Source: an optimization exercise on an open RTL-to-GDS flow (aim: small area and a short achievable clock period). Production flows keep margins and buffers that such runs may drop.
The RTL was checked by simulation tests, not by an equivalence proof against the original design.
Not every run is shown, and edits may drop behaviour that the tests do not exercise.

$ cat design/flow/config.mk
export PLATFORM = sky130hd
export DESIGN_NAME = cal_abs_angle
export DESIGN_NICKNAME = cal_abs_angle
export VERILOG_FILES = /design/flow/design.v
export SDC_FILE = /design/flow/constraint.sdc
export NUM_CORES = 4
export LEC_CHECK = 0
export CAP_MARGIN = 20
export CORE_MARGIN = 2
export CORE_UTILIZATION = 40
export SLEW_MARGIN = 20
export SYNTH_MEMORY_MAX_BITS = 65536
$ cat design/flow/constraint.sdc
create_clock -name core_clock -period 28.0 [get_ports {clk}]
set_input_delay 5.6000 -clock core_clock [delete_from_list [all_inputs] [get_ports {clk}]]
set_output_delay 5.6000 -clock core_clock [all_outputs]
set_load 0.01 [all_outputs]
$ cat design/flow/design.v
module pow_2_mul_wrapper(
    input [7:0] data_i,
    output [15:0] data_o,
    input clk
    );
    reg [15:0] p;
    always @(posedge clk) p <= $signed(data_i) * $signed(data_i);
    assign data_o = p;
endmodule
module unsigned_pow_2_mul_wrapper(
    input           clk     ,
    input   [7:0]   data_i  ,
    output  [15:0]  data_o
    );
    reg [15:0] p;
    always @(posedge clk) p <= data_i * data_i;
    assign data_o = p;
endmodule
module mul_para_A_wrapper(
    input           clk             ,
    input [15:0]    atan_poly_pow_2 ,
    output [22:0]   mul_A_p
    );
    reg [22:0] p;
    always @(posedge clk) p <= $signed({7'b0, atan_poly_pow_2}) * $signed(-23'sd37);
    assign mul_A_p = p;
endmodule
module mul_para_B_wrapper(
    input           clk         ,
    input [7:0]     atan_poly_i ,
    output [15:0]   mul_B_p
    );
    reg [15:0] p;
    always @(posedge clk) p <= atan_poly_i * 16'd138;
    assign mul_B_p = p;
endmodule
module mul_k_gen_0_wrapper(
    input        clk,
    input [19:0] co_K,
    input [15:0] sqrt_poly_in,
    output [29:0] mid_mul_K
    );
    reg [29:0] p;
    wire [35:0] full = sqrt_poly_in * co_K;
    always @(posedge clk) p <= full[29:0];
    assign mid_mul_K = p;
endmodule
module co_K_rom_wrapper(
    input       clk,
    input       val_i,
    input [9:0] read_addr,
    output [19:0] para_out
    );
    reg [19:0] rom [0:1023];
    initial $readmemh("co_K_rom.hex", rom);
    reg [19:0] q;
    always @(posedge clk) if (val_i) q <= rom[read_addr];
    assign para_out = q;
endmodule
module co_B_rom_wrapper(
    input clk,
    input val_i,
    input [9:0] read_addr,
    output [15:0] para_out
    );
    reg [15:0] rom [0:1023];
    initial $readmemh("co_B_rom.hex", rom);
    reg [15:0] q;
    always @(posedge clk) if (val_i) q <= rom[read_addr];
    assign para_out = q;
endmodule
module cal_angle_div_wrapper(
    input         clk       ,
    input [15:0]  dividened ,
    input [7:0]   divisor   ,
    input         val_i     ,
    output        val_o     ,
    output [23:0] div_res
    );
    wire [14:0] n = dividened[14:0];
    wire [14:0] q = (divisor == 8'd0) ? 15'h7fff : n / divisor;
    wire [7:0]  r = (divisor == 8'd0) ? 8'd0 : n % divisor;
    reg  [23:0] res;
    reg         v;
    always @(posedge clk) begin
        res <= {1'b0, q, r};
        v   <= val_i;
    end
    assign div_res = res;
    assign val_o   = v;
endmodule
`timescale 1ns / 1ps
module pattern_match(
    input           clk         ,
    input           val_i       ,
    input [7:0]     real_i      ,
    input [7:0]     imag_i      ,
    output [7:0]    into_atan_poly,
    output [2:0]    case_flag   ,
    output          val_o       
    );
    reg [3:0] val_r;
    assign    val_o = val_r[3];
    always@(posedge clk) begin
        val_r[0] <= val_i;
        val_r[1] <= val_r[0];
        val_r[2] <= val_r[1];
        val_r[3] <= val_r[2];
    end
    wire [7:0] abs_real_w = (real_i[7]? ~real_i + 1'b1 : real_i) ;
    wire [7:0] abs_imag_w = (imag_i[7]? ~imag_i + 1'b1 : imag_i) ;
    reg  [7:0] abs_real_r;
    reg  [7:0] abs_imag_r;
    reg        real_sign_r;
    reg        imag_sign_r;
    always@(posedge clk) begin
        real_sign_r <= real_i[7];
        imag_sign_r <= imag_i[7];
        abs_real_r <= abs_real_w;
        abs_imag_r <= abs_imag_w;
    end
    wire real_sign = real_sign_r;
    wire imag_sign = imag_sign_r;
    wire imag_eq_zero = (abs_imag_r == 0)?1:0;
    wire real_eq_zero = (abs_real_r == 0)?1:0;
    wire div_sign = (real_sign ^ imag_sign) & (~imag_eq_zero) & (~real_eq_zero);
    wire imag_eq_real = (((abs_real_r == abs_imag_r)&&(~imag_eq_zero))?1'b1 : 1'b0);
    wire imag_ls_real = ((abs_real_r > abs_imag_r)?1'b1 : 1'b0);
    wire imag_bg_real = ((abs_real_r < abs_imag_r)?1'b1 : 1'b0);
    wire all_zero = (~(abs_real_r && abs_imag_r)); 
    wire abs_div_within = ~div_sign;
    wire abs_div_without = ((~div_sign) && ~(real_eq_zero && (imag_sign)));
    reg [2:0]   case_flag_r;
    reg [2:0]   case_flag_r_1;
    reg [15:0]  dividened_r;
    reg [7:0]   divisor_r;
    assign      case_flag = case_flag_r_1;
    always@(posedge clk) begin
        case_flag_r_1 <= case_flag_r;
    end
    always@(posedge clk) begin
        if(all_zero && val_r[1]) begin
            case_flag_r <= 0;
            dividened_r <= 0;
            divisor_r <= 1;
        end
        if((imag_ls_real || imag_eq_real) && val_r[1]) begin
            dividened_r <= {abs_imag_r, 7'b0};
            divisor_r <= abs_real_r;
            if(abs_div_within) begin
                if(real_sign)
                    case_flag_r <= 0;
                else
                    case_flag_r <= 1;
            end
            else begin
                if(real_sign)
                    case_flag_r <= 2;
                else
                    case_flag_r <= 3;
            end
        end
        if(imag_bg_real && val_r[1]) begin
            dividened_r <= {abs_real_r, 7'b0};
            divisor_r <= abs_imag_r;
            if(abs_div_without) begin
                if(real_sign)
                    case_flag_r <= 4;
                else
                    case_flag_r <= 5;
            end
            else begin
                if(real_sign)
                    case_flag_r <= 6;
                else
                    case_flag_r <= 7;
            end
        end   
    end
    wire    [23:0]  div_res;
    wire            div_val_o;
    assign          into_atan_poly = div_res[15:8];
    cal_angle_div_wrapper cal_angle_div(
        .clk      (clk) ,
        .dividened(dividened_r) ,   
        .divisor  (divisor_r) ,   
        .val_i    (val_r[2]) ,
        .val_o    (div_val_o) ,
        .div_res  (div_res)     
    );
endmodule
`timescale 1ns / 1ps
module atan_poly(
    input           clk         ,
    input           val_i       ,
    output          val_o       ,
    input   [7:0]   atan_poly_i ,
    output  [15:0]  atan_poly_o 
    );
    reg [3:0] val_r;
    assign val_o = val_r[2];
    always@(posedge clk) begin
      val_r[0] <= val_i;
      val_r[1] <= val_r[0];
      val_r[2] <= val_r[1];
      val_r[3] <= val_r[2];
    end
    wire [15:0] atan_poly_pow_2;
    unsigned_pow_2_mul_wrapper unsigned_pow_2_mul(
        .data_i(atan_poly_i),
        .data_o(atan_poly_pow_2),
        .clk(clk)
    );
    wire [15:0] mul_B_w;
    reg [15:0] add_C_r;
    reg [22:0] mid_res;
    mul_para_B_wrapper mul_para_B(
      .clk        (clk) ,
      .atan_poly_i(atan_poly_i) ,
      .mul_B_p    (mul_B_w) 
    );
    wire [22:0] mul_A_w;
    mul_para_A_wrapper mul_para_A(
      .clk            (clk) ,
      .atan_poly_pow_2(atan_poly_pow_2) ,
      .mul_A_p        (mul_A_w) 
    );
    assign atan_poly_o = {{3{mid_res[22]}}, mid_res[21:9]};
    always@(posedge clk) begin
        add_C_r <= mul_B_w - 16'h55 ;
        mid_res <= {add_C_r, 7'b0} + mul_A_w;
    end
endmodule
`timescale 1ns / 1ps
module cal_angle(
    input           clk     ,
    input           val_i   ,
    input  [7: 0]   real_i  ,
    input  [7: 0]   imag_i  ,
    output [15: 0]  angle_o ,
    output          val_o   
    );
    wire [2: 0] case_flag;
	wire [7: 0]	into_atan_poly;
	wire        pattern_match_val_o;
    pattern_match pattern_match_inst(
        .clk            (clk),
        .val_i          (val_i),
        .real_i         (real_i),
        .imag_i         (imag_i),
        .into_atan_poly (into_atan_poly),
        .case_flag      (case_flag),
        .val_o          (pattern_match_val_o)
    );
    wire [15: 0] atan_poly_o;
    wire		 atan_poly_val_o;
    atan_poly atan_poly_inst(
        .clk        (clk) ,
        .val_i      (pattern_match_val_o) ,
        .val_o      (atan_poly_val_o) ,
        .atan_poly_i(into_atan_poly) ,
        .atan_poly_o(atan_poly_o) 
    );
    reg   [1:0] val_r;
    assign      val_o = val_r[0];
    always@(posedge clk) begin
        val_r[0] <= atan_poly_val_o;
        val_r[1] <= val_r[0];
    end 
    localparam [15:0] pi_div_2_fix  = 16'd6434;
    localparam [15:0] pi_fix        = 16'd12868;
    reg [15:0] angle_r;
    reg [15:0] atan_poly_o_r;
    reg [15:0] pi_para_r;
    reg [8:0]  case_flag_r;
    always@(posedge clk) begin
        case_flag_r[2:0] <= case_flag;
        case_flag_r[5:3] <= case_flag_r[2:0];
        case_flag_r[8:6] <= case_flag_r[5:3];
    end
    always@(*) begin
        case(case_flag_r[8:6]) 
            0: begin 
                atan_poly_o_r =  atan_poly_o; 
                pi_para_r     =  -pi_fix; 
            end
            1 : begin 
                atan_poly_o_r =  atan_poly_o; 
                pi_para_r     =  0; 
            end 
            2 : begin 
                atan_poly_o_r =  -atan_poly_o; 
                pi_para_r     =  pi_fix; 
            end 
            3 : begin 
                atan_poly_o_r =  -atan_poly_o; 
                pi_para_r     =  0; 
            end
            4 : begin 
                atan_poly_o_r =  -atan_poly_o; 
                pi_para_r     =  -pi_div_2_fix; 
            end
            5 : begin 
                atan_poly_o_r =  -atan_poly_o; 
                pi_para_r     =  pi_div_2_fix; 
            end
            6 : begin 
                atan_poly_o_r =  atan_poly_o; 
                pi_para_r     =  pi_div_2_fix; 
            end
            7 : begin 
                atan_poly_o_r =  atan_poly_o; 
                pi_para_r     =  -pi_div_2_fix; 
            end
            default : begin
                atan_poly_o_r =  atan_poly_o; 
                pi_para_r     =  0; 
            end
        endcase
    end
    assign      angle_o = angle_r;
    always@(posedge clk) begin
        angle_r <= (atan_poly_val_o)?(atan_poly_o_r + pi_para_r):0;
    end
endmodule
`timescale 1ns / 1ps
module sqrt_lut(
    input        clk,
    input [15:0] sqrt_lut_i,
    input        val_i,
    output [7:0] sqrt_lut_o,
    output       val_o
    );
    reg  [2:0]  val_r;
    assign      val_o = val_r[2];
    always@(posedge clk) begin
        val_r[0] <= val_i;
        val_r[1] <= val_r[0];
        val_r[2] <= val_r[1];
    end
    wire [19:0] co_K;
    wire [15:0] co_B;
    co_K_rom_wrapper co_K_rom_inst(
        .clk(clk),
        .val_i(val_r[0]),
        .read_addr(sqrt_lut_i[13:4]),
        .para_out(co_K)
    );
    co_B_rom_wrapper co_B_rom_inst(
        .clk(clk),
        .val_i(val_r[1]),
        .read_addr(sqrt_lut_i_r[13:4]),
        .para_out(co_B)
    );
    reg [15:0] sqrt_lut_i_r;
    reg [15:0] sqrt_lut_i_r_1;
    always@(posedge clk) begin
        sqrt_lut_i_r <= sqrt_lut_i;
        sqrt_lut_i_r_1 <= sqrt_lut_i_r;
    end
    wire [29:0] mid_mul_K;
    mul_k_gen_0_wrapper mul_k(
        .clk(clk),
        .co_K(co_K),
        .sqrt_poly_in(sqrt_lut_i_r),
        .mid_mul_K(mid_mul_K)
    );
    wire [29:0] mid_add_B = mid_mul_K + {co_B, 14'b0};
    reg  [29:0] mid_add_B_r;
    always@(posedge clk) begin
        if(val_r[1])
            mid_add_B_r <= mid_add_B;
        else
            mid_add_B_r <= 0;
    end
    assign      sqrt_lut_o = mid_add_B[28:21];
endmodule
`timescale 1ns / 1ps
module cal_abs(
    input           clk     ,
    input           val_i   ,
    input [7:0]     real_i  ,
    input [7:0]     imag_i  ,
    output [7:0]    abs_o   ,
    output          val_o
    );
    wire [15:0] real_pow_2_w;
    wire [15:0] imag_pow_2_w;
    pow_2_mul_wrapper real_pow_2_mul(
        .data_i(real_i),
        .data_o(real_pow_2_w),
        .clk(clk)
    );
    pow_2_mul_wrapper imag_pow_2_mul(
        .data_i(imag_i),
        .data_o(imag_pow_2_w),
        .clk(clk)
    );
    reg [15:0] real_pow_2_r;
    reg [15:0] imag_pow_2_r;
    reg        val_r;
    always@(posedge clk) begin
        real_pow_2_r <= real_pow_2_w;
        imag_pow_2_r <= imag_pow_2_w;
        val_r <= val_i;
    end
    wire [15:0] sqrt_lut_in = real_pow_2_w + imag_pow_2_w;
    sqrt_lut sqrt_lut_inst(
        .clk(clk),
        .sqrt_lut_i(sqrt_lut_in),
        .val_i(val_r),
        .sqrt_lut_o(abs_o),
        .val_o(val_o)
    );
endmodule
`timescale 1ns / 1ps
module cal_abs_angle(
    input           clk     ,
    input [7:0]     real_i  ,
    input [7:0]     imag_i  ,
    input           val_i   ,
    output [7:0]    abs_o   ,
    output [15:0]   angle_o ,
    output          val_o   
    );
    wire        cal_abs_val_o;
    wire[7:0]   cal_abs_o;
    reg [7:0]   abs_o_r[4:0];
    cal_abs cal_abs_inst(
        .clk   (clk),
        .val_i (val_i),
        .real_i(real_i),
        .imag_i(imag_i),
        .abs_o (cal_abs_o),
        .val_o (cal_abs_val_o)
    );
    assign abs_o = abs_o_r[3];
    always@(posedge clk) begin
        abs_o_r[0] <= cal_abs_o;
        abs_o_r[1] <= abs_o_r[0];
        abs_o_r[2] <= abs_o_r[1];
        abs_o_r[3] <= abs_o_r[2];
        abs_o_r[4] <= abs_o_r[3];
    end
    wire cal_angle_val_o;
    cal_angle cal_angle_inst(
        .clk    (clk),
        .val_i  (val_i),
        .real_i (real_i),
        .imag_i (imag_i),
        .angle_o(angle_o),
        .val_o  (cal_angle_val_o)
    );
    assign val_o = cal_angle_val_o;
endmodule
$ cat design/flow/co_B_rom.hex
0000
00d4
0145
019b
01e3
0222
025a
028e
02be
02eb
0316
033e
0365
0389
03ad
03cf
03f0
0410
042f
044d
046a
0487
04a3
04be
04d9
04f3
050d
0526
053e
0556
056e
0586
059d
05b3
05c9
05df
05f5
060a
061f
0634
0649
065d
0671
0685
0698
06ab
06be
06d1
06e4
06f6
0709
071b
072d
073e
0750
0761
0773
0784
0795
07a6
07b6
07c7
07d7
07e7
07f8
0808
0817
0827
0837
0846
0856
0865
0874
0883
0892
08a1
08b0
08bf
08cd
08dc
08ea
08f8
0907
0915
0923
0931
093f
094c
095a
0968
0975
0983
0990
099e
09ab
09b8
09c5
09d2
09df
09ec
09f9
0a06
0a13
0a1f
0a2c
0a39
0a45
0a51
0a5e
0a6a
0a76
0a83
0a8f
0a9b
0aa7
0ab3
0abf
0acb
0ad7
0ae2
0aee
0afa
0b05
0b11
0b1c
0b28
0b33
0b3f
0b4a
0b55
0b61
0b6c
0b77
0b82
0b8d
0b98
0ba3
0bae
0bb9
0bc4
0bcf
0bda
0be5
0bef
0bfa
0c05
0c0f
0c1a
0c25
0c2f
0c3a
0c44
0c4f
0c59
0c63
0c6e
0c78
0c82
0c8c
0c96
0ca1
0cab
0cb5
0cbf
0cc9
0cd3
0cdd
0ce7
0cf1
0cfb
0d04
0d0e
0d18
0d22
0d2c
0d35
0d3f
0d49
0d52
0d5c
0d65
0d6f
0d78
0d82
0d8b
0d95
0d9e
0da8
0db1
0dba
0dc4
0dcd
0dd6
0ddf
0de9
0df2
0dfb
0e04
0e0d
0e16
0e1f
0e28
0e31
0e3a
0e43
0e4c
0e55
0e5e
0e67
0e70
0e79
0e82
0e8b
0e93
0e9c
0ea5
0eae
0eb6
0ebf
0ec8
0ed0
0ed9
0ee2
0eea
0ef3
0efb
0f04
0f0c
0f15
0f1d
0f26
0f2e
0f37
0f3f
0f47
0f50
0f58
0f60
0f69
0f71
0f79
0f82
0f8a
0f92
0f9a
0fa2
0fab
0fb3
0fbb
0fc3
0fcb
0fd3
0fdb
0fe3
0feb
0ff3
0ffc
1004
100b
1013
101b
1023
102b
1033
103b
1043
104b
1053
105a
1062
106a
1072
107a
1081
1089
1091
1099
10a0
10a8
10b0
10b7
10bf
10c7
10ce
10d6
10dd
10e5
10ed
10f4
10fc
1103
110b
1112
111a
1121
1129
1130
1138
113f
1146
114e
1155
115d
1164
116b
1173
117a
1181
1189
1190
1197
119e
11a6
11ad
11b4
11bb
11c3
11ca
11d1
11d8
11df
11e7
11ee
11f5
11fc
1203
120a
1211
1218
121f
1226
122d
1235
123c
1243
124a
1251
1258
125f
1265
126c
1273
127a
1281
1288
128f
1296
129d
12a4
12ab
12b1
12b8
12bf
12c6
12cd
12d4
12da
12e1
12e8
12ef
12f5
12fc
1303
130a
1310
1317
131e
1324
132b
1332
1338
133f
1346
134c
1353
135a
1360
1367
136d
1374
137b
1381
1388
138e
1395
139b
13a2
13a8
13af
13b5
13bc
13c2
13c9
13cf
13d6
13dc
13e3
13e9
13ef
13f6
13fc
1403
1409
140f
1416
141c
1423
1429
142f
1436
143c
1442
1449
144f
1455
145b
1462
1468
146e
1475
147b
1481
1487
148e
1494
149a
14a0
14a6
14ad
14b3
14b9
14bf
14c5
14cb
14d2
14d8
14de
14e4
14ea
14f0
14f6
14fc
1503
1509
150f
1515
151b
1521
1527
152d
1533
1539
153f
1545
154b
1551
1557
155d
1563
1569
156f
1575
157b
1581
1587
158d
1593
1599
159f
15a5
15aa
15b0
15b6
15bc
15c2
15c8
15ce
15d4
15da
15df
15e5
15eb
15f1
15f7
15fd
1602
1608
160e
1614
161a
161f
1625
162b
1631
1637
163c
1642
1648
164e
1653
1659
165f
1664
166a
1670
1676
167b
1681
1687
168c
1692
1698
169d
16a3
16a9
16ae
16b4
16ba
16bf
16c5
16ca
16d0
16d6
16db
16e1
16e6
16ec
16f2
16f7
16fd
1702
1708
170d
1713
1718
171e
1724
1729
172f
1734
173a
173f
1745
174a
1750
1755
175b
1760
1766
176b
1771
1776
177b
1781
1786
178c
1791
1797
179c
17a1
17a7
17ac
17b2
17b7
17bc
17c2
17c7
17cd
17d2
17d7
17dd
17e2
17e7
17ed
17f2
17f7
17fd
1802
1807
180d
1812
1817
181d
1822
1827
182d
1832
1837
183d
1842
1847
184c
1852
1857
185c
1861
1867
186c
1871
1876
187c
1881
1886
188b
1890
1896
189b
18a0
18a5
18aa
18b0
18b5
18ba
18bf
18c4
18ca
18cf
18d4
18d9
18de
18e3
18e8
18ee
18f3
18f8
18fd
1902
1907
190c
1911
1917
191c
1921
1926
192b
1930
1935
193a
193f
1944
1949
194e
1953
1958
195e
1963
1968
196d
1972
1977
197c
1981
1986
198b
1990
1995
199a
199f
19a4
19a9
19ae
19b3
19b8
19bd
19c2
19c7
19cc
19d1
19d6
19da
19df
19e4
19e9
19ee
19f3
19f8
19fd
1a02
1a07
1a0c
1a11
1a16
1a1b
1a1f
1a24
1a29
1a2e
1a33
1a38
1a3d
1a42
1a47
1a4b
1a50
1a55
1a5a
1a5f
1a64
1a69
1a6d
1a72
1a77
1a7c
1a81
1a86
1a8a
1a8f
1a94
1a99
1a9e
1aa2
1aa7
1aac
1ab1
1ab6
1aba
1abf
1ac4
1ac9
1ace
1ad2
1ad7
1adc
1ae1
1ae5
1aea
1aef
1af4
1af8
1afd
1b02
1b07
1b0b
1b10
1b15
1b1a
1b1e
1b23
1b28
1b2c
1b31
1b36
1b3b
1b3f
1b44
1b49
1b4d
1b52
1b57
1b5b
1b60
1b65
1b69
1b6e
1b73
1b77
1b7c
1b81
1b85
1b8a
1b8f
1b93
1b98
1b9d
1ba1
1ba6
1baa
1baf
1bb4
1bb8
1bbd
1bc2
1bc6
1bcb
1bcf
1bd4
1bd9
1bdd
1be2
1be6
1beb
1bef
1bf4
1bf9
1bfd
1c02
1c06
1c0b
1c0f
1c14
1c19
1c1d
1c22
1c26
1c2b
1c2f
1c34
1c38
1c3d
1c41
1c46
1c4b
1c4f
1c54
1c58
1c5d
1c61
1c66
1c6a
1c6f
1c73
1c78
1c7c
1c81
1c85
1c8a
1c8e
1c93
1c97
1c9c
1ca0
1ca4
1ca9
1cad
1cb2
1cb6
1cbb
1cbf
1cc4
1cc8
1ccd
1cd1
1cd5
1cda
1cde
1ce3
1ce7
1cec
1cf0
1cf4
1cf9
1cfd
1d02
1d06
1d0b
1d0f
1d13
1d18
1d1c
1d21
1d25
1d29
1d2e
1d32
1d36
1d3b
1d3f
1d44
1d48
1d4c
1d51
1d55
1d59
1d5e
1d62
1d67
1d6b
1d6f
1d74
1d78
1d7c
1d81
1d85
1d89
1d8e
1d92
1d96
1d9b
1d9f
1da3
1da8
1dac
1db0
1db4
1db9
1dbd
1dc1
1dc6
1dca
1dce
1dd3
1dd7
1ddb
1ddf
1de4
1de8
1dec
1df1
1df5
1df9
1dfd
1e02
1e06
1e0a
1e0e
1e13
1e17
1e1b
1e1f
1e24
1e28
1e2c
1e30
1e35
1e39
1e3d
1e41
1e46
1e4a
1e4e
1e52
1e56
1e5b
1e5f
1e63
1e67
1e6c
1e70
1e74
1e78
1e7c
1e81
1e85
1e89
1e8d
1e91
1e96
1e9a
1e9e
1ea2
1ea6
1eaa
1eaf
1eb3
1eb7
1ebb
1ebf
1ec3
1ec8
1ecc
1ed0
1ed4
1ed8
1edc
1ee0
1ee5
1ee9
1eed
1ef1
1ef5
1ef9
1efd
1f02
1f06
1f0a
1f0e
1f12
1f16
1f1a
1f1e
1f23
1f27
1f2b
1f2f
1f33
1f37
1f3b
1f3f
1f43
1f47
1f4c
1f50
1f54
1f58
1f5c
1f60
1f64
1f68
1f6c
1f70
1f74
1f78
1f7c
1f81
1f85
1f89
1f8d
1f91
1f95
1f99
1f9d
1fa1
1fa5
1fa9
1fad
1fb1
1fb5
1fb9
1fbd
1fc1
1fc5
1fc9
1fcd
1fd1
1fd5
1fd9
1fdd
1fe1
1fe5
1fe9
1fed
1ff1
1ff5
1ffa
$ cat design/flow/co_K_rom.hex
80000
3504f
28aee
224c2
1e377
1b516
191f1
1761e
15f61
14c58
13c1a
12e08
121b0
116be
10cf4
10421
0fc1e
0f4ce
0ee18
0e7e8
0e22e
0dcdb
0d7e4
0d33f
0cee3
0caca
0c6ed
0c346
0bfd1
0bc8a
0b96c
0b674
0b3a0
0b0ec
0ae57
0abde
0a97f
0a738
0a509
0a2ee
0a0e8
09ef5
09d13
09b42
09981
097cf
0962b
09494
0930a
0918c
09019
08eb1
08d53
08bff
08ab5
08974
0883b
0870a
085e2
084c0
083a6
08293
08187
08081
07f80
07e86
07d92
07ca3
07bb9
07ad4
079f5
07919
07843
07771
076a3
075d9
07513
07451
07393
072d8
07221
0716d
070bd
0700f
06f65
06ebe
06e1a
06d78
06cd9
06c3d
06ba4
06b0d
06a78
069e6
06956
068c9
0683d
067b4
0672d
066a8
06625
065a4
06524
064a7
0642b
063b2
06339
062c3
0624e
061db
06169
060f9
0608b
0601e
05fb2
05f48
05edf
05e77
05e11
05dac
05d48
05ce6
05c84
05c24
05bc5
05b68
05b0b
05aaf
05a55
059fb
059a3
0594c
058f5
058a0
0584b
057f8
057a5
05753
05702
056b2
05663
05615
055c8
0557b
0552f
054e4
0549a
05450
05407
053bf
05378
05331
052eb
052a6
05261
0521e
051da
05198
05156
05114
050d4
05093
05054
05015
04fd6
04f99
04f5b
04f1f
04ee2
04ea7
04e6c
04e31
04df7
04dbd
04d84
04d4b
04d13
04cdc
04ca5
04c6e
04c37
04c02
04bcc
04b97
04b63
04b2f
04afb
04ac8
04a95
04a63
04a30
049ff
049ce
0499d
0496c
0493c
0490c
048dd
048ae
0487f
04851
04823
047f5
047c8
0479b
0476e
04742
04716
046ea
046bf
04694
04669
0463e
04614
045ea
045c1
04598
0456f
04546
0451d
044f5
044cd
044a6
0447e
04457
04430
0440a
043e3
043bd
04398
04372
0434d
04328
04303
042de
042ba
04296
04272
0424e
0422a
04207
041e4
041c1
0419f
0417c
0415a
04138
04116
040f5
040d4
040b2
04091
04071
04050
04030
04010
03ff0
03fd0
03fb0
03f91
03f71
03f52
03f33
03f15
03ef6
03ed8
03eba
03e9b
03e7e
03e60
03e42
03e25
03e08
03deb
03dce
03db1
03d94
03d78
03d5c
03d40
03d24
03d08
03cec
03cd1
03cb5
03c9a
03c7f
03c64
03c49
03c2e
03c14
03bf9
03bdf
03bc5
03bab
03b91
03b77
03b5e
03b44
03b2b
03b12
03af9
03ae0
03ac7
03aae
03a96
03a7d
03a65
03a4c
03a34
03a1c
03a04
039ed
039d5
039bd
039a6
0398f
03977
03960
03949
03932
0391c
03905
038ee
038d8
038c1
038ab
03895
0387f
03869
03853
0383d
03828
03812
037fd
037e7
037d2
037bd
037a8
03793
0377e
03769
03754
03740
0372b
03717
03702
036ee
036da
036c6
036b2
0369e
0368a
03676
03662
0364f
0363b
03628
03615
03601
035ee
035db
035c8
035b5
035a2
0358f
0357d
0356a
03557
03545
03533
03520
0350e
034fc
034ea
034d8
034c6
034b4
034a2
03490
0347e
0346d
0345b
0344a
03438
03427
03416
03404
033f3
033e2
033d1
033c0
033af
0339f
0338e
0337d
0336c
0335c
0334b
0333b
0332b
0331a
0330a
032fa
032ea
032da
032c9
032ba
032aa
0329a
0328a
0327a
0326b
0325b
0324b
0323c
0322c
0321d
0320e
031fe
031ef
031e0
031d1
031c2
031b3
031a4
03195
03186
03177
03169
0315a
0314b
0313d
0312e
03120
03111
03103
030f4
030e6
030d8
030ca
030bb
030ad
0309f
03091
03083
03075
03068
0305a
0304c
0303e
03031
03023
03015
03008
02ffa
02fed
02fdf
02fd2
02fc5
02fb7
02faa
02f9d
02f90
02f83
02f76
02f69
02f5c
02f4f
02f42
02f35
02f28
02f1b
02f0f
02f02
02ef5
02ee9
02edc
02ecf
02ec3
02eb6
02eaa
02e9e
02e91
02e85
02e79
02e6c
02e60
02e54
02e48
02e3c
02e30
02e24
02e18
02e0c
02e00
02df4
02de8
02ddd
02dd1
02dc5
02db9
02dae
02da2
02d97
02d8b
02d7f
02d74
02d69
02d5d
02d52
02d46
02d3b
02d30
02d25
02d19
02d0e
02d03
02cf8
02ced
02ce2
02cd7
02ccc
02cc1
02cb6
02cab
02ca0
02c95
02c8a
02c80
02c75
02c6a
02c60
02c55
02c4a
02c40
02c35
02c2b
02c20
02c16
02c0b
02c01
02bf6
02bec
02be2
02bd7
02bcd
02bc3
02bb9
02bae
02ba4
02b9a
02b90
02b86
02b7c
02b72
02b68
02b5e
02b54
02b4a
02b40
02b36
02b2c
02b23
02b19
02b0f
02b05
02afc
02af2
02ae8
02adf
02ad5
02acc
02ac2
02ab8
02aaf
02aa5
02a9c
02a93
02a89
02a80
02a76
02a6d
02a64
02a5a
02a51
02a48
02a3f
02a36
02a2c
02a23
02a1a
02a11
02a08
029ff
029f6
029ed
029e4
029db
029d2
029c9
029c0
029b7
029ae
029a6
0299d
02994
0298b
02982
0297a
02971
02968
02960
02957
0294e
02946
0293d
02935
0292c
02924
0291b
02913
0290a
02902
028f9
028f1
028e9
028e0
028d8
028d0
028c7
028bf
028b7
028af
028a6
0289e
02896
0288e
02886
0287e
02876
0286e
02865
0285d
02855
0284d
02845
0283d
02836
0282e
02826
0281e
02816
0280e
02806
027fe
027f7
027ef
027e7
027df
027d8
027d0
027c8
027c0
027b9
027b1
027aa
027a2
0279a
02793
0278b
02784
0277c
02775
0276d
02766
0275e
02757
0274f
02748
02741
02739
02732
0272a
02723
0271c
02715
0270d
02706
026ff
026f8
026f0
026e9
026e2
026db
026d4
026cc
026c5
026be
026b7
026b0
026a9
026a2
0269b
02694
0268d
02686
0267f
02678
02671
0266a
02663
0265c
02655
0264f
02648
02641
0263a
02633
0262c
02626
0261f
02618
02611
0260b
02604
025fd
025f7
025f0
025e9
025e3
025dc
025d5
025cf
025c8
025c2
025bb
025b4
025ae
025a7
025a1
0259a
02594
0258d
02587
02580
0257a
02574
0256d
02567
02560
0255a
02554
0254d
02547
02541
0253a
02534
0252e
02528
02521
0251b
02515
0250f
02508
02502
024fc
024f6
024f0
024ea
024e3
024dd
024d7
024d1
024cb
024c5
024bf
024b9
024b3
024ad
024a7
024a1
0249b
02495
0248f
02489
02483
0247d
02477
02471
0246b
02465
0245f
0245a
02454
0244e
02448
02442
0243c
02437
02431
0242b
02425
0241f
0241a
02414
0240e
02409
02403
023fd
023f7
023f2
023ec
023e6
023e1
023db
023d6
023d0
023ca
023c5
023bf
023ba
023b4
023ae
023a9
023a3
0239e
02398
02393
0238d
02388
02382
0237d
02378
02372
0236d
02367
02362
0235c
02357
02352
0234c
02347
02342
0233c
02337
02332
0232c
02327
02322
0231c
02317
02312
0230d
02307
02302
022fd
022f8
022f2
022ed
022e8
022e3
022de
022d8
022d3
022ce
022c9
022c4
022bf
022ba
022b4
022af
022aa
022a5
022a0
0229b
02296
02291
0228c
02287
02282
0227d
02278
02273
0226e
02269
02264
0225f
0225a
02255
02250
0224b
02246
02241
0223c
02238
02233
0222e
02229
02224
0221f
0221a
02216
02211
0220c
02207
02202
021fd
021f9
021f4
021ef
021ea
021e6
021e1
021dc
021d7
021d3
021ce
021c9
021c4
021c0
021bb
021b6
021b2
021ad
021a8
021a4
0219f
0219a
02196
02191
0218d
02188
02183
0217f
0217a
02176
02171
0216d
02168
02163
0215f
0215a
02156
02151
0214d
02148
02144
0213f
0213b
02136
02132
0212d
02129
02125
02120
0211c
02117
02113
0210e
0210a
02106
02101
020fd
020f8
020f4
020f0
020eb
020e7
020e3
020de
020da
020d6
020d1
020cd
020c9
020c4
020c0
020bc
020b8
020b3
020af
020ab
020a6
020a2
0209e
0209a
02096
02091
0208d
02089
02085
02080
0207c
02078
02074
02070
0206c
02067
02063
0205f
0205b
02057
02053
0204f
0204b
02046
02042
0203e
0203a
02036
02032
0202e
0202a
02026
02022
0201e
0201a
02016
02012
0200e
0200a
02006
02002
$ cat design/flow/run.sh
#!/bin/bash
# synth_recipe.tcl (not shown) runs the flow's synth.tcl, then flattens the netlist and writes it again
# the make line also repeats each setting of config.mk as NAME=value (left out here)
make -C /OpenROAD-flow-scripts/flow DESIGN_CONFIG=/design/flow/config.mk WORK_HOME=/design/flow/orfs CLKGATE_MAP_FILE= SYNTH_SCRIPT=/design/flow/synth_recipe.tcl finish
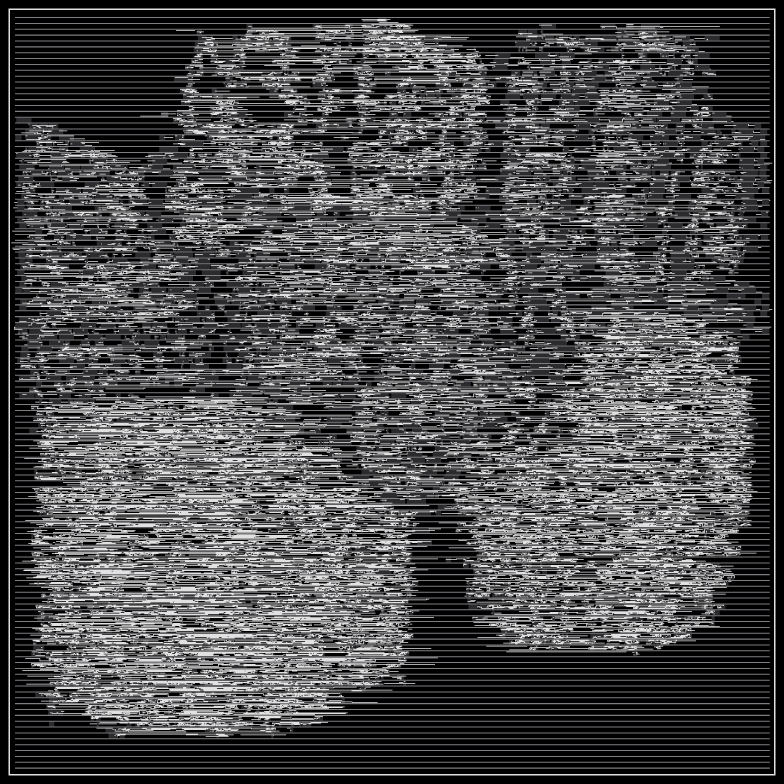
Fig. 1. Signal wires on met1 (run 1).
Supply wires on this layer in gray. Cells faint in the background.
longest straight run	62.6 microns
wire length on this layer	80.0 mm
main direction	horizontal
nets with wire on the layer	6703
met1 usage: 40.8%
vias: 51800
final WL: 200 mm

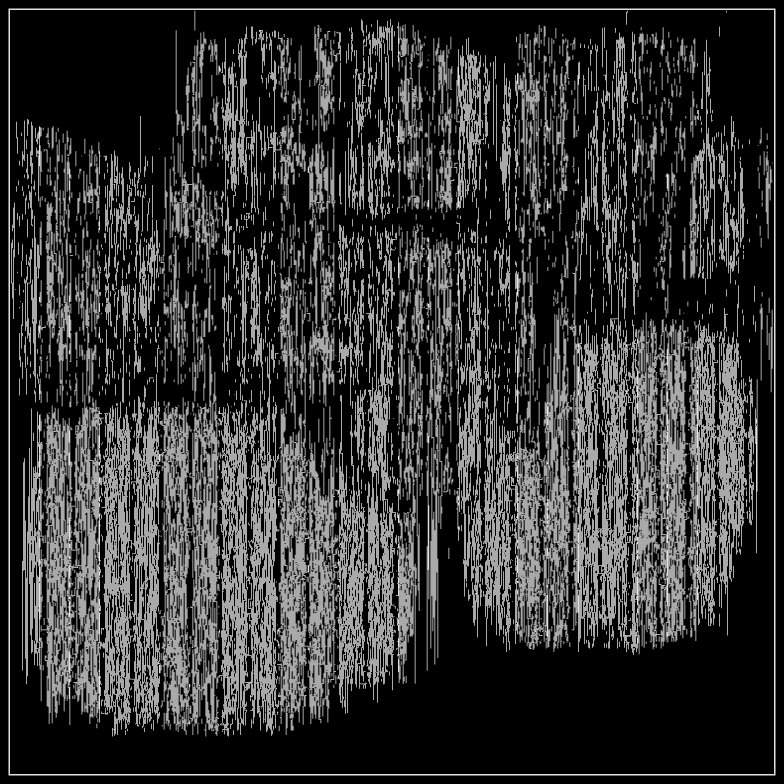
Fig. 2. Signal wires on met2 (run 1).
share of all routed wire	42%
longest straight run	85.3 microns
grt met2 use: 46.0%

==> results.py, run 1 <==
metrics = {
    "synthesis": {
        "synth-seq-cells": 278,
        "synth_compound_area_share_pct": 27.8,
        "netlist_top_cells_area": "fa_1, ha_1, dfxtp_1",
        "synth_cells": 6617,
        "synthDistinctLibCells": 101,
        "async_flop_share_pct": 0,
        "yosysMostFrequentCell": "nand2_1",
        "synth_area_per_cell_sq_um": 7.42,
        "synth_top_family_by_area": "compound AO/OA/AOI/OAI gates",
        "synth_xor_area_share_pct": 3.73,
    },
    "cells_and_area": {
        "synthToLayoutAreaGrowth_pct": 6.67,
        "nFlopsAndLatches": 278,
        "num_antenna_cells": 7,
        "drive_gt1_share_pct": 6.26,
        "largest_register": "abs_o_r",
        "layout_common_cells": "nand2_1, a21oi_1, inv_1, nor2_1, o21ai_0",
        "buffers": 206,
        "largest_register_ffs": 32,
        "multi_input_gates": 5243,
    },
    "timing": {
        "final.setup.worst_slack_ns": 1.54,
        "min_period_ns": 26.46,
        "report.final.slew_viol_count": 0,
        "hold_slack_ns": 0.326,
        "tns_ns": 0,
        "tightest_slew_ns": 1.38,
    },
    "setup_path": {
        "crit_family": "compound AO/OA/AOI/OAI gates",
        "cp-start-kind": "flop",
        "critPathMostFrequentCell": "a21o_1",
        "slowest_delay_ns": 0.53,
    },
    "place": {
        "io_buffer_count": 42,
    },
    "worst_hold_path": {
        "whs_endpoint": "abs_o_r[3][7]",
        "whs_path_depth": 0,
    },
    "floorplanning": {
        "rows": 128,
    },
    "routing": {
        "met1Wirelength_mm": 80.0,
        "drtIter0Drc": 7970,
        "drc_errors": 0,
    },
    "status": {
        "outcome": "no timing/DRC/antenna violations",
    },
    "clock_tree": {
        "tritoncts": "done",
    },
    "grt": {
        "grt_pass1_wl_mm": 305,
    },
}
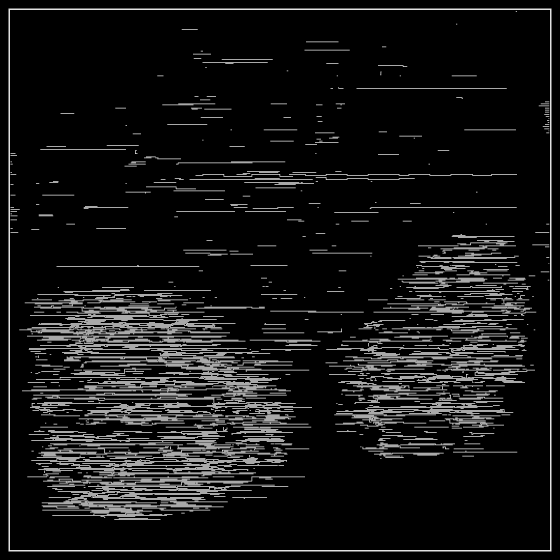
Fig. 3. Met3 routing (run 1).
main direction	horizontal
longest straight run	100 microns
met3 Use GR: 7.98%

Fig. 4: run 1, routing view
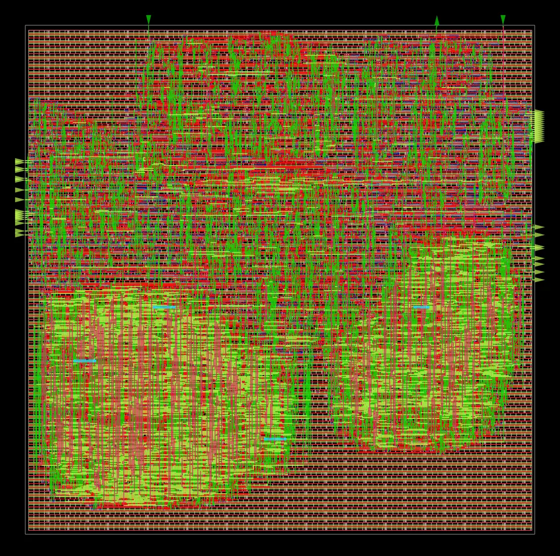

--- run 2: outline of the changes from run 1 ---
design/flow/design.v: 455 -> 2722 lines; modules unchanged: 0
  atan_poly: edited, 41 -> 709 lines
  sqrt_lut: edited, 51 -> 12 lines
  sqrt_lut_gray: new, 1778 lines
  cal_abs_angle: edited, 39 -> 194 lines
  divstep_fast: new, 10 lines
  divstep_slow: new, 19 lines
  removed: pow_2_mul_wrapper, unsigned_pow_2_mul_wrapper, mul_para_A_wrapper, mul_para_B_wrapper, mul_k_gen_0_wrapper, co_K_rom_wrapper, co_B_rom_wrapper, cal_angle_div_wrapper, pattern_match, cal_angle, cal_abs
==> module divstep_fast as of run 2 <==
module divstep_fast(
    input  [7:0] r,
    input  [7:0] d,
    output       q,
    output [7:0] u
    );
    wire [8:0] t = {r, 1'b0} - {1'b0, d};
    assign q = ~t[8];
    assign u = q ? t[7:0] : {r[6:0], 1'b0};
endmodule
==> module divstep_slow as of run 2 <==
module divstep_slow(
    input  [7:0] r,
    input  [7:0] d,
    output       q,
    output [7:0] u
    );
    wire [8:0] x = {r, 1'b0};
    wire [8:0] y = {1'b0, d};
    wire [9:0] bw;
    wire [8:0] t;
    assign bw[0] = 1'b0;
    genvar i;
    generate for (i = 0; i < 9; i = i + 1) begin : g
        assign t[i]    = x[i] ^ y[i] ^ bw[i];
        assign bw[i+1] = (~x[i] & y[i]) | (~(x[i] ^ y[i]) & bw[i]);
    end endgenerate
    assign q = ~bw[9];
    assign u = q ? t[7:0] : x[7:0];
endmodule
==> module sqrt_lut as of run 2 <==
module sqrt_lut(
    input  [14:0] s,
    output [7:0]  v
    );
    wire [7:0] g;
    sqrt_lut_gray tab(.s(s), .v(g));
    assign v[7] = g[7];
    genvar i;
    generate for (i = 6; i >= 0; i = i - 1) begin : dec
        assign v[i] = v[i+1] ^ g[i];
    end endgenerate
endmodule
==> module cal_abs_angle as of run 2 <==
module cal_abs_angle(
    input           clk     ,
    input [7:0]     real_i  ,
    input [7:0]     imag_i  ,
    input           val_i   ,
    output [7:0]    abs_o   ,
    output [15:0]   angle_o ,
    output          val_o
    );
    reg [7:0] val_r;
    always @(posedge clk) val_r <= {val_r[6:0], val_i};
    assign val_o = val_r[7];
    reg [7:0] re1, im1, re2, im2;
    always @(posedge clk) begin
        re1 <= real_i; im1 <= imag_i;
        re2 <= re1;    im2 <= im1;
    end
    wire       rs = re2[7];
    wire       is = im2[7];
    wire [7:0] a  = rs ? -re2 : re2;
    wire [7:0] b  = is ? -im2 : im2;
    wire       rz = (re2 == 8'd0);
    wire       iz = (im2 == 8'd0);
    wire       ge = (a >= b);
    wire       eq = (re2 == im2) | (re2 == -im2);
    wire       ds = (rs ^ is) & ~iz & ~rz;
    reg  [2:0] cs_a;
    always @(*) begin
        if (rz & iz)       cs_a = 3'd0;
        else if (ge)       cs_a = ds ? (rs ? 3'd2 : 3'd3) : (rs ? 3'd0 : 3'd1);
        else               cs_a = (~ds & ~(rz & is)) ? (rs ? 3'd4 : 3'd5) : (rs ? 3'd6 : 3'd7);
    end
    wire [7:0] mn = ge ? b : a;
    wire [7:0] mx = ge ? a : b;
    wire       q7_a = eq & ~rz;
    wire [7:0] r0   = eq ? 8'd0 : mn;
    wire [7:0] d_a  = {mx[7:1], mx[0] | (rz & iz)};
    reg [7:0]  rem3, d3;
    reg        q3;
    reg [2:0]  cs3;
    always @(posedge clk) begin
        rem3 <= r0;
        d3   <= d_a;
        q3   <= q7_a;
        cs3  <= cs_a;
    end
    wire [7:0] mn_b = q3 ? d3 : rem3;
    wire [7:0] sqa  = d3;
    wire [7:0] sqb  = mn_b;
    wire sq_0 = sqb[3] ^ (sqb[2] & sqb[3]) ^ (sqb[1] & sqb[4]);
    wire sq_1 = (sqb[3] & (sqb[2] & sqb[3])) | (sqb[3] & (sqb[1] & sqb[4])) | ((sqb[2] & sqb[3]) & (sqb[1] & sqb[4]));
    wire sq_2 = (sqb[2] & sqb[4]) ^ (sqb[1] & sqb[5]);
    wire sq_3 = (sqb[2] & sqb[4]) & (sqb[1] & sqb[5]);
    wire sq_4 = sqb[4] ^ (sqb[3] & sqb[4]) ^ (sqb[2] & sqb[5]);
    wire sq_5 = (sqb[4] & (sqb[3] & sqb[4])) | (sqb[4] & (sqb[2] & sqb[5])) | ((sqb[3] & sqb[4]) & (sqb[2] & sqb[5]));
    wire sq_6 = (sqb[1] & sqb[6]) ^ sqa[4];
    wire sq_7 = (sqb[1] & sqb[6]) & sqa[4];
    wire sq_8 = sqb[2] ^ (sqb[1] & sqb[2]) ^ (sqb[0] & sqb[3]);
    wire sq_9 = (sqb[2] & (sqb[1] & sqb[2])) | (sqb[2] & (sqb[0] & sqb[3])) | ((sqb[1] & sqb[2]) & (sqb[0] & sqb[3]));
    wire sq_10 = (sqb[1] & sqb[3]) ^ (sqb[0] & sqb[4]);
    wire sq_11 = (sqb[1] & sqb[3]) & (sqb[0] & sqb[4]);
    wire sq_12 = (sqb[0] & sqb[5]) ^ sqa[3] ^ (sqa[2] & sqa[3]);
    wire sq_13 = ((sqb[0] & sqb[5]) & sqa[3]) | ((sqb[0] & sqb[5]) & (sqa[2] & sqa[3])) | (sqa[3] & (sqa[2] & sqa[3]));
    wire sq_14 = (sqa[1] & sqa[4]) ^ (sqa[0] & sqa[5]);
    wire sq_15 = (sqa[1] & sqa[4]) & (sqa[0] & sqa[5]);
    wire sq_16 = sq_1 ^ (sqb[0] & sqb[6]) ^ (sqa[2] & sqa[4]);
    wire sq_17 = (sq_1 & (sqb[0] & sqb[6])) | (sq_1 & (sqa[2] & sqa[4])) | ((sqb[0] & sqb[6]) & (sqa[2] & sqa[4]));
    wire sq_18 = (sqa[1] & sqa[5]) ^ (sqa[0] & sqa[6]) ^ sq_2;
    wire sq_19 = ((sqa[1] & sqa[5]) & (sqa[0] & sqa[6])) | ((sqa[1] & sqa[5]) & sq_2) | ((sqa[0] & sqa[6]) & sq_2);
    wire sq_20 = sq_3 ^ (sqa[3] & sqa[4]) ^ (sqa[2] & sqa[5]);
    wire sq_21 = (sq_3 & (sqa[3] & sqa[4])) | (sq_3 & (sqa[2] & sqa[5])) | ((sqa[3] & sqa[4]) & (sqa[2] & sqa[5]));
    wire sq_22 = (sqa[1] & sqa[6]) ^ sq_4 ^ sq_6;
    wire sq_23 = ((sqa[1] & sqa[6]) & sq_4) | ((sqa[1] & sqa[6]) & sq_6) | (sq_4 & sq_6);
    wire sq_24 = sq_7 ^ sq_5 ^ (sqb[3] & sqb[5]);
    wire sq_25 = (sq_7 & sq_5) | (sq_7 & (sqb[3] & sqb[5])) | (sq_5 & (sqb[3] & sqb[5]));
    wire sq_26 = (sqb[2] & sqb[6]) ^ (sqa[3] & sqa[5]) ^ (sqa[2] & sqa[6]);
    wire sq_27 = ((sqb[2] & sqb[6]) & (sqa[3] & sqa[5])) | ((sqb[2] & sqb[6]) & (sqa[2] & sqa[6])) | ((sqa[3] & sqa[5]) & (sqa[2] & sqa[6]));
    wire sq_28 = sqb[5] ^ (sqb[4] & sqb[5]) ^ (sqb[3] & sqb[6]);
    wire sq_29 = (sqb[5] & (sqb[4] & sqb[5])) | (sqb[5] & (sqb[3] & sqb[6])) | ((sqb[4] & sqb[5]) & (sqb[3] & sqb[6]));
    wire sq_30 = sqa[5] ^ (sqa[4] & sqa[5]) ^ (sqa[3] & sqa[6]);
    wire sq_31 = (sqa[5] & (sqa[4] & sqa[5])) | (sqa[5] & (sqa[3] & sqa[6])) | ((sqa[4] & sqa[5]) & (sqa[3] & sqa[6]));
    wire sq_32 = sqb[1] ^ (sqb[0] & sqb[1]);
    wire sq_33 = sqb[1] & (sqb[0] & sqb[1]);
    wire sq_34 = sqa[2] ^ (sqa[1] & sqa[2]);
    wire sq_35 = sqa[2] & (sqa[1] & sqa[2]);
    wire sq_36 = sq_9 ^ (sqa[1] & sqa[3]) ^ (sqa[0] & sqa[4]);
    wire sq_37 = (sq_9 & (sqa[1] & sqa[3])) | (sq_9 & (sqa[0] & sqa[4])) | ((sqa[1] & sqa[3]) & (sqa[0] & sqa[4]));
    wire sq_38 = sq_11 ^ sq_0 ^ sq_12;
    wire sq_39 = (sq_11 & sq_0) | (sq_11 & sq_12) | (sq_0 & sq_12);
    wire sq_40 = sq_15 ^ sq_13 ^ sq_16;
    wire sq_41 = (sq_15 & sq_13) | (sq_15 & sq_16) | (sq_13 & sq_16);
    wire sq_42 = sq_19 ^ sq_17 ^ sq_20;
    wire sq_43 = (sq_19 & sq_17) | (sq_19 & sq_20) | (sq_17 & sq_20);
    wire sq_44 = sq_23 ^ sq_21 ^ sq_24;
    wire sq_45 = (sq_23 & sq_21) | (sq_23 & sq_24) | (sq_21 & sq_24);
    wire sq_46 = sq_27 ^ sq_25 ^ sq_28;
    wire sq_47 = (sq_27 & sq_25) | (sq_27 & sq_28) | (sq_25 & sq_28);
    wire sq_48 = sq_31 ^ sq_29 ^ (sqb[4] & sqb[6]);
    wire sq_49 = (sq_31 & sq_29) | (sq_31 & (sqb[4] & sqb[6])) | (sq_29 & (sqb[4] & sqb[6]));
    wire sq_50 = sqb[6] ^ (sqb[5] & sqb[6]) ^ sqa[6];
    wire sq_51 = (sqb[6] & (sqb[5] & sqb[6])) | (sqb[6] & sqa[6]) | ((sqb[5] & sqb[6]) & sqa[6]);
    wire sq_52 = sqa[1] ^ (sqa[0] & sqa[1]);
    wire sq_53 = sqa[1] & (sqa[0] & sqa[1]);
    wire sq_54 = sq_33 ^ (sqb[0] & sqb[2]) ^ (sqa[0] & sqa[2]);
    wire sq_55 = (sq_33 & (sqb[0] & sqb[2])) | (sq_33 & (sqa[0] & sqa[2])) | ((sqb[0] & sqb[2]) & (sqa[0] & sqa[2]));
    wire sq_56 = (sqa[0] & sqa[3]) ^ sq_8 ^ sq_34;
    wire sq_57 = ((sqa[0] & sqa[3]) & sq_8) | ((sqa[0] & sqa[3]) & sq_34) | (sq_8 & sq_34);
    wire sq_58 = sq_35 ^ sq_10 ^ sq_36;
    wire sq_59 = (sq_35 & sq_10) | (sq_35 & sq_36) | (sq_10 & sq_36);
    wire sq_60 = sq_37 ^ sq_14 ^ sq_38;
    wire sq_61 = (sq_37 & sq_14) | (sq_37 & sq_38) | (sq_14 & sq_38);
    wire sq_62 = sq_39 ^ sq_18 ^ sq_40;
    wire sq_63 = (sq_39 & sq_18) | (sq_39 & sq_40) | (sq_18 & sq_40);
    wire sq_64 = sq_41 ^ sq_22 ^ sq_42;
    wire sq_65 = (sq_41 & sq_22) | (sq_41 & sq_42) | (sq_22 & sq_42);
    wire sq_66 = sq_43 ^ sq_26 ^ sq_44;
    wire sq_67 = (sq_43 & sq_26) | (sq_43 & sq_44) | (sq_26 & sq_44);
    wire sq_68 = sq_45 ^ sq_30 ^ sq_46;
    wire sq_69 = (sq_45 & sq_30) | (sq_45 & sq_46) | (sq_30 & sq_46);
    wire sq_70 = sq_47 ^ (sqa[4] & sqa[6]) ^ sq_48;
    wire sq_71 = (sq_47 & (sqa[4] & sqa[6])) | (sq_47 & sq_48) | ((sqa[4] & sqa[6]) & sq_48);
    wire sq_72 = sq_49 ^ (sqa[5] & sqa[6]) ^ sq_50;
    wire sq_73 = (sq_49 & (sqa[5] & sqa[6])) | (sq_49 & sq_50) | ((sqa[5] & sqa[6]) & sq_50);
    wire [14:0] s_r0 = {sqa[7], sq_51, sq_72, sq_70, sq_68, sq_66, sq_64, sq_62, sq_60, sq_58, sq_56, sq_54, sq_52, 1'b0, sqa[0]};
    wire [14:0] s_r1 = {sqb[7], sq_73, sq_71, sq_69, sq_67, sq_65, sq_63, sq_61, sq_59, sq_57, sq_55, sq_53, sq_32, 1'b0, sqb[0]};
    wire [14:0] s_b  = s_r0 + s_r1;
    wire       qb1, qb2;
    wire [7:0] ub1, ub2;
    divstep_slow sb1(.r(rem3), .d(d3), .q(qb1), .u(ub1));
    divstep_slow sb2(.r(ub1),  .d(d3), .q(qb2), .u(ub2));
    reg [14:0] s4;
    reg [7:0] rem4, d4;
    reg [2:0] q4;
    reg [2:0] cs4;
    always @(posedge clk) begin
        s4   <= s_b;
        rem4 <= ub2;
        d4   <= d3;
        q4   <= {q3, qb1, qb2};
        cs4  <= cs3;
    end
    wire [7:0] abs_c;
    sqrt_lut sqrt_lut_inst(.s(s4), .v(abs_c));
    wire       qc1, qc2;
    wire [7:0] uc1, uc2;
    divstep_slow sc1(.r(rem4), .d(d4), .q(qc1), .u(uc1));
    divstep_slow sc2(.r(uc1),  .d(d4), .q(qc2), .u(uc2));
    reg [7:0] abs5, rem5, d5;
    reg [4:0] q5;
    reg [2:0] cs5;
    always @(posedge clk) begin
        abs5 <= abs_c;
        rem5 <= uc2;
        d5   <= d4;
        q5   <= {q4, qc1, qc2};
        cs5  <= cs4;
    end
    wire       qd1, qd2;
    wire [7:0] ud1, ud2;
    divstep_slow sd1(.r(rem5), .d(d5), .q(qd1), .u(ud1));
    divstep_fast sd2(.r(ud1),  .d(d5), .q(qd2), .u(ud2));
    wire [8:0] td3 = {ud2, 1'b0} - {1'b0, d5};
    wire       qd3 = ~td3[8];
    reg [7:0] abs6, q6;
    reg [2:0] cs6;
    always @(posedge clk) begin
        abs6 <= abs5;
        q6   <= {q5, qd1, qd2, qd3};
        cs6  <= cs5;
    end
    wire [12:0] p;
    atan_poly atan_poly_inst(.q(q6), .p(p));
    wire        neg = (cs6 == 3'd2) | (cs6 == 3'd3) | (cs6 == 3'd4) | (cs6 == 3'd5);
    reg  [15:0] off;
    always @(*) begin
        case (cs6)
            3'd0: off = -16'd12868;
            3'd2: off =  16'd12868;
            3'd4, 3'd7: off = -16'd6434;
            3'd5, 3'd6: off =  16'd6434;
            default: off = 16'd0;
        endcase
    end
    wire [15:0] px = {{3{p[12]}}, p} ^ {16{neg}};
    wire [15:0] ang_e = off + px + {15'd0, neg};
    reg [7:0]  abs7;
    reg [15:0] ang7;
    always @(posedge clk) begin
        abs7 <= abs6;
        ang7 <= ang_e;
    end
    assign abs_o   = abs7;
    assign angle_o = ang7;
endmodule
==> design/flow/flow/run.sh (new file) <==
#!/bin/bash
# Own layout flow: the standard flow (standard.sh) with two changes:
#  - synthesis is synth_recipe.tcl's, but ABC maps the logic with the
#    area-oriented flow/abc_area.script instead of ORFS's speed script
#    (same registers: ABC only maps the combinational logic), and with full
#    adder cells extracted only in the sum-of-squares tree (flow/synth.tcl);
#  - the port buffers that buffer_ports inserts are sky130_fd_sc_hd__buf_2.
# Each step's output goes to a log file of its own in the work folder.
set -euo pipefail
W=$PWD
export OWN_ABC_SCRIPT=$W/flow/abc_area.script
sed "s#SYNTH_SCRIPT=[^ ]*#SYNTH_SCRIPT=$W/flow/synth.tcl#" standard.sh > "$W/own_synth.sh"
bash "$W/own_synth.sh" synth > "$W/flow_synth.log" 2>&1
export BUFFER_PORTS_ARGS="-buffer_cell sky130_fd_sc_hd__buf_2"
bash standard.sh > "$W/flow_layout.log" 2>&1
==> design/flow/flow/abc_area.script (new file) <==
strash
&get -n
&dch -f
&nf -R 1000
&put
topo
stime -c
==> design/flow/flow/synth.tcl (new file) <==
# synth_recipe.tcl (the standard synthesis), except that ABC maps the logic with
# flow/abc_area.script instead of ORFS's speed script, and that half/full-adder
# cells are extracted only as full adders and only in the logic that feeds the
# sum-of-squares registers s4 (the carry-save tree); ABC maps the rest.
# Neither touches the registers, which come from the same passes as in the
# standard synthesis.
proc synth {args} { yosys synth -nofsm -noshare {*}$args }
proc abc {args} {
  set i [lsearch -exact $args -script]
  if {$i >= 0} { lset args [expr {$i + 1}] $::env(OWN_ABC_SCRIPT) }
  yosys abc {*}$args
}
proc extract_fa {args} { yosys extract_fa -fa {*}$args c:s4* %ci* }
source $::env(SCRIPTS_DIR)/synth.tcl
# left out here: clear keep_hierarchy, flatten, clean up, hide names made inside functions, write 1_2_yosys.v
==> design/flow/standard.sh (new file) <==
#!/bin/bash
# synth_recipe.tcl (not shown) runs the flow's synth.tcl, then flattens the netlist and writes it again
# the make line also repeats each setting of config.mk as NAME=value (left out here)
make -C /OpenROAD-flow-scripts/flow DESIGN_CONFIG=/design/flow/config.mk WORK_HOME=/design/flow/orfs CLKGATE_MAP_FILE= SYNTH_SCRIPT=/design/flow/synth_recipe.tcl "${@:-finish}"
--- a/design/flow/config.mk
+++ b/design/flow/config.mk
@@ -10,3 +10,3 @@
 export CORE_UTILIZATION = 40
 export SLEW_MARGIN = 20
-export SYNTH_MEMORY_MAX_BITS = 65536
+export SYNTH_MEMORY_MAX_BITS = 262144
removed: design/flow/co_B_rom.hex
removed: design/flow/co_K_rom.hex
removed: design/flow/run.sh
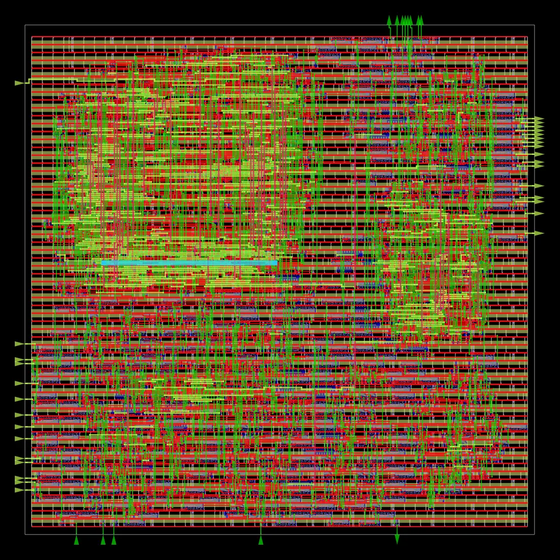
Fig. 5. Routing view (run 2).
Detail Route met2 WL: 17.1 mm
WL met1: 17.3 mm
uppermost layer routed: met5
wire length on met3: 4.07 mm

==> results.py, run 2 <==
metrics = {
    "status": {
        "outcome": "no timing/DRC/antenna violations",
    },
    "timing": {
        "tightest_slew_ns": 0.995,
        "report.final.slew_viol_count": 0,
        "hold_slack_ns": 0.315,
        "final.setup.worst_slack_ns": 21.53,
    },
    "synthesis": {
        "yosysMostFrequentCell": "nor2_1",
        "synth_cells": 1582,
        "netlist_top_cells_area": "dfxtp_1, xnor2_1, nor2_1",
        "synth_xor_area_share_pct": 11.9,
        "async_flop_share_pct": 0,
        "synth-seq-cells": 172,
        "synthDistinctLibCells": 54,
    },
    "cells_and_area": {
        "buffers": 71,
        "num_antenna_cells": 0,
        "synthToLayoutAreaGrowth_pct": 13.3,
        "largest_register": "ang7",
        "multi_input_gates": 1354,
        "largest_register_ffs": 16,
        "layout_common_cells": "nor2_1, nand2_1, dfxtp_1, a21oi_1, o21ai_0",
    },
    "worst_hold_path": {
        "whs_endpoint": "val_r[4]",
    },
    "grt": {
        "grt_pass1_wl_mm": 62.8,
        "use_met3_pct": 6.00,
        "grtUsageMet2_pct": 39.6,
    },
    "floorplanning": {
        "rows": 62,
    },
    "routing": {
        "drc_errors": 0,
    },
    "setup_path": {
        "crit_family": "flip-flops",
        "cp-start-kind": "flop",
    },
    "clock_tree": {
        "tritoncts": "done",
    },
}
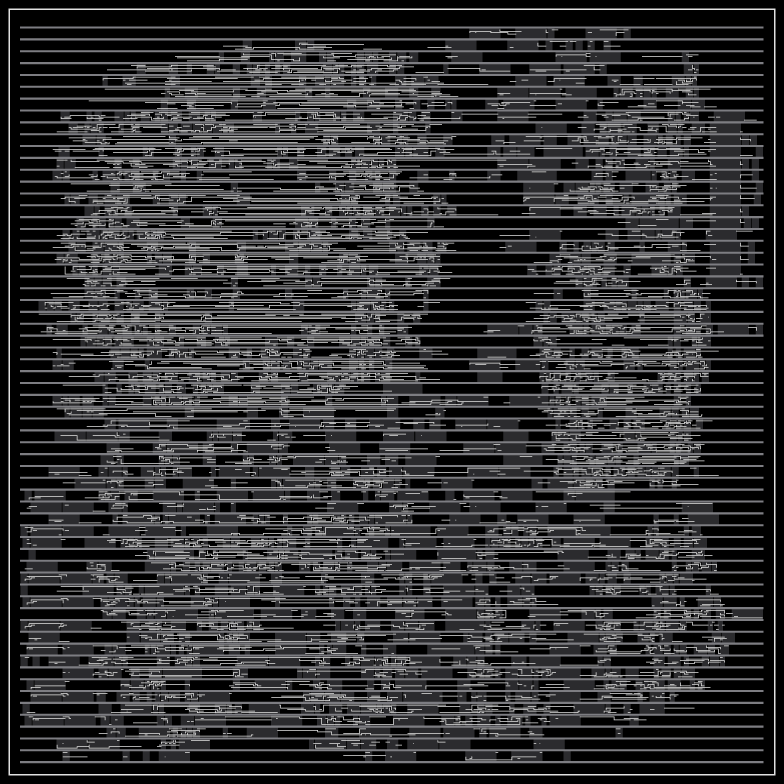
Fig. 6. Signal wires on met1 (run 2).
Supply wires on this layer in gray. Cells faint in the background.
wire length on this layer	17300 microns
longest straight run	62.1 microns
met1 usage: 34.8%
vias: 12300
final WL: 40.2 mm

Fig. 7: run 2, track usage over the die
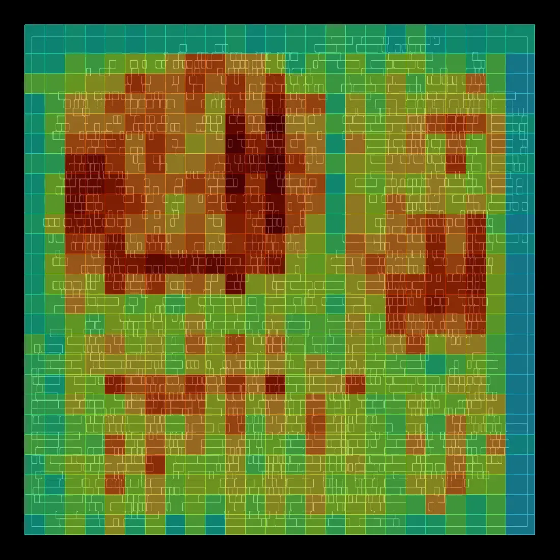

==> run 2 -> run 3 <==
--- a/design/flow/config.mk
+++ b/design/flow/config.mk
@@ -8,5 +8,6 @@
 export CAP_MARGIN = 20
 export CORE_MARGIN = 2
 export CORE_UTILIZATION = 40
+export CTS_BUF_LIST = sky130_fd_sc_hd__clkbuf_8
 export SLEW_MARGIN = 20
 export SYNTH_MEMORY_MAX_BITS = 262144
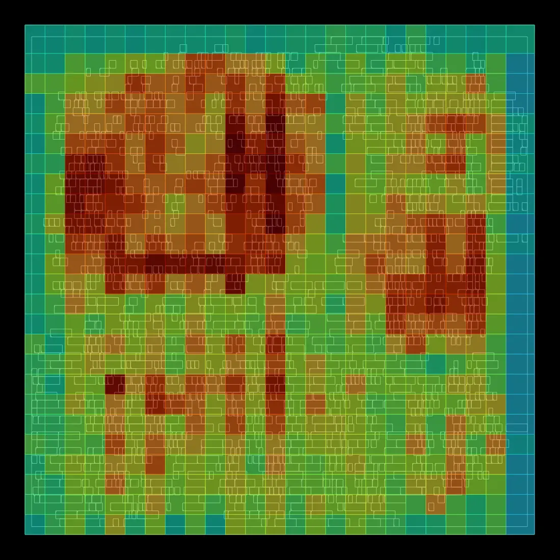
Fig. 8. Track usage over the die (run 3).
final core occ: 45.6%
Total Routing Usage GR: 25.7%
busiest grt layer: met2
met3 Use GR: 5.76%

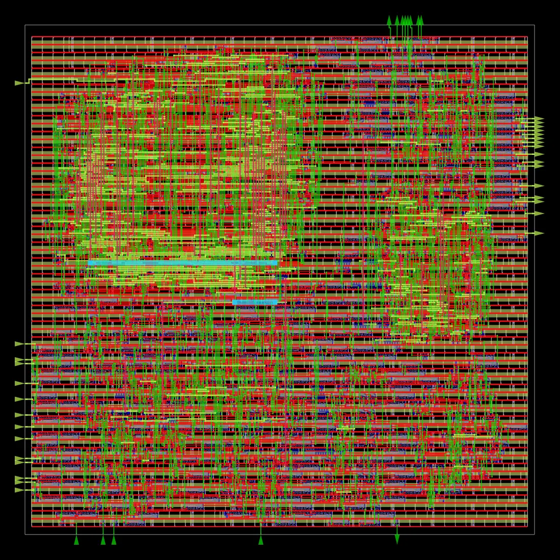
Fig. 9. Routing view (run 3).
WL met1: 17.7 mm
Detail Route met2 WL: 17.0 mm
final WL: 40.1 mm
wire length on met3: 3.70 mm
Wirelength per Cell: 19.4 microns

==> results.py, run 3 <==
metrics = {
    "status": {
        "outcome": "no timing/DRC/antenna violations",
    },
    "cells_and_area": {
        "buffers": 71,
        "largest_register_ffs": 16,
        "layout_common_cells": "nor2_1, nand2_1, dfxtp_1, a21oi_1, o21ai_0",
        "multi_input_area_sq_um": 8110,
        "largest_register": "ang7",
        "synthToLayoutAreaGrowth_pct": 11.7,
        "num_antenna_cells": 0,
        "drive_gt1_share_pct": 6.29,
        "largestRegisters": "ang7: 16 flops, s4: 15 flops",
        "seq_area_share_pct": 26.2,
        "top_area_cell_class": "multi-input combinational cells",
        "multi_input_gates": 1354,
    },
    "clock_tree": {
        "insertion_delay_ns": 0.47,
        "tritoncts": "done",
    },
    "synthesis": {
        "synth_xor_area_share_pct": 11.9,
        "syn-cell-area_sq_um": 11800,
        "synth-seq-cells": 172,
        "synth-edff-count": 0,
        "yosysMostFrequentCell": "nor2_1",
        "synth_cells": 1582,
        "netlist_top_cells_area": "dfxtp_1, xnor2_1, nor2_1",
        "synth_area_per_cell_sq_um": 7.43,
        "async_flop_share_pct": 0,
        "synthDistinctLibCells": 54,
    },
    "timing": {
        "max_clock_freq_mhz": 154,
        "tightest_slew_ns": 0.995,
        "tns_ns": 0,
        "hold_slack_ns": 0.308,
        "report.final.slew_viol_count": 0,
        "min_period_ns": 6.51,
        "final.setup.worst_slack_ns": 21.49,
        "setup_viol": 0,
    },
    "worst_hold_path": {
        "whs_path_depth": 0,
        "worstHoldStart": "val_r[3]",
    },
    "floorplanning": {
        "rows": 62,
        "dieArea_sq_um": 30800,
        "start_util_pct": 40.8,
    },
    "grt": {
        "grtUsageMet2_pct": 39.3,
        "grt_util_met1_pct": 34.6,
    },
    "place": {
        "place_inst": 2036,
        "placed_area_sq_um": 12700,
    },
    "setup_path": {
        "critPathMaxFanout": 1,
        "cp-start-kind": "flop",
        "crit_family": "flip-flops",
    },
    "routing": {
        "drc_errors": 0,
        "num_vias": 12400,
        "via_per_inst": 5.98,
        "top_layer": "met5",
    },
    "job": {
        "cap_violations": 0,
    },
}
Fig. 10: run 3, signal wires on met2
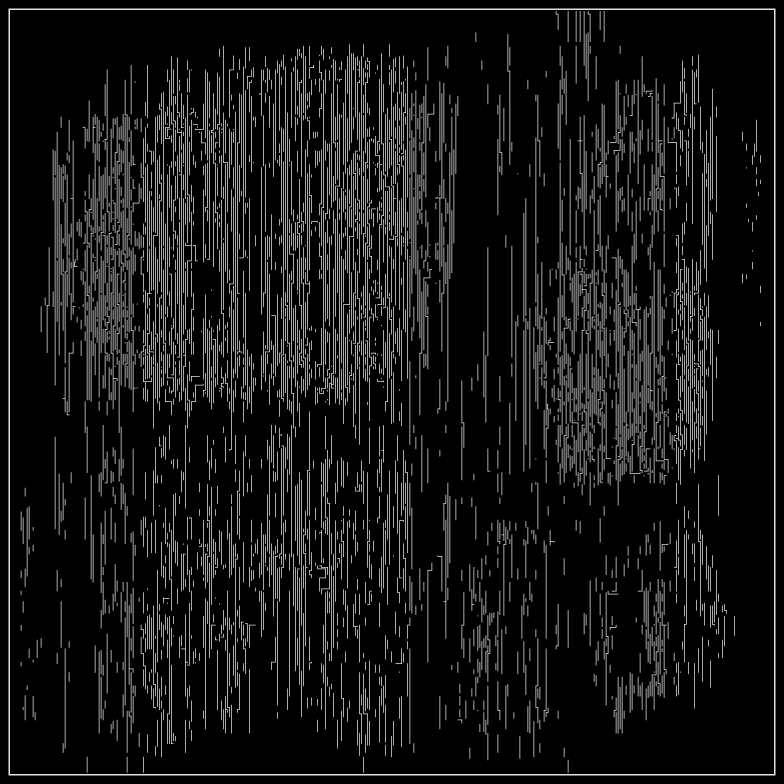

==> run 3 -> run 4 <==
--- a/design/flow/config.mk
+++ b/design/flow/config.mk
@@ -7,7 +7,7 @@
 export LEC_CHECK = 0
 export CAP_MARGIN = 20
 export CORE_MARGIN = 2
-export CORE_UTILIZATION = 40
+export CORE_UTILIZATION = 50
 export CTS_BUF_LIST = sky130_fd_sc_hd__clkbuf_8
 export SLEW_MARGIN = 20
 export SYNTH_MEMORY_MAX_BITS = 262144
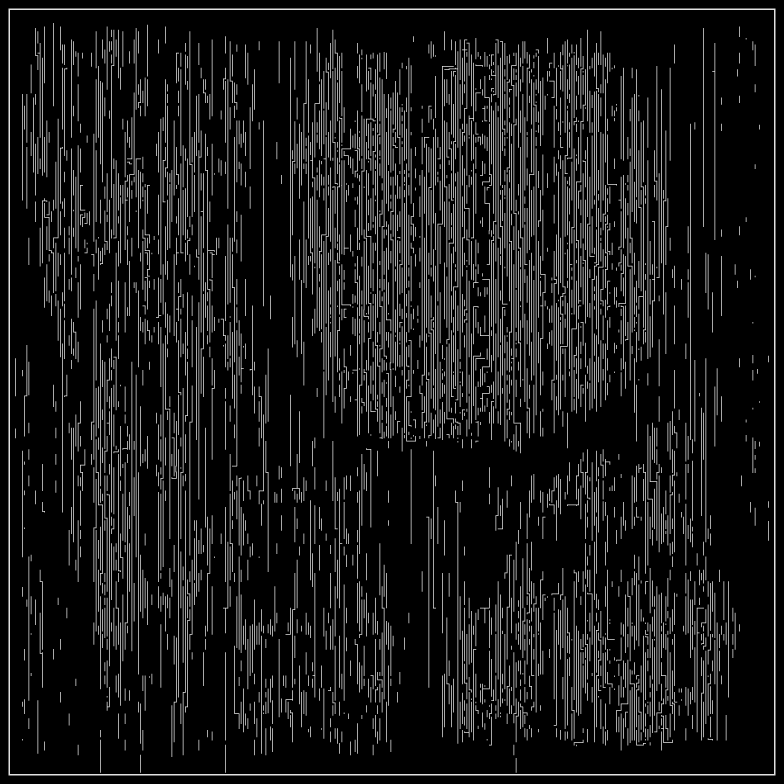
Fig. 11. Signal wires on met2 (run 4).
nets with wire on the layer	1405
wire length on this layer	16800 microns
grt met2 use: 48.2%
vias: 12500
final WL: 37.7 mm

==> results.py, run 4 <==
metrics = {
    "worst_hold_path": {
        "worstHoldStart": "q5[0]",
        "whs_path_depth": 0,
    },
    "routing": {
        "drc_errors": 0,
        "wl_per_cell_microns": 18.9,
        "met1Wirelength_mm": 15.1,
        "via_per_inst": 6.25,
        "dr_wl_met2_mm": 16.8,
    },
    "place": {
        "place_inst": 1965,
        "placed_area_sq_um": 12500,
    },
    "setup_path": {
        "critPathMaxFanout": 1,
        "cpMaxStageDelayCell": "dfxtp_1",
        "regToRegSetupSlack_ns": 21.76,
        "cp-start-kind": "flop",
        "crit_family": "flip-flops",
    },
    "cells_and_area": {
        "layout_common_cells": "nor2_1, nand2_1, dfxtp_1, a21oi_1, o21ai_0",
        "num_antenna_cells": 0,
        "seq_area_share_pct": 26.5,
        "largest_register": "ang7",
        "multi_input_area_sq_um": 8100,
        "buffers": 65,
        "top_area_cell_class": "multi-input combinational cells",
        "largest_register_ffs": 16,
        "largestRegisters": "ang7: 16 flops, s4: 15 flops",
        "final_util_pct": 55.8,
        "multi_input_gates": 1354,
    },
    "timing": {
        "setup_viol": 0,
        "tns_ns": 0,
        "min_period_ns": 6.51,
        "tightest_slew_ns": 1.08,
        "report.final.slew_viol_count": 0,
        "final.setup.worst_slack_ns": 21.49,
        "hold_slack_ns": 0.332,
    },
    "floorplanning": {
        "dieArea_sq_um": 24700,
        "rows": 56,
        "start_util_pct": 50.5,
    },
    "synthesis": {
        "synth.net_count": 1624,
        "synth-edff-count": 0,
        "synth-seq-cells": 172,
        "synth_xor_area_share_pct": 11.9,
        "netlist_top_cells_area": "dfxtp_1, xnor2_1, nor2_1",
        "synth_cells": 1582,
        "synth_area_per_cell_sq_um": 7.43,
        "async_flop_share_pct": 0,
        "synthDistinctLibCells": 54,
        "yosysMostFrequentCell": "nor2_1",
    },
    "clock_tree": {
        "tritoncts": "done",
        "insertion_delay_ns": 0.47,
    },
    "status": {
        "outcome": "no timing/DRC/antenna violations",
    },
    "job": {
        "cap_violations": 0,
    },
    "grt": {
        "track_usage_pct": 30.7,
        "use_met3_pct": 7.60,
        "grt_util_met1_pct": 39.4,
    },
}
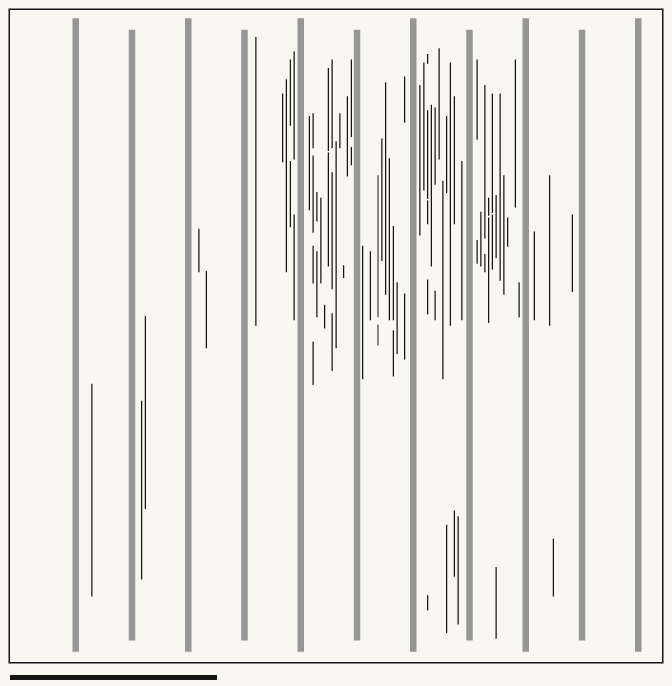
Fig. 12. The metal 4 layer (run 4).
The bar under the picture is 50 microns long. Supply wires on this layer in gray.
main direction	vertical
share of all routed wire	4.9%

Fig. 13: run 4, met3 routing
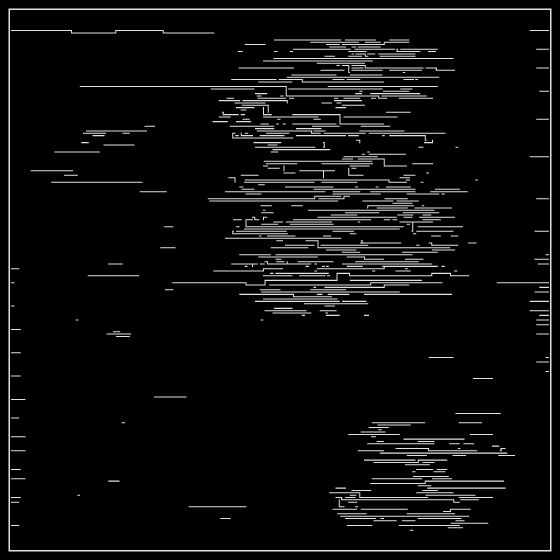

==> run 4 -> run 5 <==
--- a/design/flow/config.mk
+++ b/design/flow/config.mk
@@ -8,6 +8,6 @@
 export CAP_MARGIN = 20
 export CORE_MARGIN = 2
 export CORE_UTILIZATION = 50
-export CTS_BUF_LIST = sky130_fd_sc_hd__clkbuf_8
+export CTS_CLUSTER_SIZE = 30
 export SLEW_MARGIN = 20
 export SYNTH_MEMORY_MAX_BITS = 262144
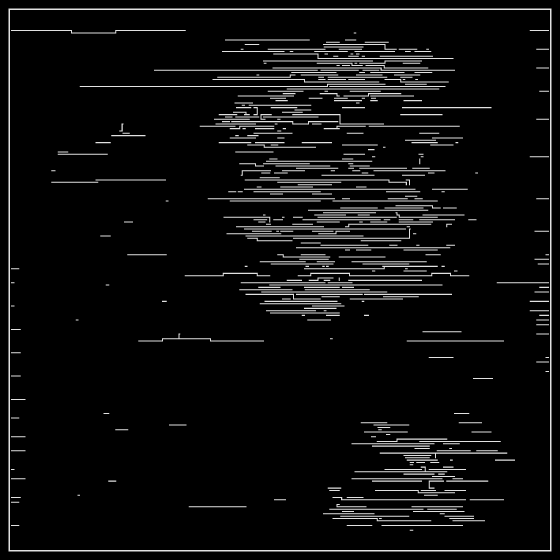
Fig. 14. Met3 routing (run 5).
wire length on this layer	4100 microns
nets with wire on the layer	246
final WL: 37.7 mm
vias: 12500
met3 Use GR: 7.19%

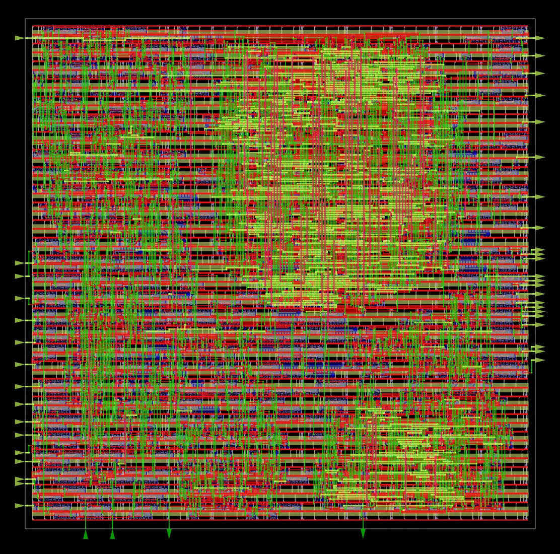
Fig. 15. Routing view (run 5).
uppermost layer routed: met4
Wirelength per Cell: 18.9 microns
Detail Route met2 WL: 16.9 mm

==> results.py, run 5 <==
metrics = {
    "status": {
        "outcome": "no timing/DRC/antenna violations",
    },
    "place": {
        "placed_area_sq_um": 12500,
        "place_inst": 1965,
    },
    "timing": {
        "setup_viol": 0,
        "tightest_slew_ns": 1.07,
        "tns_ns": 0,
        "report.final.slew_viol_count": 0,
        "min_period_ns": 6.47,
    },
    "grt": {
        "track_usage_pct": 30.8,
        "grtUsageMet2_pct": 48.7,
        "grt_util_met1_pct": 39.4,
    },
    "cells_and_area": {
        "largest_register": "ang7",
        "num_antenna_cells": 0,
        "final_util_pct": 56.6,
        "largest_register_ffs": 16,
        "multi_input_gates": 1354,
        "largestRegisters": "ang7: 16 flops, s4: 15 flops",
        "multi_input_area_sq_um": 8100,
        "buffers": 64,
    },
    "routing": {
        "drc_errors": 0,
        "via_per_inst": 6.24,
        "met1Wirelength_mm": 14.8,
    },
    "setup_path": {
        "regToRegSetupSlack_ns": 21.69,
        "critPathMaxFanout": 1,
        "cpMaxStageDelayCell": "dfxtp_1",
        "crit_family": "flip-flops",
        "cp-start-kind": "flop",
    },
    "synthesis": {
        "synth-seq-cells": 172,
        "synth-edff-count": 0,
        "synth.net_count": 1624,
        "async_flop_share_pct": 0,
        "yosysMostFrequentCell": "nor2_1",
        "synth_cells": 1582,
        "synth_xor_area_share_pct": 11.9,
        "netlist_top_cells_area": "dfxtp_1, xnor2_1, nor2_1",
    },
    "floorplanning": {
        "io_pins": 43,
        "start_util_pct": 50.5,
        "rows": 56,
    },
    "clock_tree": {
        "insertion_delay_ns": 0.44,
        "tritoncts": "done",
    },
    "job": {
        "cap_violations": 0,
    },
}
Fig. 16: run 5, track usage over the die
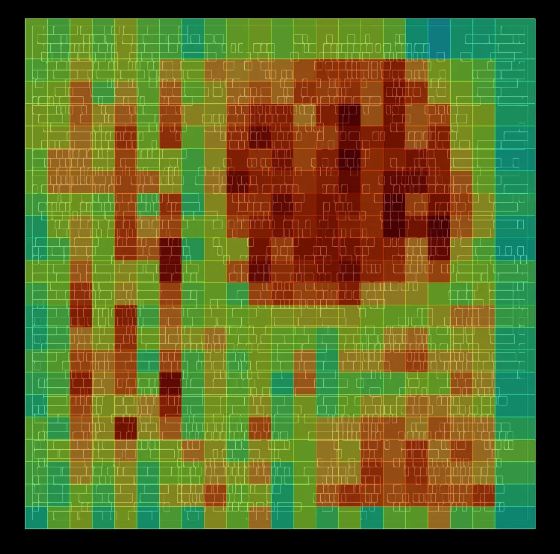

--- run 6: outline of the changes from run 5 ---
design/flow/design.v: 2722 -> 3154 lines; modules unchanged: 4
  sqrt_lut: edited, 12 -> 2222 lines
  removed: sqrt_lut_gray
--- a/design/flow/config.mk
+++ b/design/flow/config.mk
@@ -8,6 +8,6 @@
 export CAP_MARGIN = 20
 export CORE_MARGIN = 2
-export CORE_UTILIZATION = 50
-export CTS_CLUSTER_SIZE = 30
+export CORE_UTILIZATION = 40
+export CTS_BUF_LIST = sky130_fd_sc_hd__clkbuf_8
 export SLEW_MARGIN = 20
 export SYNTH_MEMORY_MAX_BITS = 262144
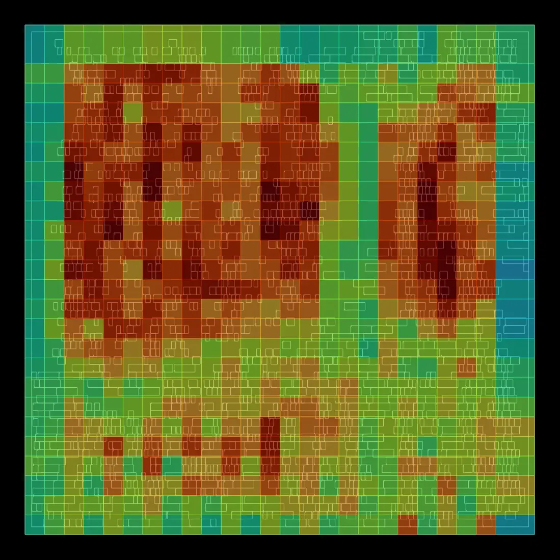
Fig. 17. Track usage over the die (run 6).
grt met2 use: 49.6%
met1 usage: 41.9%

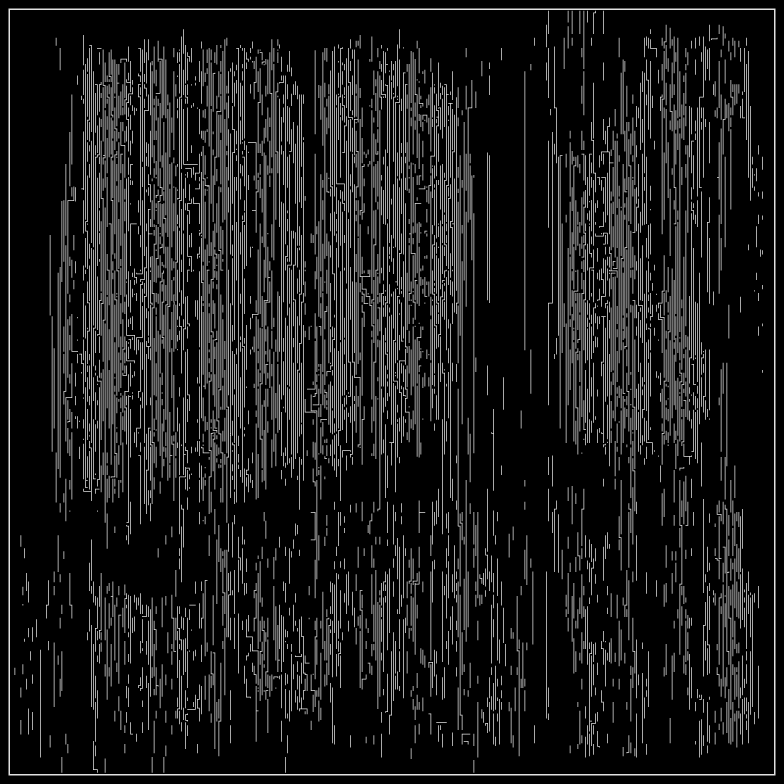
Fig. 18. Signal wires on met2 (run 6).
longest straight run	86.4 microns
share of all routed wire	43%
main direction	vertical
final WL: 50.8 mm
vias: 13900

==> results.py, run 6 <==
metrics = {
    "synthesis": {
        "synth-edff-count": 0,
        "synth_xor_area_share_pct": 10.3,
        "async_flop_share_pct": 0,
        "yosysMostFrequentCell": "nand2_1",
    },
    "cells_and_area": {
        "largest_register_ffs": 16,
        "num_antenna_cells": 0,
        "largest_register": "ang7",
        "final_util_pct": 44.9,
        "multi_input_gates": 1471,
        "largestRegisters": "ang7: 16 flops, s4: 15 flops",
        "buffers": 82,
        "multi_input_area_sq_um": 8620,
    },
    "setup_path": {
        "critPathMaxFanout": 1,
    },
    "timing": {
        "tns_ns": 0,
        "tightest_slew_ns": 1.02,
        "setup_viol": 0,
        "min_period_ns": 6.51,
    },
    "routing": {
        "wl_per_cell_microns": 22.9,
        "via_per_inst": 6.29,
        "drc_errors": 0,
    },
    "job": {
        "cap_violations": 0,
    },
    "clock_tree": {
        "tritoncts": "done",
    },
    "floorplanning": {
        "rows": 64,
    },
    "status": {
        "outcome": "no timing/DRC/antenna violations",
    },
}
Fig. 19: run 6, signal wires on met1
Supply wires on this layer in gray. Cells faint in the background.
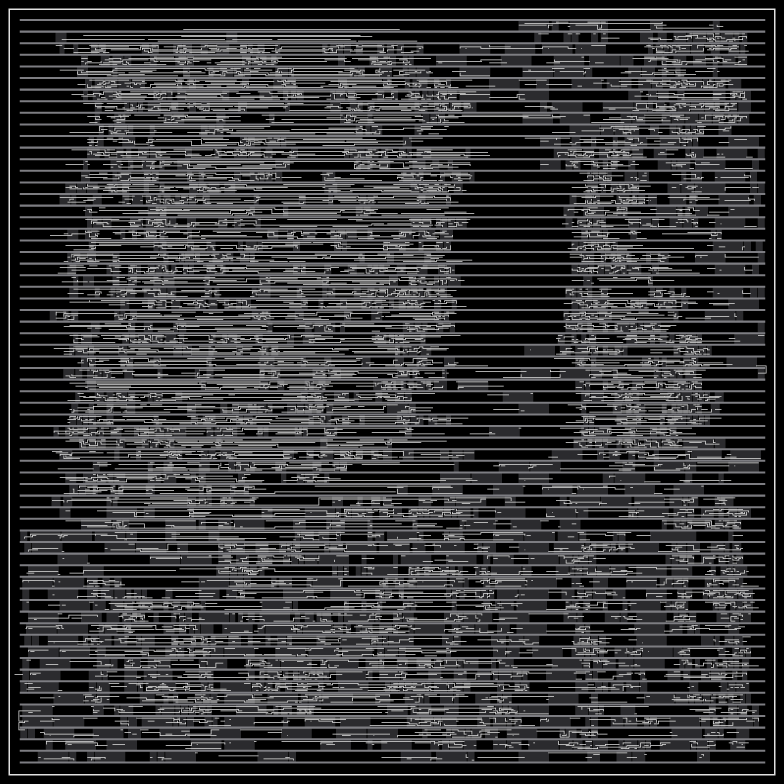

==> run 6 -> run 7 <==
--- a/design/flow/config.mk
+++ b/design/flow/config.mk
@@ -8,6 +8,6 @@
 export CAP_MARGIN = 20
 export CORE_MARGIN = 2
 export CORE_UTILIZATION = 40
-export CTS_BUF_LIST = sky130_fd_sc_hd__clkbuf_8
+export CTS_BUF_LIST = sky130_fd_sc_hd__clkbuf_8 sky130_fd_sc_hd__clkbuf_16
 export SLEW_MARGIN = 20
 export SYNTH_MEMORY_MAX_BITS = 262144
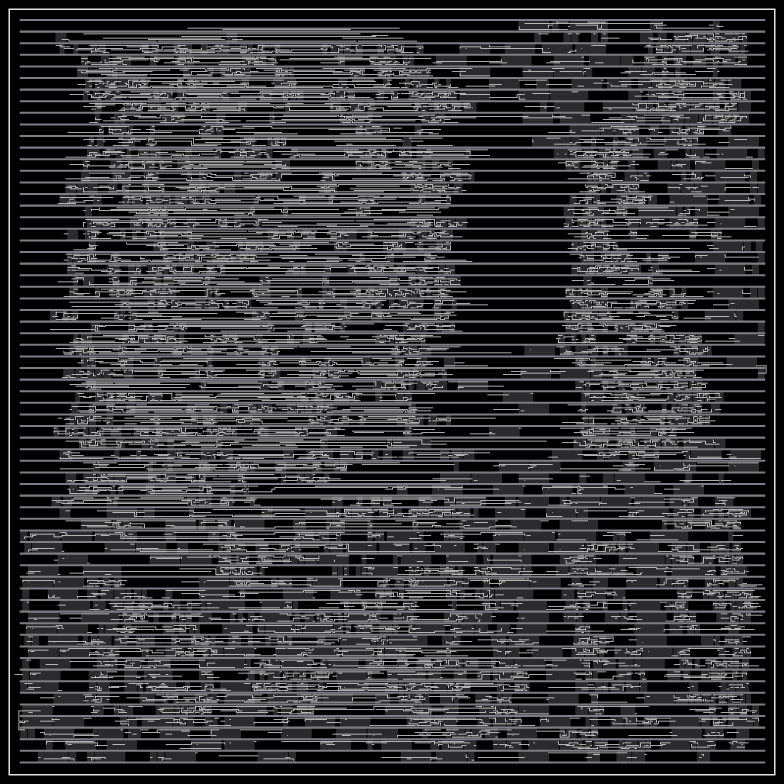
Fig. 20. Signal wires on met1 (run 7).
Supply wires on this layer in gray. Cells faint in the background.
wire length on this layer	21.3 mm
share of all routed wire	42%
nets with wire on the layer	1737
vias: 13900
final WL: 50.9 mm
met1 usage: 42.2%

==> results.py, run 7 <==
metrics = {
    "status": {
        "outcome": "no timing/DRC/antenna violations",
    },
    "cells_and_area": {
        "buffers": 82,
        "largest_register": "ang7",
        "largestRegisters": "ang7: 16 flops, s4: 15 flops",
        "nClkBuffers": 17,
        "final_util_pct": 45.5,
        "multi_input_area_sq_um": 8620,
        "synthToLayoutAreaGrowth_pct": 12.9,
        "drive_gt1_share_pct": 6.33,
        "multi_input_gates": 1471,
        "num_antenna_cells": 0,
        "largest_register_ffs": 16,
    },
    "timing": {
        "min_period_ns": 6.46,
        "tns_ns": 0,
        "slew_headroom_pct": 32.6,
        "setup_viol": 0,
        "tightest_slew_ns": 1.01,
        "skew_ns": 0.0108,
    },
    "grt": {
        "grtUsageMet2_pct": 49.1,
    },
    "synthesis": {
        "async_flop_share_pct": 0,
        "synth_xor_area_share_pct": 10.3,
        "netlist_top_cells_area": "dfxtp_1, nand2_1, xnor2_1",
        "synth-edff-count": 0,
        "synth_fa_ha_area_share_pct": 5.14,
        "synth_cells": 1702,
    },
    "routing": {
        "via_per_inst": 6.29,
        "wl_per_cell_microns": 23.0,
        "drc_errors": 0,
    },
    "setup_path": {
        "worst-path-stages": 1,
        "critPathMaxFanout": 1,
        "worstPathCellList": "buf_2",
        "cp.arrival_ns": 0.86,
        "path_class": "reg2out",
    },
    "job": {
        "cap_violations": 0,
    },
    "place": {
        "placed_area_sq_um": 13300,
    },
    "clock_tree": {
        "cts_setup_buffers": 0,
        "tritoncts": "done",
    },
    "floorplanning": {
        "rows": 64,
    },
    "worst_hold_path": {
        "whs_endpoint": "q5[4]",
    },
}
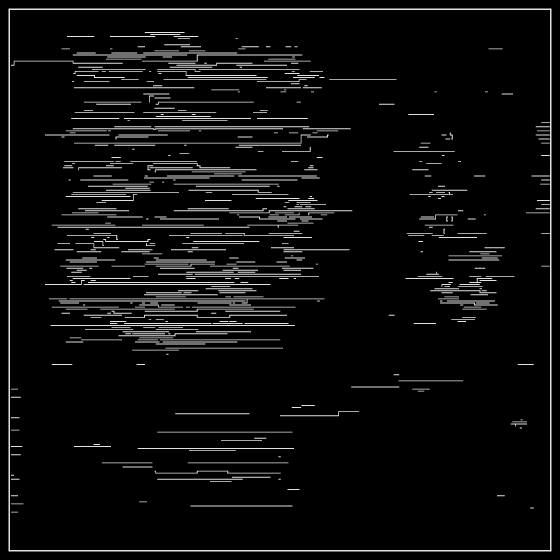
Fig. 21. Met3 routing (run 7).
main direction	horizontal
nets with wire on the layer	269
longest straight run	84.4 microns
wire length on this layer	5180 microns
share of all routed wire	10%
met3 Use GR: 7.99%

Fig. 22: run 7, signal wires on met2
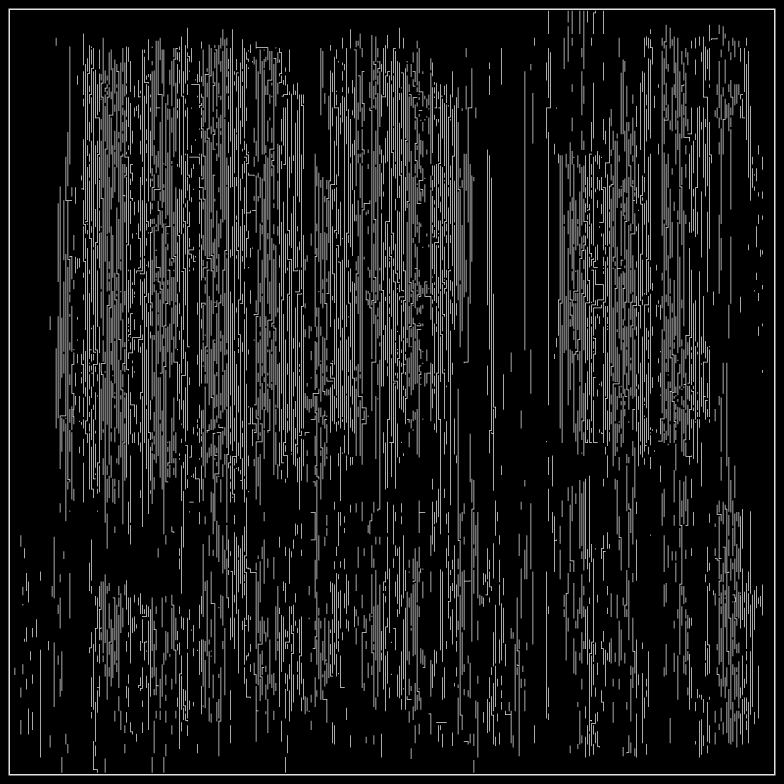

==> run 7 -> run 8 <==
--- a/design/flow/design.v
+++ b/design/flow/design.v
@@ -2966,56 +2966,44 @@
     wire       q7_a = eq & ~rz;
     wire [7:0] r0   = eq ? 8'd0 : mn;
     wire [7:0] d_a  = {mx[7:1], mx[0] | (rz & iz)};
-    reg [7:0]  rem3, d3;
-    reg        q3;
-    reg [2:0]  cs3;
-    always @(posedge clk) begin
-        rem3 <= r0;
-        d3   <= d_a;
-        q3   <= q7_a;
-        cs3  <= cs_a;
-    end
-    wire [7:0] mn_b = q3 ? d3 : rem3;
-    wire [7:0] sqa  = d3;
-    wire [7:0] sqb  = mn_b;
-    wire sq_0 = sqb[3] ^ (sqb[2] & sqb[3]) ^ (sqb[1] & sqb[4]);
-    wire sq_1 = (sqb[3] & (sqb[2] & sqb[3])) | (sqb[3] & (sqb[1] & sqb[4])) | ((sqb[2] & sqb[3]) & (sqb[1] & sqb[4]));
-    wire sq_2 = (sqb[2] & sqb[4]) ^ (sqb[1] & sqb[5]);
-    wire sq_3 = (sqb[2] & sqb[4]) & (sqb[1] & sqb[5]);
-    wire sq_4 = sqb[4] ^ (sqb[3] & sqb[4]) ^ (sqb[2] & sqb[5]);
-    wire sq_5 = (sqb[4] & (sqb[3] & sqb[4])) | (sqb[4] & (sqb[2] & sqb[5])) | ((sqb[3] & sqb[4]) & (sqb[2] & sqb[5]));
-    wire sq_6 = (sqb[1] & sqb[6]) ^ sqa[4];
-    wire sq_7 = (sqb[1] & sqb[6]) & sqa[4];
-    wire sq_8 = sqb[2] ^ (sqb[1] & sqb[2]) ^ (sqb[0] & sqb[3]);
-    wire sq_9 = (sqb[2] & (sqb[1] & sqb[2])) | (sqb[2] & (sqb[0] & sqb[3])) | ((sqb[1] & sqb[2]) & (sqb[0] & sqb[3]));
-    wire sq_10 = (sqb[1] & sqb[3]) ^ (sqb[0] & sqb[4]);
-    wire sq_11 = (sqb[1] & sqb[3]) & (sqb[0] & sqb[4]);
-    wire sq_12 = (sqb[0] & sqb[5]) ^ sqa[3] ^ (sqa[2] & sqa[3]);
-    wire sq_13 = ((sqb[0] & sqb[5]) & sqa[3]) | ((sqb[0] & sqb[5]) & (sqa[2] & sqa[3])) | (sqa[3] & (sqa[2] & sqa[3]));
-    wire sq_14 = (sqa[1] & sqa[4]) ^ (sqa[0] & sqa[5]);
-    wire sq_15 = (sqa[1] & sqa[4]) & (sqa[0] & sqa[5]);
-    wire sq_16 = sq_1 ^ (sqb[0] & sqb[6]) ^ (sqa[2] & sqa[4]);
-    wire sq_17 = (sq_1 & (sqb[0] & sqb[6])) | (sq_1 & (sqa[2] & sqa[4])) | ((sqb[0] & sqb[6]) & (sqa[2] & sqa[4]));
-    wire sq_18 = (sqa[1] & sqa[5]) ^ (sqa[0] & sqa[6]) ^ sq_2;
-    wire sq_19 = ((sqa[1] & sqa[5]) & (sqa[0] & sqa[6])) | ((sqa[1] & sqa[5]) & sq_2) | ((sqa[0] & sqa[6]) & sq_2);
-    wire sq_20 = sq_3 ^ (sqa[3] & sqa[4]) ^ (sqa[2] & sqa[5]);
-    wire sq_21 = (sq_3 & (sqa[3] & sqa[4])) | (sq_3 & (sqa[2] & sqa[5])) | ((sqa[3] & sqa[4]) & (sqa[2] & sqa[5]));
-    wire sq_22 = (sqa[1] & sqa[6]) ^ sq_4 ^ sq_6;
-    wire sq_23 = ((sqa[1] & sqa[6]) & sq_4) | ((sqa[1] & sqa[6]) & sq_6) | (sq_4 & sq_6);
-    wire sq_24 = sq_7 ^ sq_5 ^ (sqb[3] & sqb[5]);
-    wire sq_25 = (sq_7 & sq_5) | (sq_7 & (sqb[3] & sqb[5])) | (sq_5 & (sqb[3] & sqb[5]));
-    wire sq_26 = (sqb[2] & sqb[6]) ^ (sqa[3] & sqa[5]) ^ (sqa[2] & sqa[6]);
-    wire sq_27 = ((sqb[2] & sqb[6]) & (sqa[3] & sqa[5])) | ((sqb[2] & sqb[6]) & (sqa[2] & sqa[6])) | ((sqa[3] & sqa[5]) & (sqa[2] & sqa[6]));
-    wire sq_28 = sqb[5] ^ (sqb[4] & sqb[5]) ^ (sqb[3] & sqb[6]);
-    wire sq_29 = (sqb[5] & (sqb[4] & sqb[5])) | (sqb[5] & (sqb[3] & sqb[6])) | ((sqb[4] & sqb[5]) & (sqb[3] & sqb[6]));
-    wire sq_30 = sqa[5] ^ (sqa[4] & sqa[5]) ^ (sqa[3] & sqa[6]);
-    wire sq_31 = (sqa[5] & (sqa[4] & sqa[5])) | (sqa[5] & (sqa[3] & sqa[6])) | ((sqa[4] & sqa[5]) & (sqa[3] & sqa[6]));
-    wire sq_32 = sqb[1] ^ (sqb[0] & sqb[1]);
-    wire sq_33 = sqb[1] & (sqb[0] & sqb[1]);
-    wire sq_34 = sqa[2] ^ (sqa[1] & sqa[2]);
-    wire sq_35 = sqa[2] & (sqa[1] & sqa[2]);
-    wire sq_36 = sq_9 ^ (sqa[1] & sqa[3]) ^ (sqa[0] & sqa[4]);
-    wire sq_37 = (sq_9 & (sqa[1] & sqa[3])) | (sq_9 & (sqa[0] & sqa[4])) | ((sqa[1] & sqa[3]) & (sqa[0] & sqa[4]));
+    wire sq_0 = b[3] ^ (b[2] & b[3]) ^ (b[1] & b[4]);
+    wire sq_1 = (b[3] & (b[2] & b[3])) | (b[3] & (b[1] & b[4])) | ((b[2] & b[3]) & (b[1] & b[4]));
+    wire sq_2 = (b[2] & b[4]) ^ (b[1] & b[5]);
+    wire sq_3 = (b[2] & b[4]) & (b[1] & b[5]);
+    wire sq_4 = b[4] ^ (b[3] & b[4]) ^ (b[2] & b[5]);
+    wire sq_5 = (b[4] & (b[3] & b[4])) | (b[4] & (b[2] & b[5])) | ((b[3] & b[4]) & (b[2] & b[5]));
+    wire sq_6 = (b[1] & b[6]) ^ a[4];
+    wire sq_7 = (b[1] & b[6]) & a[4];
+    wire sq_8 = b[2] ^ (b[1] & b[2]) ^ (b[0] & b[3]);
+    wire sq_9 = (b[2] & (b[1] & b[2])) | (b[2] & (b[0] & b[3])) | ((b[1] & b[2]) & (b[0] & b[3]));
+    wire sq_10 = (b[1] & b[3]) ^ (b[0] & b[4]);
+    wire sq_11 = (b[1] & b[3]) & (b[0] & b[4]);
+    wire sq_12 = (b[0] & b[5]) ^ a[3] ^ (a[2] & a[3]);
+    wire sq_13 = ((b[0] & b[5]) & a[3]) | ((b[0] & b[5]) & (a[2] & a[3])) | (a[3] & (a[2] & a[3]));
+    wire sq_14 = (a[1] & a[4]) ^ (a[0] & a[5]);
+    wire sq_15 = (a[1] & a[4]) & (a[0] & a[5]);
+    wire sq_16 = sq_1 ^ (b[0] & b[6]) ^ (a[2] & a[4]);
+    wire sq_17 = (sq_1 & (b[0] & b[6])) | (sq_1 & (a[2] & a[4])) | ((b[0] & b[6]) & (a[2] & a[4]));
+    wire sq_18 = (a[1] & a[5]) ^ (a[0] & a[6]) ^ sq_2;
+    wire sq_19 = ((a[1] & a[5]) & (a[0] & a[6])) | ((a[1] & a[5]) & sq_2) | ((a[0] & a[6]) & sq_2);
+    wire sq_20 = sq_3 ^ (a[3] & a[4]) ^ (a[2] & a[5]);
+    wire sq_21 = (sq_3 & (a[3] & a[4])) | (sq_3 & (a[2] & a[5])) | ((a[3] & a[4]) & (a[2] & a[5]));
+    wire sq_22 = (a[1] & a[6]) ^ sq_4 ^ sq_6;
+    wire sq_23 = ((a[1] & a[6]) & sq_4) | ((a[1] & a[6]) & sq_6) | (sq_4 & sq_6);
+    wire sq_24 = sq_7 ^ sq_5 ^ (b[3] & b[5]);
+    wire sq_25 = (sq_7 & sq_5) | (sq_7 & (b[3] & b[5])) | (sq_5 & (b[3] & b[5]));
+    wire sq_26 = (b[2] & b[6]) ^ (a[3] & a[5]) ^ (a[2] & a[6]);
+    wire sq_27 = ((b[2] & b[6]) & (a[3] & a[5])) | ((b[2] & b[6]) & (a[2] & a[6])) | ((a[3] & a[5]) & (a[2] & a[6]));
+    wire sq_28 = b[5] ^ (b[4] & b[5]) ^ (b[3] & b[6]);
+    wire sq_29 = (b[5] & (b[4] & b[5])) | (b[5] & (b[3] & b[6])) | ((b[4] & b[5]) & (b[3] & b[6]));
+    wire sq_30 = a[5] ^ (a[4] & a[5]) ^ (a[3] & a[6]);
+    wire sq_31 = (a[5] & (a[4] & a[5])) | (a[5] & (a[3] & a[6])) | ((a[4] & a[5]) & (a[3] & a[6]));
+    wire sq_32 = b[1] ^ (b[0] & b[1]);
+    wire sq_33 = b[1] & (b[0] & b[1]);
+    wire sq_34 = a[2] ^ (a[1] & a[2]);
+    wire sq_35 = a[2] & (a[1] & a[2]);
+    wire sq_36 = sq_9 ^ (a[1] & a[3]) ^ (a[0] & a[4]);
+    wire sq_37 = (sq_9 & (a[1] & a[3])) | (sq_9 & (a[0] & a[4])) | ((a[1] & a[3]) & (a[0] & a[4]));
     wire sq_38 = sq_11 ^ sq_0 ^ sq_12;
     wire sq_39 = (sq_11 & sq_0) | (sq_11 & sq_12) | (sq_0 & sq_12);
     wire sq_40 = sq_15 ^ sq_13 ^ sq_16;
@@ -3026,16 +3014,16 @@
     wire sq_45 = (sq_23 & sq_21) | (sq_23 & sq_24) | (sq_21 & sq_24);
     wire sq_46 = sq_27 ^ sq_25 ^ sq_28;
     wire sq_47 = (sq_27 & sq_25) | (sq_27 & sq_28) | (sq_25 & sq_28);
-    wire sq_48 = sq_31 ^ sq_29 ^ (sqb[4] & sqb[6]);
-    wire sq_49 = (sq_31 & sq_29) | (sq_31 & (sqb[4] & sqb[6])) | (sq_29 & (sqb[4] & sqb[6]));
-    wire sq_50 = sqb[6] ^ (sqb[5] & sqb[6]) ^ sqa[6];
-    wire sq_51 = (sqb[6] & (sqb[5] & sqb[6])) | (sqb[6] & sqa[6]) | ((sqb[5] & sqb[6]) & sqa[6]);
-    wire sq_52 = sqa[1] ^ (sqa[0] & sqa[1]);
-    wire sq_53 = sqa[1] & (sqa[0] & sqa[1]);
-    wire sq_54 = sq_33 ^ (sqb[0] & sqb[2]) ^ (sqa[0] & sqa[2]);
-    wire sq_55 = (sq_33 & (sqb[0] & sqb[2])) | (sq_33 & (sqa[0] & sqa[2])) | ((sqb[0] & sqb[2]) & (sqa[0] & sqa[2]));
-    wire sq_56 = (sqa[0] & sqa[3]) ^ sq_8 ^ sq_34;
-    wire sq_57 = ((sqa[0] & sqa[3]) & sq_8) | ((sqa[0] & sqa[3]) & sq_34) | (sq_8 & sq_34);
+    wire sq_48 = sq_31 ^ sq_29 ^ (b[4] & b[6]);
+    wire sq_49 = (sq_31 & sq_29) | (sq_31 & (b[4] & b[6])) | (sq_29 & (b[4] & b[6]));
+    wire sq_50 = b[6] ^ (b[5] & b[6]) ^ a[6];
+    wire sq_51 = (b[6] & (b[5] & b[6])) | (b[6] & a[6]) | ((b[5] & b[6]) & a[6]);
+    wire sq_52 = a[1] ^ (a[0] & a[1]);
+    wire sq_53 = a[1] & (a[0] & a[1]);
+    wire sq_54 = sq_33 ^ (b[0] & b[2]) ^ (a[0] & a[2]);
+    wire sq_55 = (sq_33 & (b[0] & b[2])) | (sq_33 & (a[0] & a[2])) | ((b[0] & b[2]) & (a[0] & a[2]));
+    wire sq_56 = (a[0] & a[3]) ^ sq_8 ^ sq_34;
+    wire sq_57 = ((a[0] & a[3]) & sq_8) | ((a[0] & a[3]) & sq_34) | (sq_8 & sq_34);
     wire sq_58 = sq_35 ^ sq_10 ^ sq_36;
     wire sq_59 = (sq_35 & sq_10) | (sq_35 & sq_36) | (sq_10 & sq_36);
     wire sq_60 = sq_37 ^ sq_14 ^ sq_38;
@@ -3048,39 +3036,49 @@
     wire sq_67 = (sq_43 & sq_26) | (sq_43 & sq_44) | (sq_26 & sq_44);
     wire sq_68 = sq_45 ^ sq_30 ^ sq_46;
     wire sq_69 = (sq_45 & sq_30) | (sq_45 & sq_46) | (sq_30 & sq_46);
-    wire sq_70 = sq_47 ^ (sqa[4] & sqa[6]) ^ sq_48;
-    wire sq_71 = (sq_47 & (sqa[4] & sqa[6])) | (sq_47 & sq_48) | ((sqa[4] & sqa[6]) & sq_48);
-    wire sq_72 = sq_49 ^ (sqa[5] & sqa[6]) ^ sq_50;
-    wire sq_73 = (sq_49 & (sqa[5] & sqa[6])) | (sq_49 & sq_50) | ((sqa[5] & sqa[6]) & sq_50);
-    wire [14:0] s_r0 = {sqa[7], sq_51, sq_72, sq_70, sq_68, sq_66, sq_64, sq_62, sq_60, sq_58, sq_56, sq_54, sq_52, 1'b0, sqa[0]};
-    wire [14:0] s_r1 = {sqb[7], sq_73, sq_71, sq_69, sq_67, sq_65, sq_63, sq_61, sq_59, sq_57, sq_55, sq_53, sq_32, 1'b0, sqb[0]};
-    wire [14:0] s_b  = s_r0 + s_r1;
+    wire sq_70 = sq_47 ^ (a[4] & a[6]) ^ sq_48;
+    wire sq_71 = (sq_47 & (a[4] & a[6])) | (sq_47 & sq_48) | ((a[4] & a[6]) & sq_48);
+    wire sq_72 = sq_49 ^ (a[5] & a[6]) ^ sq_50;
+    wire sq_73 = (sq_49 & (a[5] & a[6])) | (sq_49 & sq_50) | ((a[5] & a[6]) & sq_50);
+    wire [14:0] s_r0 = {a[7], sq_51, sq_72, sq_70, sq_68, sq_66, sq_64, sq_62, sq_60, sq_58, sq_56, sq_54, sq_52, 1'b0, a[0]};
+    wire [14:0] s_r1 = {b[7], sq_73, sq_71, sq_69, sq_67, sq_65, sq_63, sq_61, sq_59, sq_57, sq_55, sq_53, sq_32, 1'b0, b[0]};
+    wire [14:0] s_a  = s_r0 + s_r1;
+    reg [14:0] s3;
+    reg [7:0]  rem3, d3;
+    reg        q3;
+    reg [2:0]  cs3;
+    always @(posedge clk) begin
+        s3   <= s_a;
+        rem3 <= r0;
+        d3   <= d_a;
+        q3   <= q7_a;
+        cs3  <= cs_a;
+    end
+    wire [7:0] abs_b;
+    sqrt_lut sqrt_lut_inst(.s(s3), .v(abs_b));
     wire       qb1, qb2;
     wire [7:0] ub1, ub2;
-    divstep_slow sb1(.r(rem3), .d(d3), .q(qb1), .u(ub1));
+    divstep_fast sb1(.r(rem3), .d(d3), .q(qb1), .u(ub1));
     divstep_slow sb2(.r(ub1),  .d(d3), .q(qb2), .u(ub2));
-    reg [14:0] s4;
-    reg [7:0] rem4, d4;
+    reg [7:0] abs4, rem4, d4;
     reg [2:0] q4;
     reg [2:0] cs4;
     always @(posedge clk) begin
-        s4   <= s_b;
+        abs4 <= abs_b;
         rem4 <= ub2;
         d4   <= d3;
         q4   <= {q3, qb1, qb2};
         cs4  <= cs3;
     end
-    wire [7:0] abs_c;
-    sqrt_lut sqrt_lut_inst(.s(s4), .v(abs_c));
     wire       qc1, qc2;
     wire [7:0] uc1, uc2;
-    divstep_slow sc1(.r(rem4), .d(d4), .q(qc1), .u(uc1));
+    divstep_fast sc1(.r(rem4), .d(d4), .q(qc1), .u(uc1));
     divstep_slow sc2(.r(uc1),  .d(d4), .q(qc2), .u(uc2));
     reg [7:0] abs5, rem5, d5;
     reg [4:0] q5;
     reg [2:0] cs5;
     always @(posedge clk) begin
-        abs5 <= abs_c;
+        abs5 <= abs4;
         rem5 <= uc2;
         d5   <= d4;
         q5   <= {q4, qc1, qc2};
@@ -3088,7 +3086,7 @@
     end
     wire       qd1, qd2;
     wire [7:0] ud1, ud2;
-    divstep_slow sd1(.r(rem5), .d(d5), .q(qd1), .u(ud1));
+    divstep_fast sd1(.r(rem5), .d(d5), .q(qd1), .u(ud1));
     divstep_fast sd2(.r(ud1),  .d(d5), .q(qd2), .u(ud2));
     wire [8:0] td3 = {ud2, 1'b0} - {1'b0, d5};
     wire       qd3 = ~td3[8];
--- a/design/flow/flow/run.sh
+++ b/design/flow/flow/run.sh
@@ -2,8 +2,7 @@
 # Own layout flow: the standard flow (standard.sh) with two changes:
 #  - synthesis is synth_recipe.tcl's, but ABC maps the logic with the
 #    area-oriented flow/abc_area.script instead of ORFS's speed script
-#    (same registers: ABC only maps the combinational logic), and with full
-#    adder cells extracted only in the sum-of-squares tree (flow/synth.tcl);
+#    (same registers: ABC only maps the combinational logic);
 #  - the port buffers that buffer_ports inserts are sky130_fd_sc_hd__buf_2.
 # Each step's output goes to a log file of its own in the work folder.
 set -euo pipefail
==> design/flow/flow/synth.tcl (replaced) <==
# synth_recipe.tcl (the standard synthesis), except that ABC maps the logic with
# flow/abc_area.script instead of ORFS's speed script.
proc synth {args} { yosys synth -nofsm -noshare {*}$args }
proc abc {args} {
  set i [lsearch -exact $args -script]
  if {$i >= 0} { lset args [expr {$i + 1}] $::env(OWN_ABC_SCRIPT) }
  yosys abc {*}$args
}
source $::env(SCRIPTS_DIR)/synth.tcl
# left out here: clear keep_hierarchy, flatten, clean up, hide names made inside functions, write 1_2_yosys.v
--- a/design/flow/config.mk
+++ b/design/flow/config.mk
@@ -8,6 +8,5 @@
 export CAP_MARGIN = 20
 export CORE_MARGIN = 2
 export CORE_UTILIZATION = 40
-export CTS_BUF_LIST = sky130_fd_sc_hd__clkbuf_8 sky130_fd_sc_hd__clkbuf_16
 export SLEW_MARGIN = 20
 export SYNTH_MEMORY_MAX_BITS = 262144
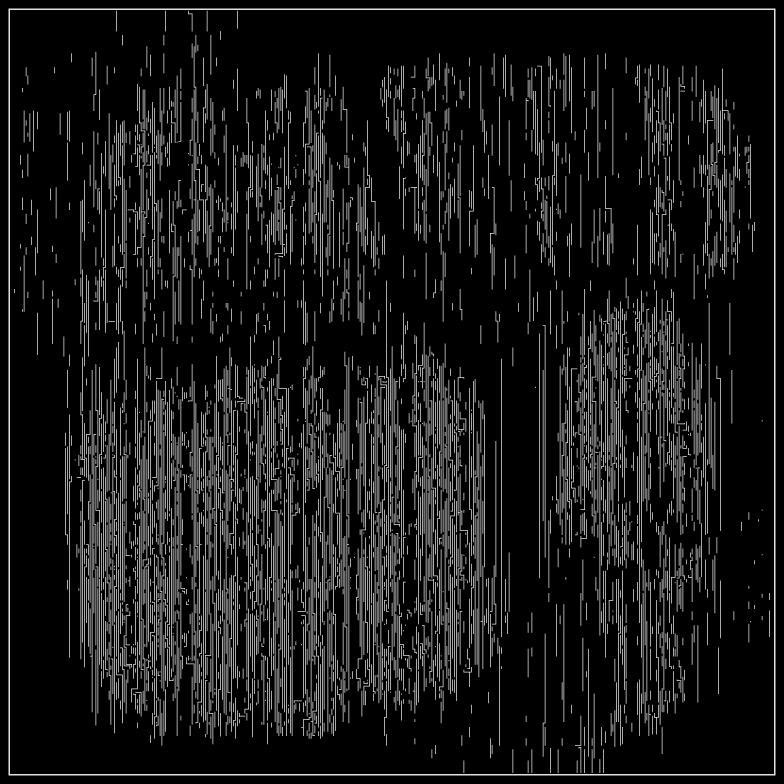
Fig. 23. Signal wires on met2 (run 8).
longest straight run	67.7 microns
nets with wire on the layer	1582
share of all routed wire	42%
grt met2 use: 42.9%
final WL: 48.6 mm
vias: 13900

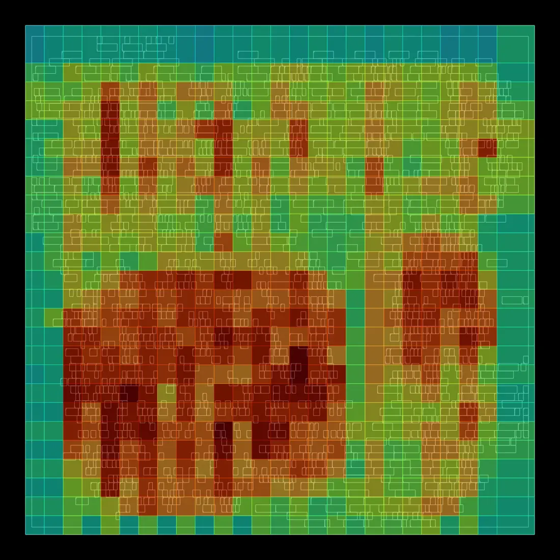
Fig. 24. Track usage over the die (run 8).
Total Routing Usage GR: 28.5%
Wirelength per Cell: 21.5 microns
met1 usage: 37.2%
met3 Use GR: 8.22%

==> results.py, run 8 <==
metrics = {
    "synthesis": {
        "yosys_warnings": 1,
        "synth-edff-count": 0,
        "async_flop_share_pct": 0,
        "netlist_top_cells_area": "dfxtp_1, ha_1, a21oi_1",
    },
    "cells_and_area": {
        "largest_register_ffs": 16,
        "num_antenna_cells": 0,
        "multi_input_area_sq_um": 9270,
        "multi_input_gates": 1411,
        "final_util_pct": 45.9,
        "buffers": 82,
        "drive_gt1_share_pct": 6.39,
        "synthToLayoutAreaGrowth_pct": 12.8,
        "largest_register": "ang7",
    },
    "timing": {
        "hold_slack_ns": 0.323,
        "tns_ns": 0,
        "tightest_slew_ns": 1.09,
        "slew_headroom_pct": 26.4,
        "skew_ns": 0.0139,
        "min_period_ns": 6.47,
    },
    "worst_hold_path": {
        "whs_endpoint": "q6[4]",
    },
    "place": {
        "placed_area_sq_um": 14300,
    },
    "routing": {
        "drc_errors": 0,
        "via_per_inst": 6.17,
    },
    "setup_path": {
        "path_class": "reg2out",
        "worst-path-stages": 1,
        "critPathMaxFanout": 1,
        "worstPathCellList": "buf_2",
        "slowest_delay_ns": 0.31,
        "cp.arrival_ns": 0.87,
    },
    "floorplanning": {
        "rows": 66,
        "start_util_pct": 40.7,
    },
    "status": {
        "outcome": "no timing/DRC/antenna violations",
    },
    "clock_tree": {
        "tritoncts": "done",
    },
}
Fig. 25: run 8, signal wires on met1
Supply wires on this layer in gray. Cells faint in the background.
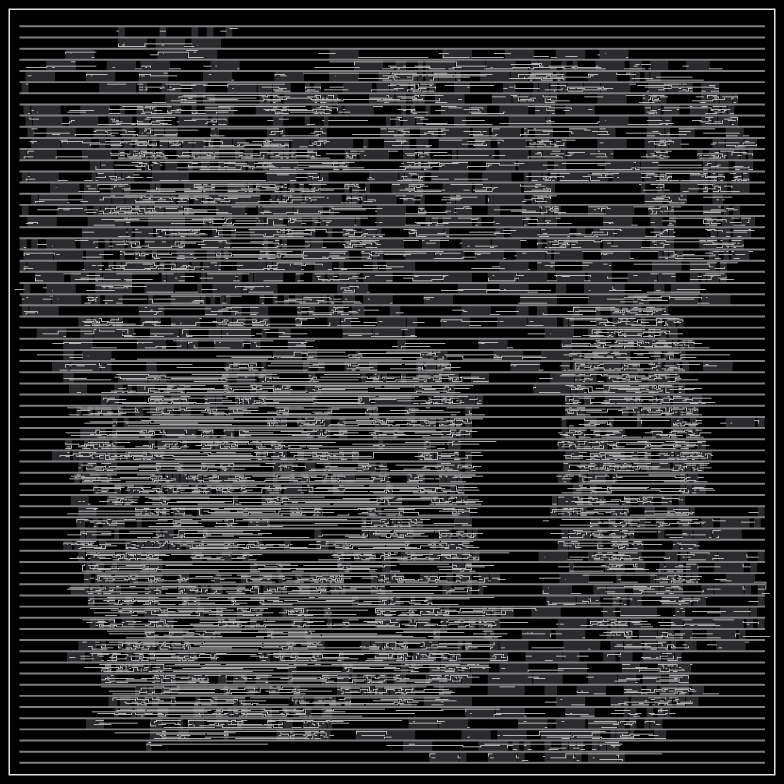

==> run 8 -> run 9 <==
--- a/design/flow/design.v
+++ b/design/flow/design.v
@@ -3058,7 +3058,7 @@
     sqrt_lut sqrt_lut_inst(.s(s3), .v(abs_b));
     wire       qb1, qb2;
     wire [7:0] ub1, ub2;
-    divstep_fast sb1(.r(rem3), .d(d3), .q(qb1), .u(ub1));
+    divstep_slow sb1(.r(rem3), .d(d3), .q(qb1), .u(ub1));
     divstep_slow sb2(.r(ub1),  .d(d3), .q(qb2), .u(ub2));
     reg [7:0] abs4, rem4, d4;
     reg [2:0] q4;
@@ -3072,7 +3072,7 @@
     end
     wire       qc1, qc2;
     wire [7:0] uc1, uc2;
-    divstep_fast sc1(.r(rem4), .d(d4), .q(qc1), .u(uc1));
+    divstep_slow sc1(.r(rem4), .d(d4), .q(qc1), .u(uc1));
     divstep_slow sc2(.r(uc1),  .d(d4), .q(qc2), .u(uc2));
     reg [7:0] abs5, rem5, d5;
     reg [4:0] q5;
@@ -3086,7 +3086,7 @@
     end
     wire       qd1, qd2;
     wire [7:0] ud1, ud2;
-    divstep_fast sd1(.r(rem5), .d(d5), .q(qd1), .u(ud1));
+    divstep_slow sd1(.r(rem5), .d(d5), .q(qd1), .u(ud1));
     divstep_fast sd2(.r(ud1),  .d(d5), .q(qd2), .u(ud2));
     wire [8:0] td3 = {ud2, 1'b0} - {1'b0, d5};
     wire       qd3 = ~td3[8];
--- a/design/flow/flow/run.sh
+++ b/design/flow/flow/run.sh
@@ -2,7 +2,8 @@
 # Own layout flow: the standard flow (standard.sh) with two changes:
 #  - synthesis is synth_recipe.tcl's, but ABC maps the logic with the
 #    area-oriented flow/abc_area.script instead of ORFS's speed script
-#    (same registers: ABC only maps the combinational logic);
+#    (same registers: ABC only maps the combinational logic), and without
+#    the extraction of adder cells before ABC;
 #  - the port buffers that buffer_ports inserts are sky130_fd_sc_hd__buf_2.
 # Each step's output goes to a log file of its own in the work folder.
 set -euo pipefail
==> design/flow/flow/synth.tcl (replaced) <==
# synth_recipe.tcl (the standard synthesis), except that ABC maps the logic with
# flow/abc_area.script instead of ORFS's speed script, and that adders are not
# first extracted into half/full-adder cells (ABC maps that logic with the rest).
# Neither touches the registers, which come from the same passes as in the
# standard synthesis.
proc synth {args} { yosys synth -nofsm -noshare {*}$args }
proc abc {args} {
  set i [lsearch -exact $args -script]
  if {$i >= 0} { lset args [expr {$i + 1}] $::env(OWN_ABC_SCRIPT) }
  yosys abc {*}$args
}
proc extract_fa {args} { puts "extract_fa skipped by the own flow" }
source $::env(SCRIPTS_DIR)/synth.tcl
# left out here: clear keep_hierarchy, flatten, clean up, hide names made inside functions, write 1_2_yosys.v
--- a/design/flow/config.mk
+++ b/design/flow/config.mk
@@ -8,5 +8,6 @@
 export CAP_MARGIN = 20
 export CORE_MARGIN = 2
 export CORE_UTILIZATION = 40
+export CTS_BUF_LIST = sky130_fd_sc_hd__clkbuf_8
 export SLEW_MARGIN = 20
 export SYNTH_MEMORY_MAX_BITS = 262144
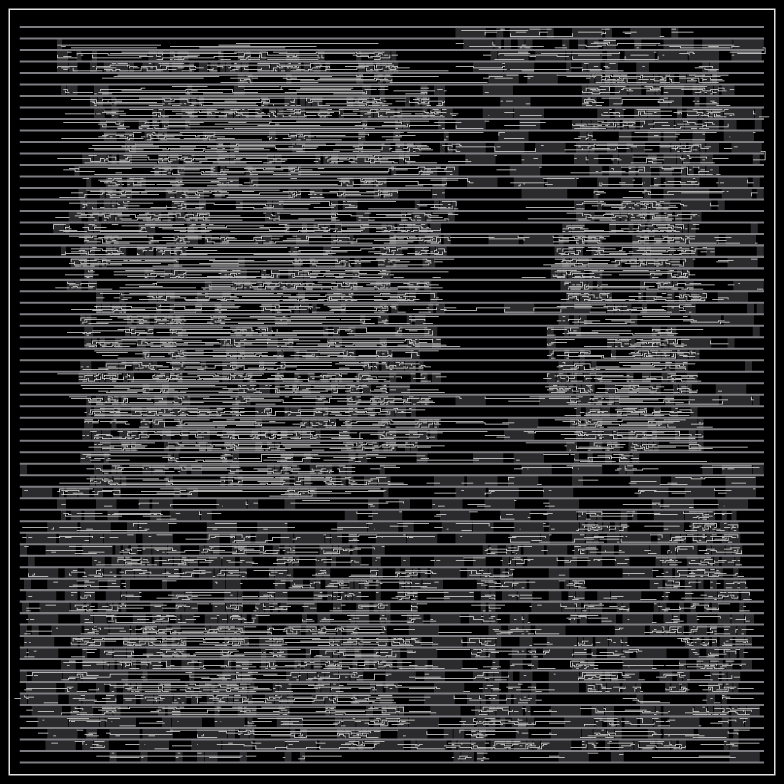
Fig. 26. Signal wires on met1 (run 9).
Supply wires on this layer in gray. Cells faint in the background.
nets with wire on the layer	1803
share of all routed wire	41%
final WL: 49.6 mm
met1 usage: 38.2%
vias: 14300

==> results.py, run 9 <==
metrics = {
    "timing": {
        "slew_headroom_pct": 27.1,
        "skew_ns": 0.0133,
        "report.final.slew_viol_count": 0,
        "min_period_ns": 6.53,
        "tns_ns": 0,
        "tightest_slew_ns": 1.08,
    },
    "worst_hold_path": {
        "whs_endpoint": "cs5[2]",
    },
    "grt": {
        "use_met3_pct": 9.03,
        "grtUsageMet2_pct": 45.9,
        "track_usage_pct": 30.1,
    },
    "cells_and_area": {
        "buffer_area_share_pct": 3.77,
        "multi_input_area_sq_um": 8730,
        "drive_gt1_share_pct": 6.19,
        "synthToLayoutAreaGrowth_pct": 11.6,
        "final_util_pct": 45.5,
        "num_antenna_cells": 0,
        "seq_area_share_pct": 25.8,
        "buffers": 84,
        "largest_register_ffs": 16,
    },
    "clock_tree": {
        "cts_resized": 0,
        "tritoncts": "done",
    },
    "synthesis": {
        "synthDistinctLibCells": 57,
        "ys.flop_type": "dfxtp_1",
        "async_flop_share_pct": 0,
        "netlist_top_cells_area": "dfxtp_1, nand2_1, xnor2_1",
        "synth-seq-cells": 180,
        "synth-edff-count": 0,
        "yosys_warnings": 1,
    },
    "routing": {
        "wl_per_cell_microns": 21.7,
        "via_per_inst": 6.26,
        "drc_errors": 0,
        "drtIter0Drc": 1731,
    },
    "setup_path": {
        "crit_family": "flip-flops",
        "worstPathCellList": "buf_2",
        "critPathMaxFanout": 1,
        "required_ns": 22.40,
        "cp.arrival_ns": 0.93,
        "slowest_delay_ns": 0.32,
        "path_class": "reg2out",
    },
    "floorplanning": {
        "rows": 64,
    },
    "status": {
        "outcome": "no timing/DRC/antenna violations",
    },
    "place": {
        "placed_area_sq_um": 13500,
    },
}
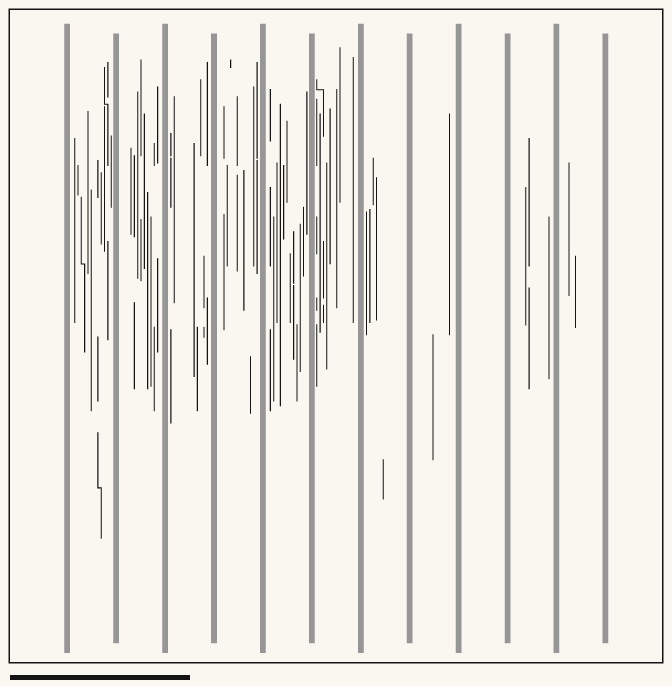
Fig. 27. The metal 4 layer (run 9).
The bar under the picture is 50 microns long. Supply wires on this layer in gray.
longest straight run	83.6 microns
main direction	vertical
wire length on this layer	2660 microns

Fig. 28: run 9, track usage over the die
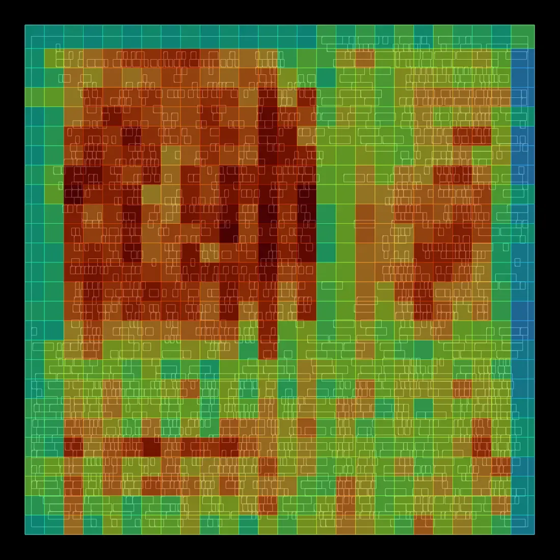

==> run 9 -> run 10 <==
--- a/design/flow/config.mk
+++ b/design/flow/config.mk
@@ -7,7 +7,7 @@
 export LEC_CHECK = 0
 export CAP_MARGIN = 20
 export CORE_MARGIN = 2
-export CORE_UTILIZATION = 40
+export CORE_UTILIZATION = 55
 export CTS_BUF_LIST = sky130_fd_sc_hd__clkbuf_8
 export SLEW_MARGIN = 20
 export SYNTH_MEMORY_MAX_BITS = 262144
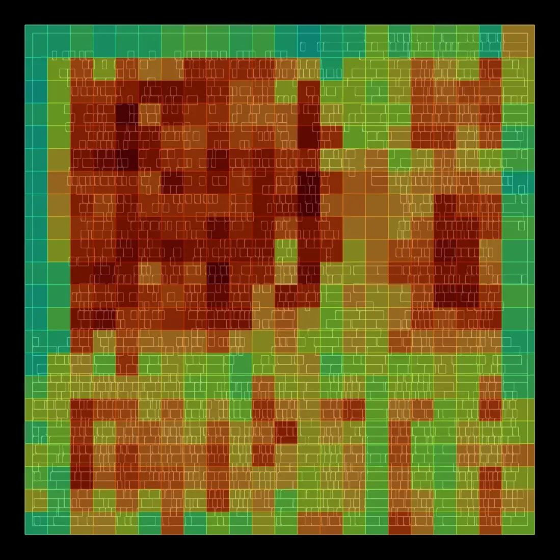
Fig. 29. Track usage over the die (run 10).
Wirelength per Cell: 21.6 microns
met3 Use GR: 12.4%
grt met2 use: 60.4%

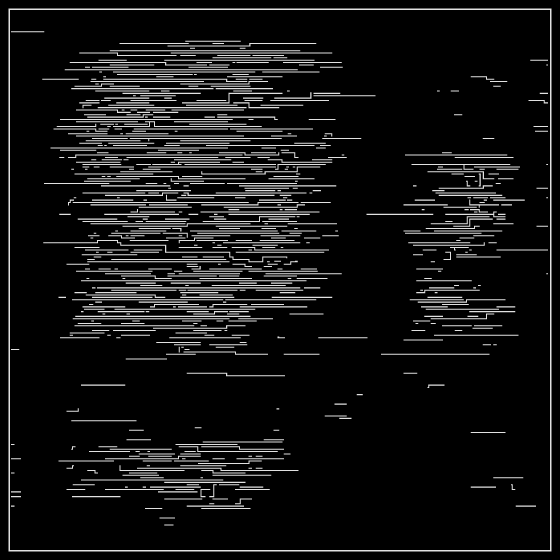
Fig. 30. Met3 routing (run 10).
share of all routed wire	14%
wire length on this layer	6500 microns
nets with wire on the layer	317
main direction	horizontal
final WL: 47.0 mm
vias: 14800

==> results.py, run 10 <==
metrics = {
    "status": {
        "outcome": "no timing/DRC/antenna violations",
    },
    "cells_and_area": {
        "buffers": 80,
        "buffer_area_share_pct": 3.60,
        "largest_register_ffs": 16,
        "seq_area_share_pct": 26.2,
        "final_util_pct": 61.2,
        "drive_gt1_share_pct": 6.04,
        "num_antenna_cells": 0,
        "multi_input_area_sq_um": 8740,
    },
    "synthesis": {
        "synthDistinctLibCells": 57,
        "yosys_warnings": 1,
        "synth-seq-cells": 180,
        "async_flop_share_pct": 0,
        "ys.flop_type": "dfxtp_1",
        "synth-edff-count": 0,
        "netlist_top_cells_area": "dfxtp_1, nand2_1, xnor2_1",
    },
    "setup_path": {
        "path_class": "reg2out",
        "required_ns": 22.40,
        "cp.arrival_ns": 0.93,
        "worstPathCellList": "buf_2",
        "critPathMaxFanout": 1,
        "crit_family": "flip-flops",
    },
    "timing": {
        "report.final.slew_viol_count": 0,
        "tns_ns": 0,
        "min_period_ns": 6.53,
        "skew_ns": 0.0264,
    },
    "clock_tree": {
        "cts_resized": 0,
        "tritoncts": "done",
    },
    "routing": {
        "via_per_inst": 6.80,
        "drtIter0Drc": 2033,
        "drc_errors": 0,
    },
    "floorplanning": {
        "rows": 55,
    },
    "worst_hold_path": {
        "whs_endpoint": "abs6[4]",
    },
    "grt": {
        "busiest_layer": "met2",
        "grt_util_met1_pct": 46.9,
    },
    "place": {
        "placed_area_sq_um": 13400,
    },
}

==> static timing again, ports no longer ideal <==
No port has a modelled driver above. Below, the same layouts with a new extraction and two added sets of constraints.
Step 1 sets driving cells, clkbuf_16 on the clock port and buf_2 on the other inputs (assumed; they add their load-dependent delay and slew).
Step 2, shift: input delay + t, output delay - t, t = (earliest + latest rising clock arrival at the registers) / 2. This alone moves slack from input paths to output paths.
Three values: no drivers, after step 1, after step 2; two values: the first two.
| run | t (ns) | setup WS [ns] | worst setup path after step 2 | worst register clock-pin slew, ns |
|---|---|---|---|---|
| run 1 | 0.606 | 1.537 / 1.537 / 1.537 | register to register | 0.07 / 0.07 |
| run 2 | 0.485 | 21.532 / 21.480 / 21.965 | register to output | 0.08 / 0.08 |
| run 3 | 0.510 | 21.486 / 21.438 / 21.948 | register to output | 0.12 / 0.12 |
| run 4 | 0.508 | 21.486 / 21.437 / 21.757 | register to register | 0.13 / 0.13 |
| run 5 | 0.480 | 21.534 / 21.485 / 21.687 | register to register | 0.09 / 0.09 |
| run 6 | 0.527 | 21.486 / 21.432 / 21.939 | register to register | 0.10 / 0.10 |
| run 7 | 0.490 | 21.538 / 21.480 / 21.896 | register to register | 0.07 / 0.07 |
| run 8 | 0.491 | 21.529 / 21.477 / 21.969 | register to output | 0.07 / 0.07 |
| run 9 | 0.526 | 21.474 / 21.424 / 21.950 | register to output | 0.10 / 0.10 |
| run 10 | 0.502 | 21.471 / 21.423 / 21.925 | register to output | 0.12 / 0.12 |
After both steps every run listed still meets setup and hold.
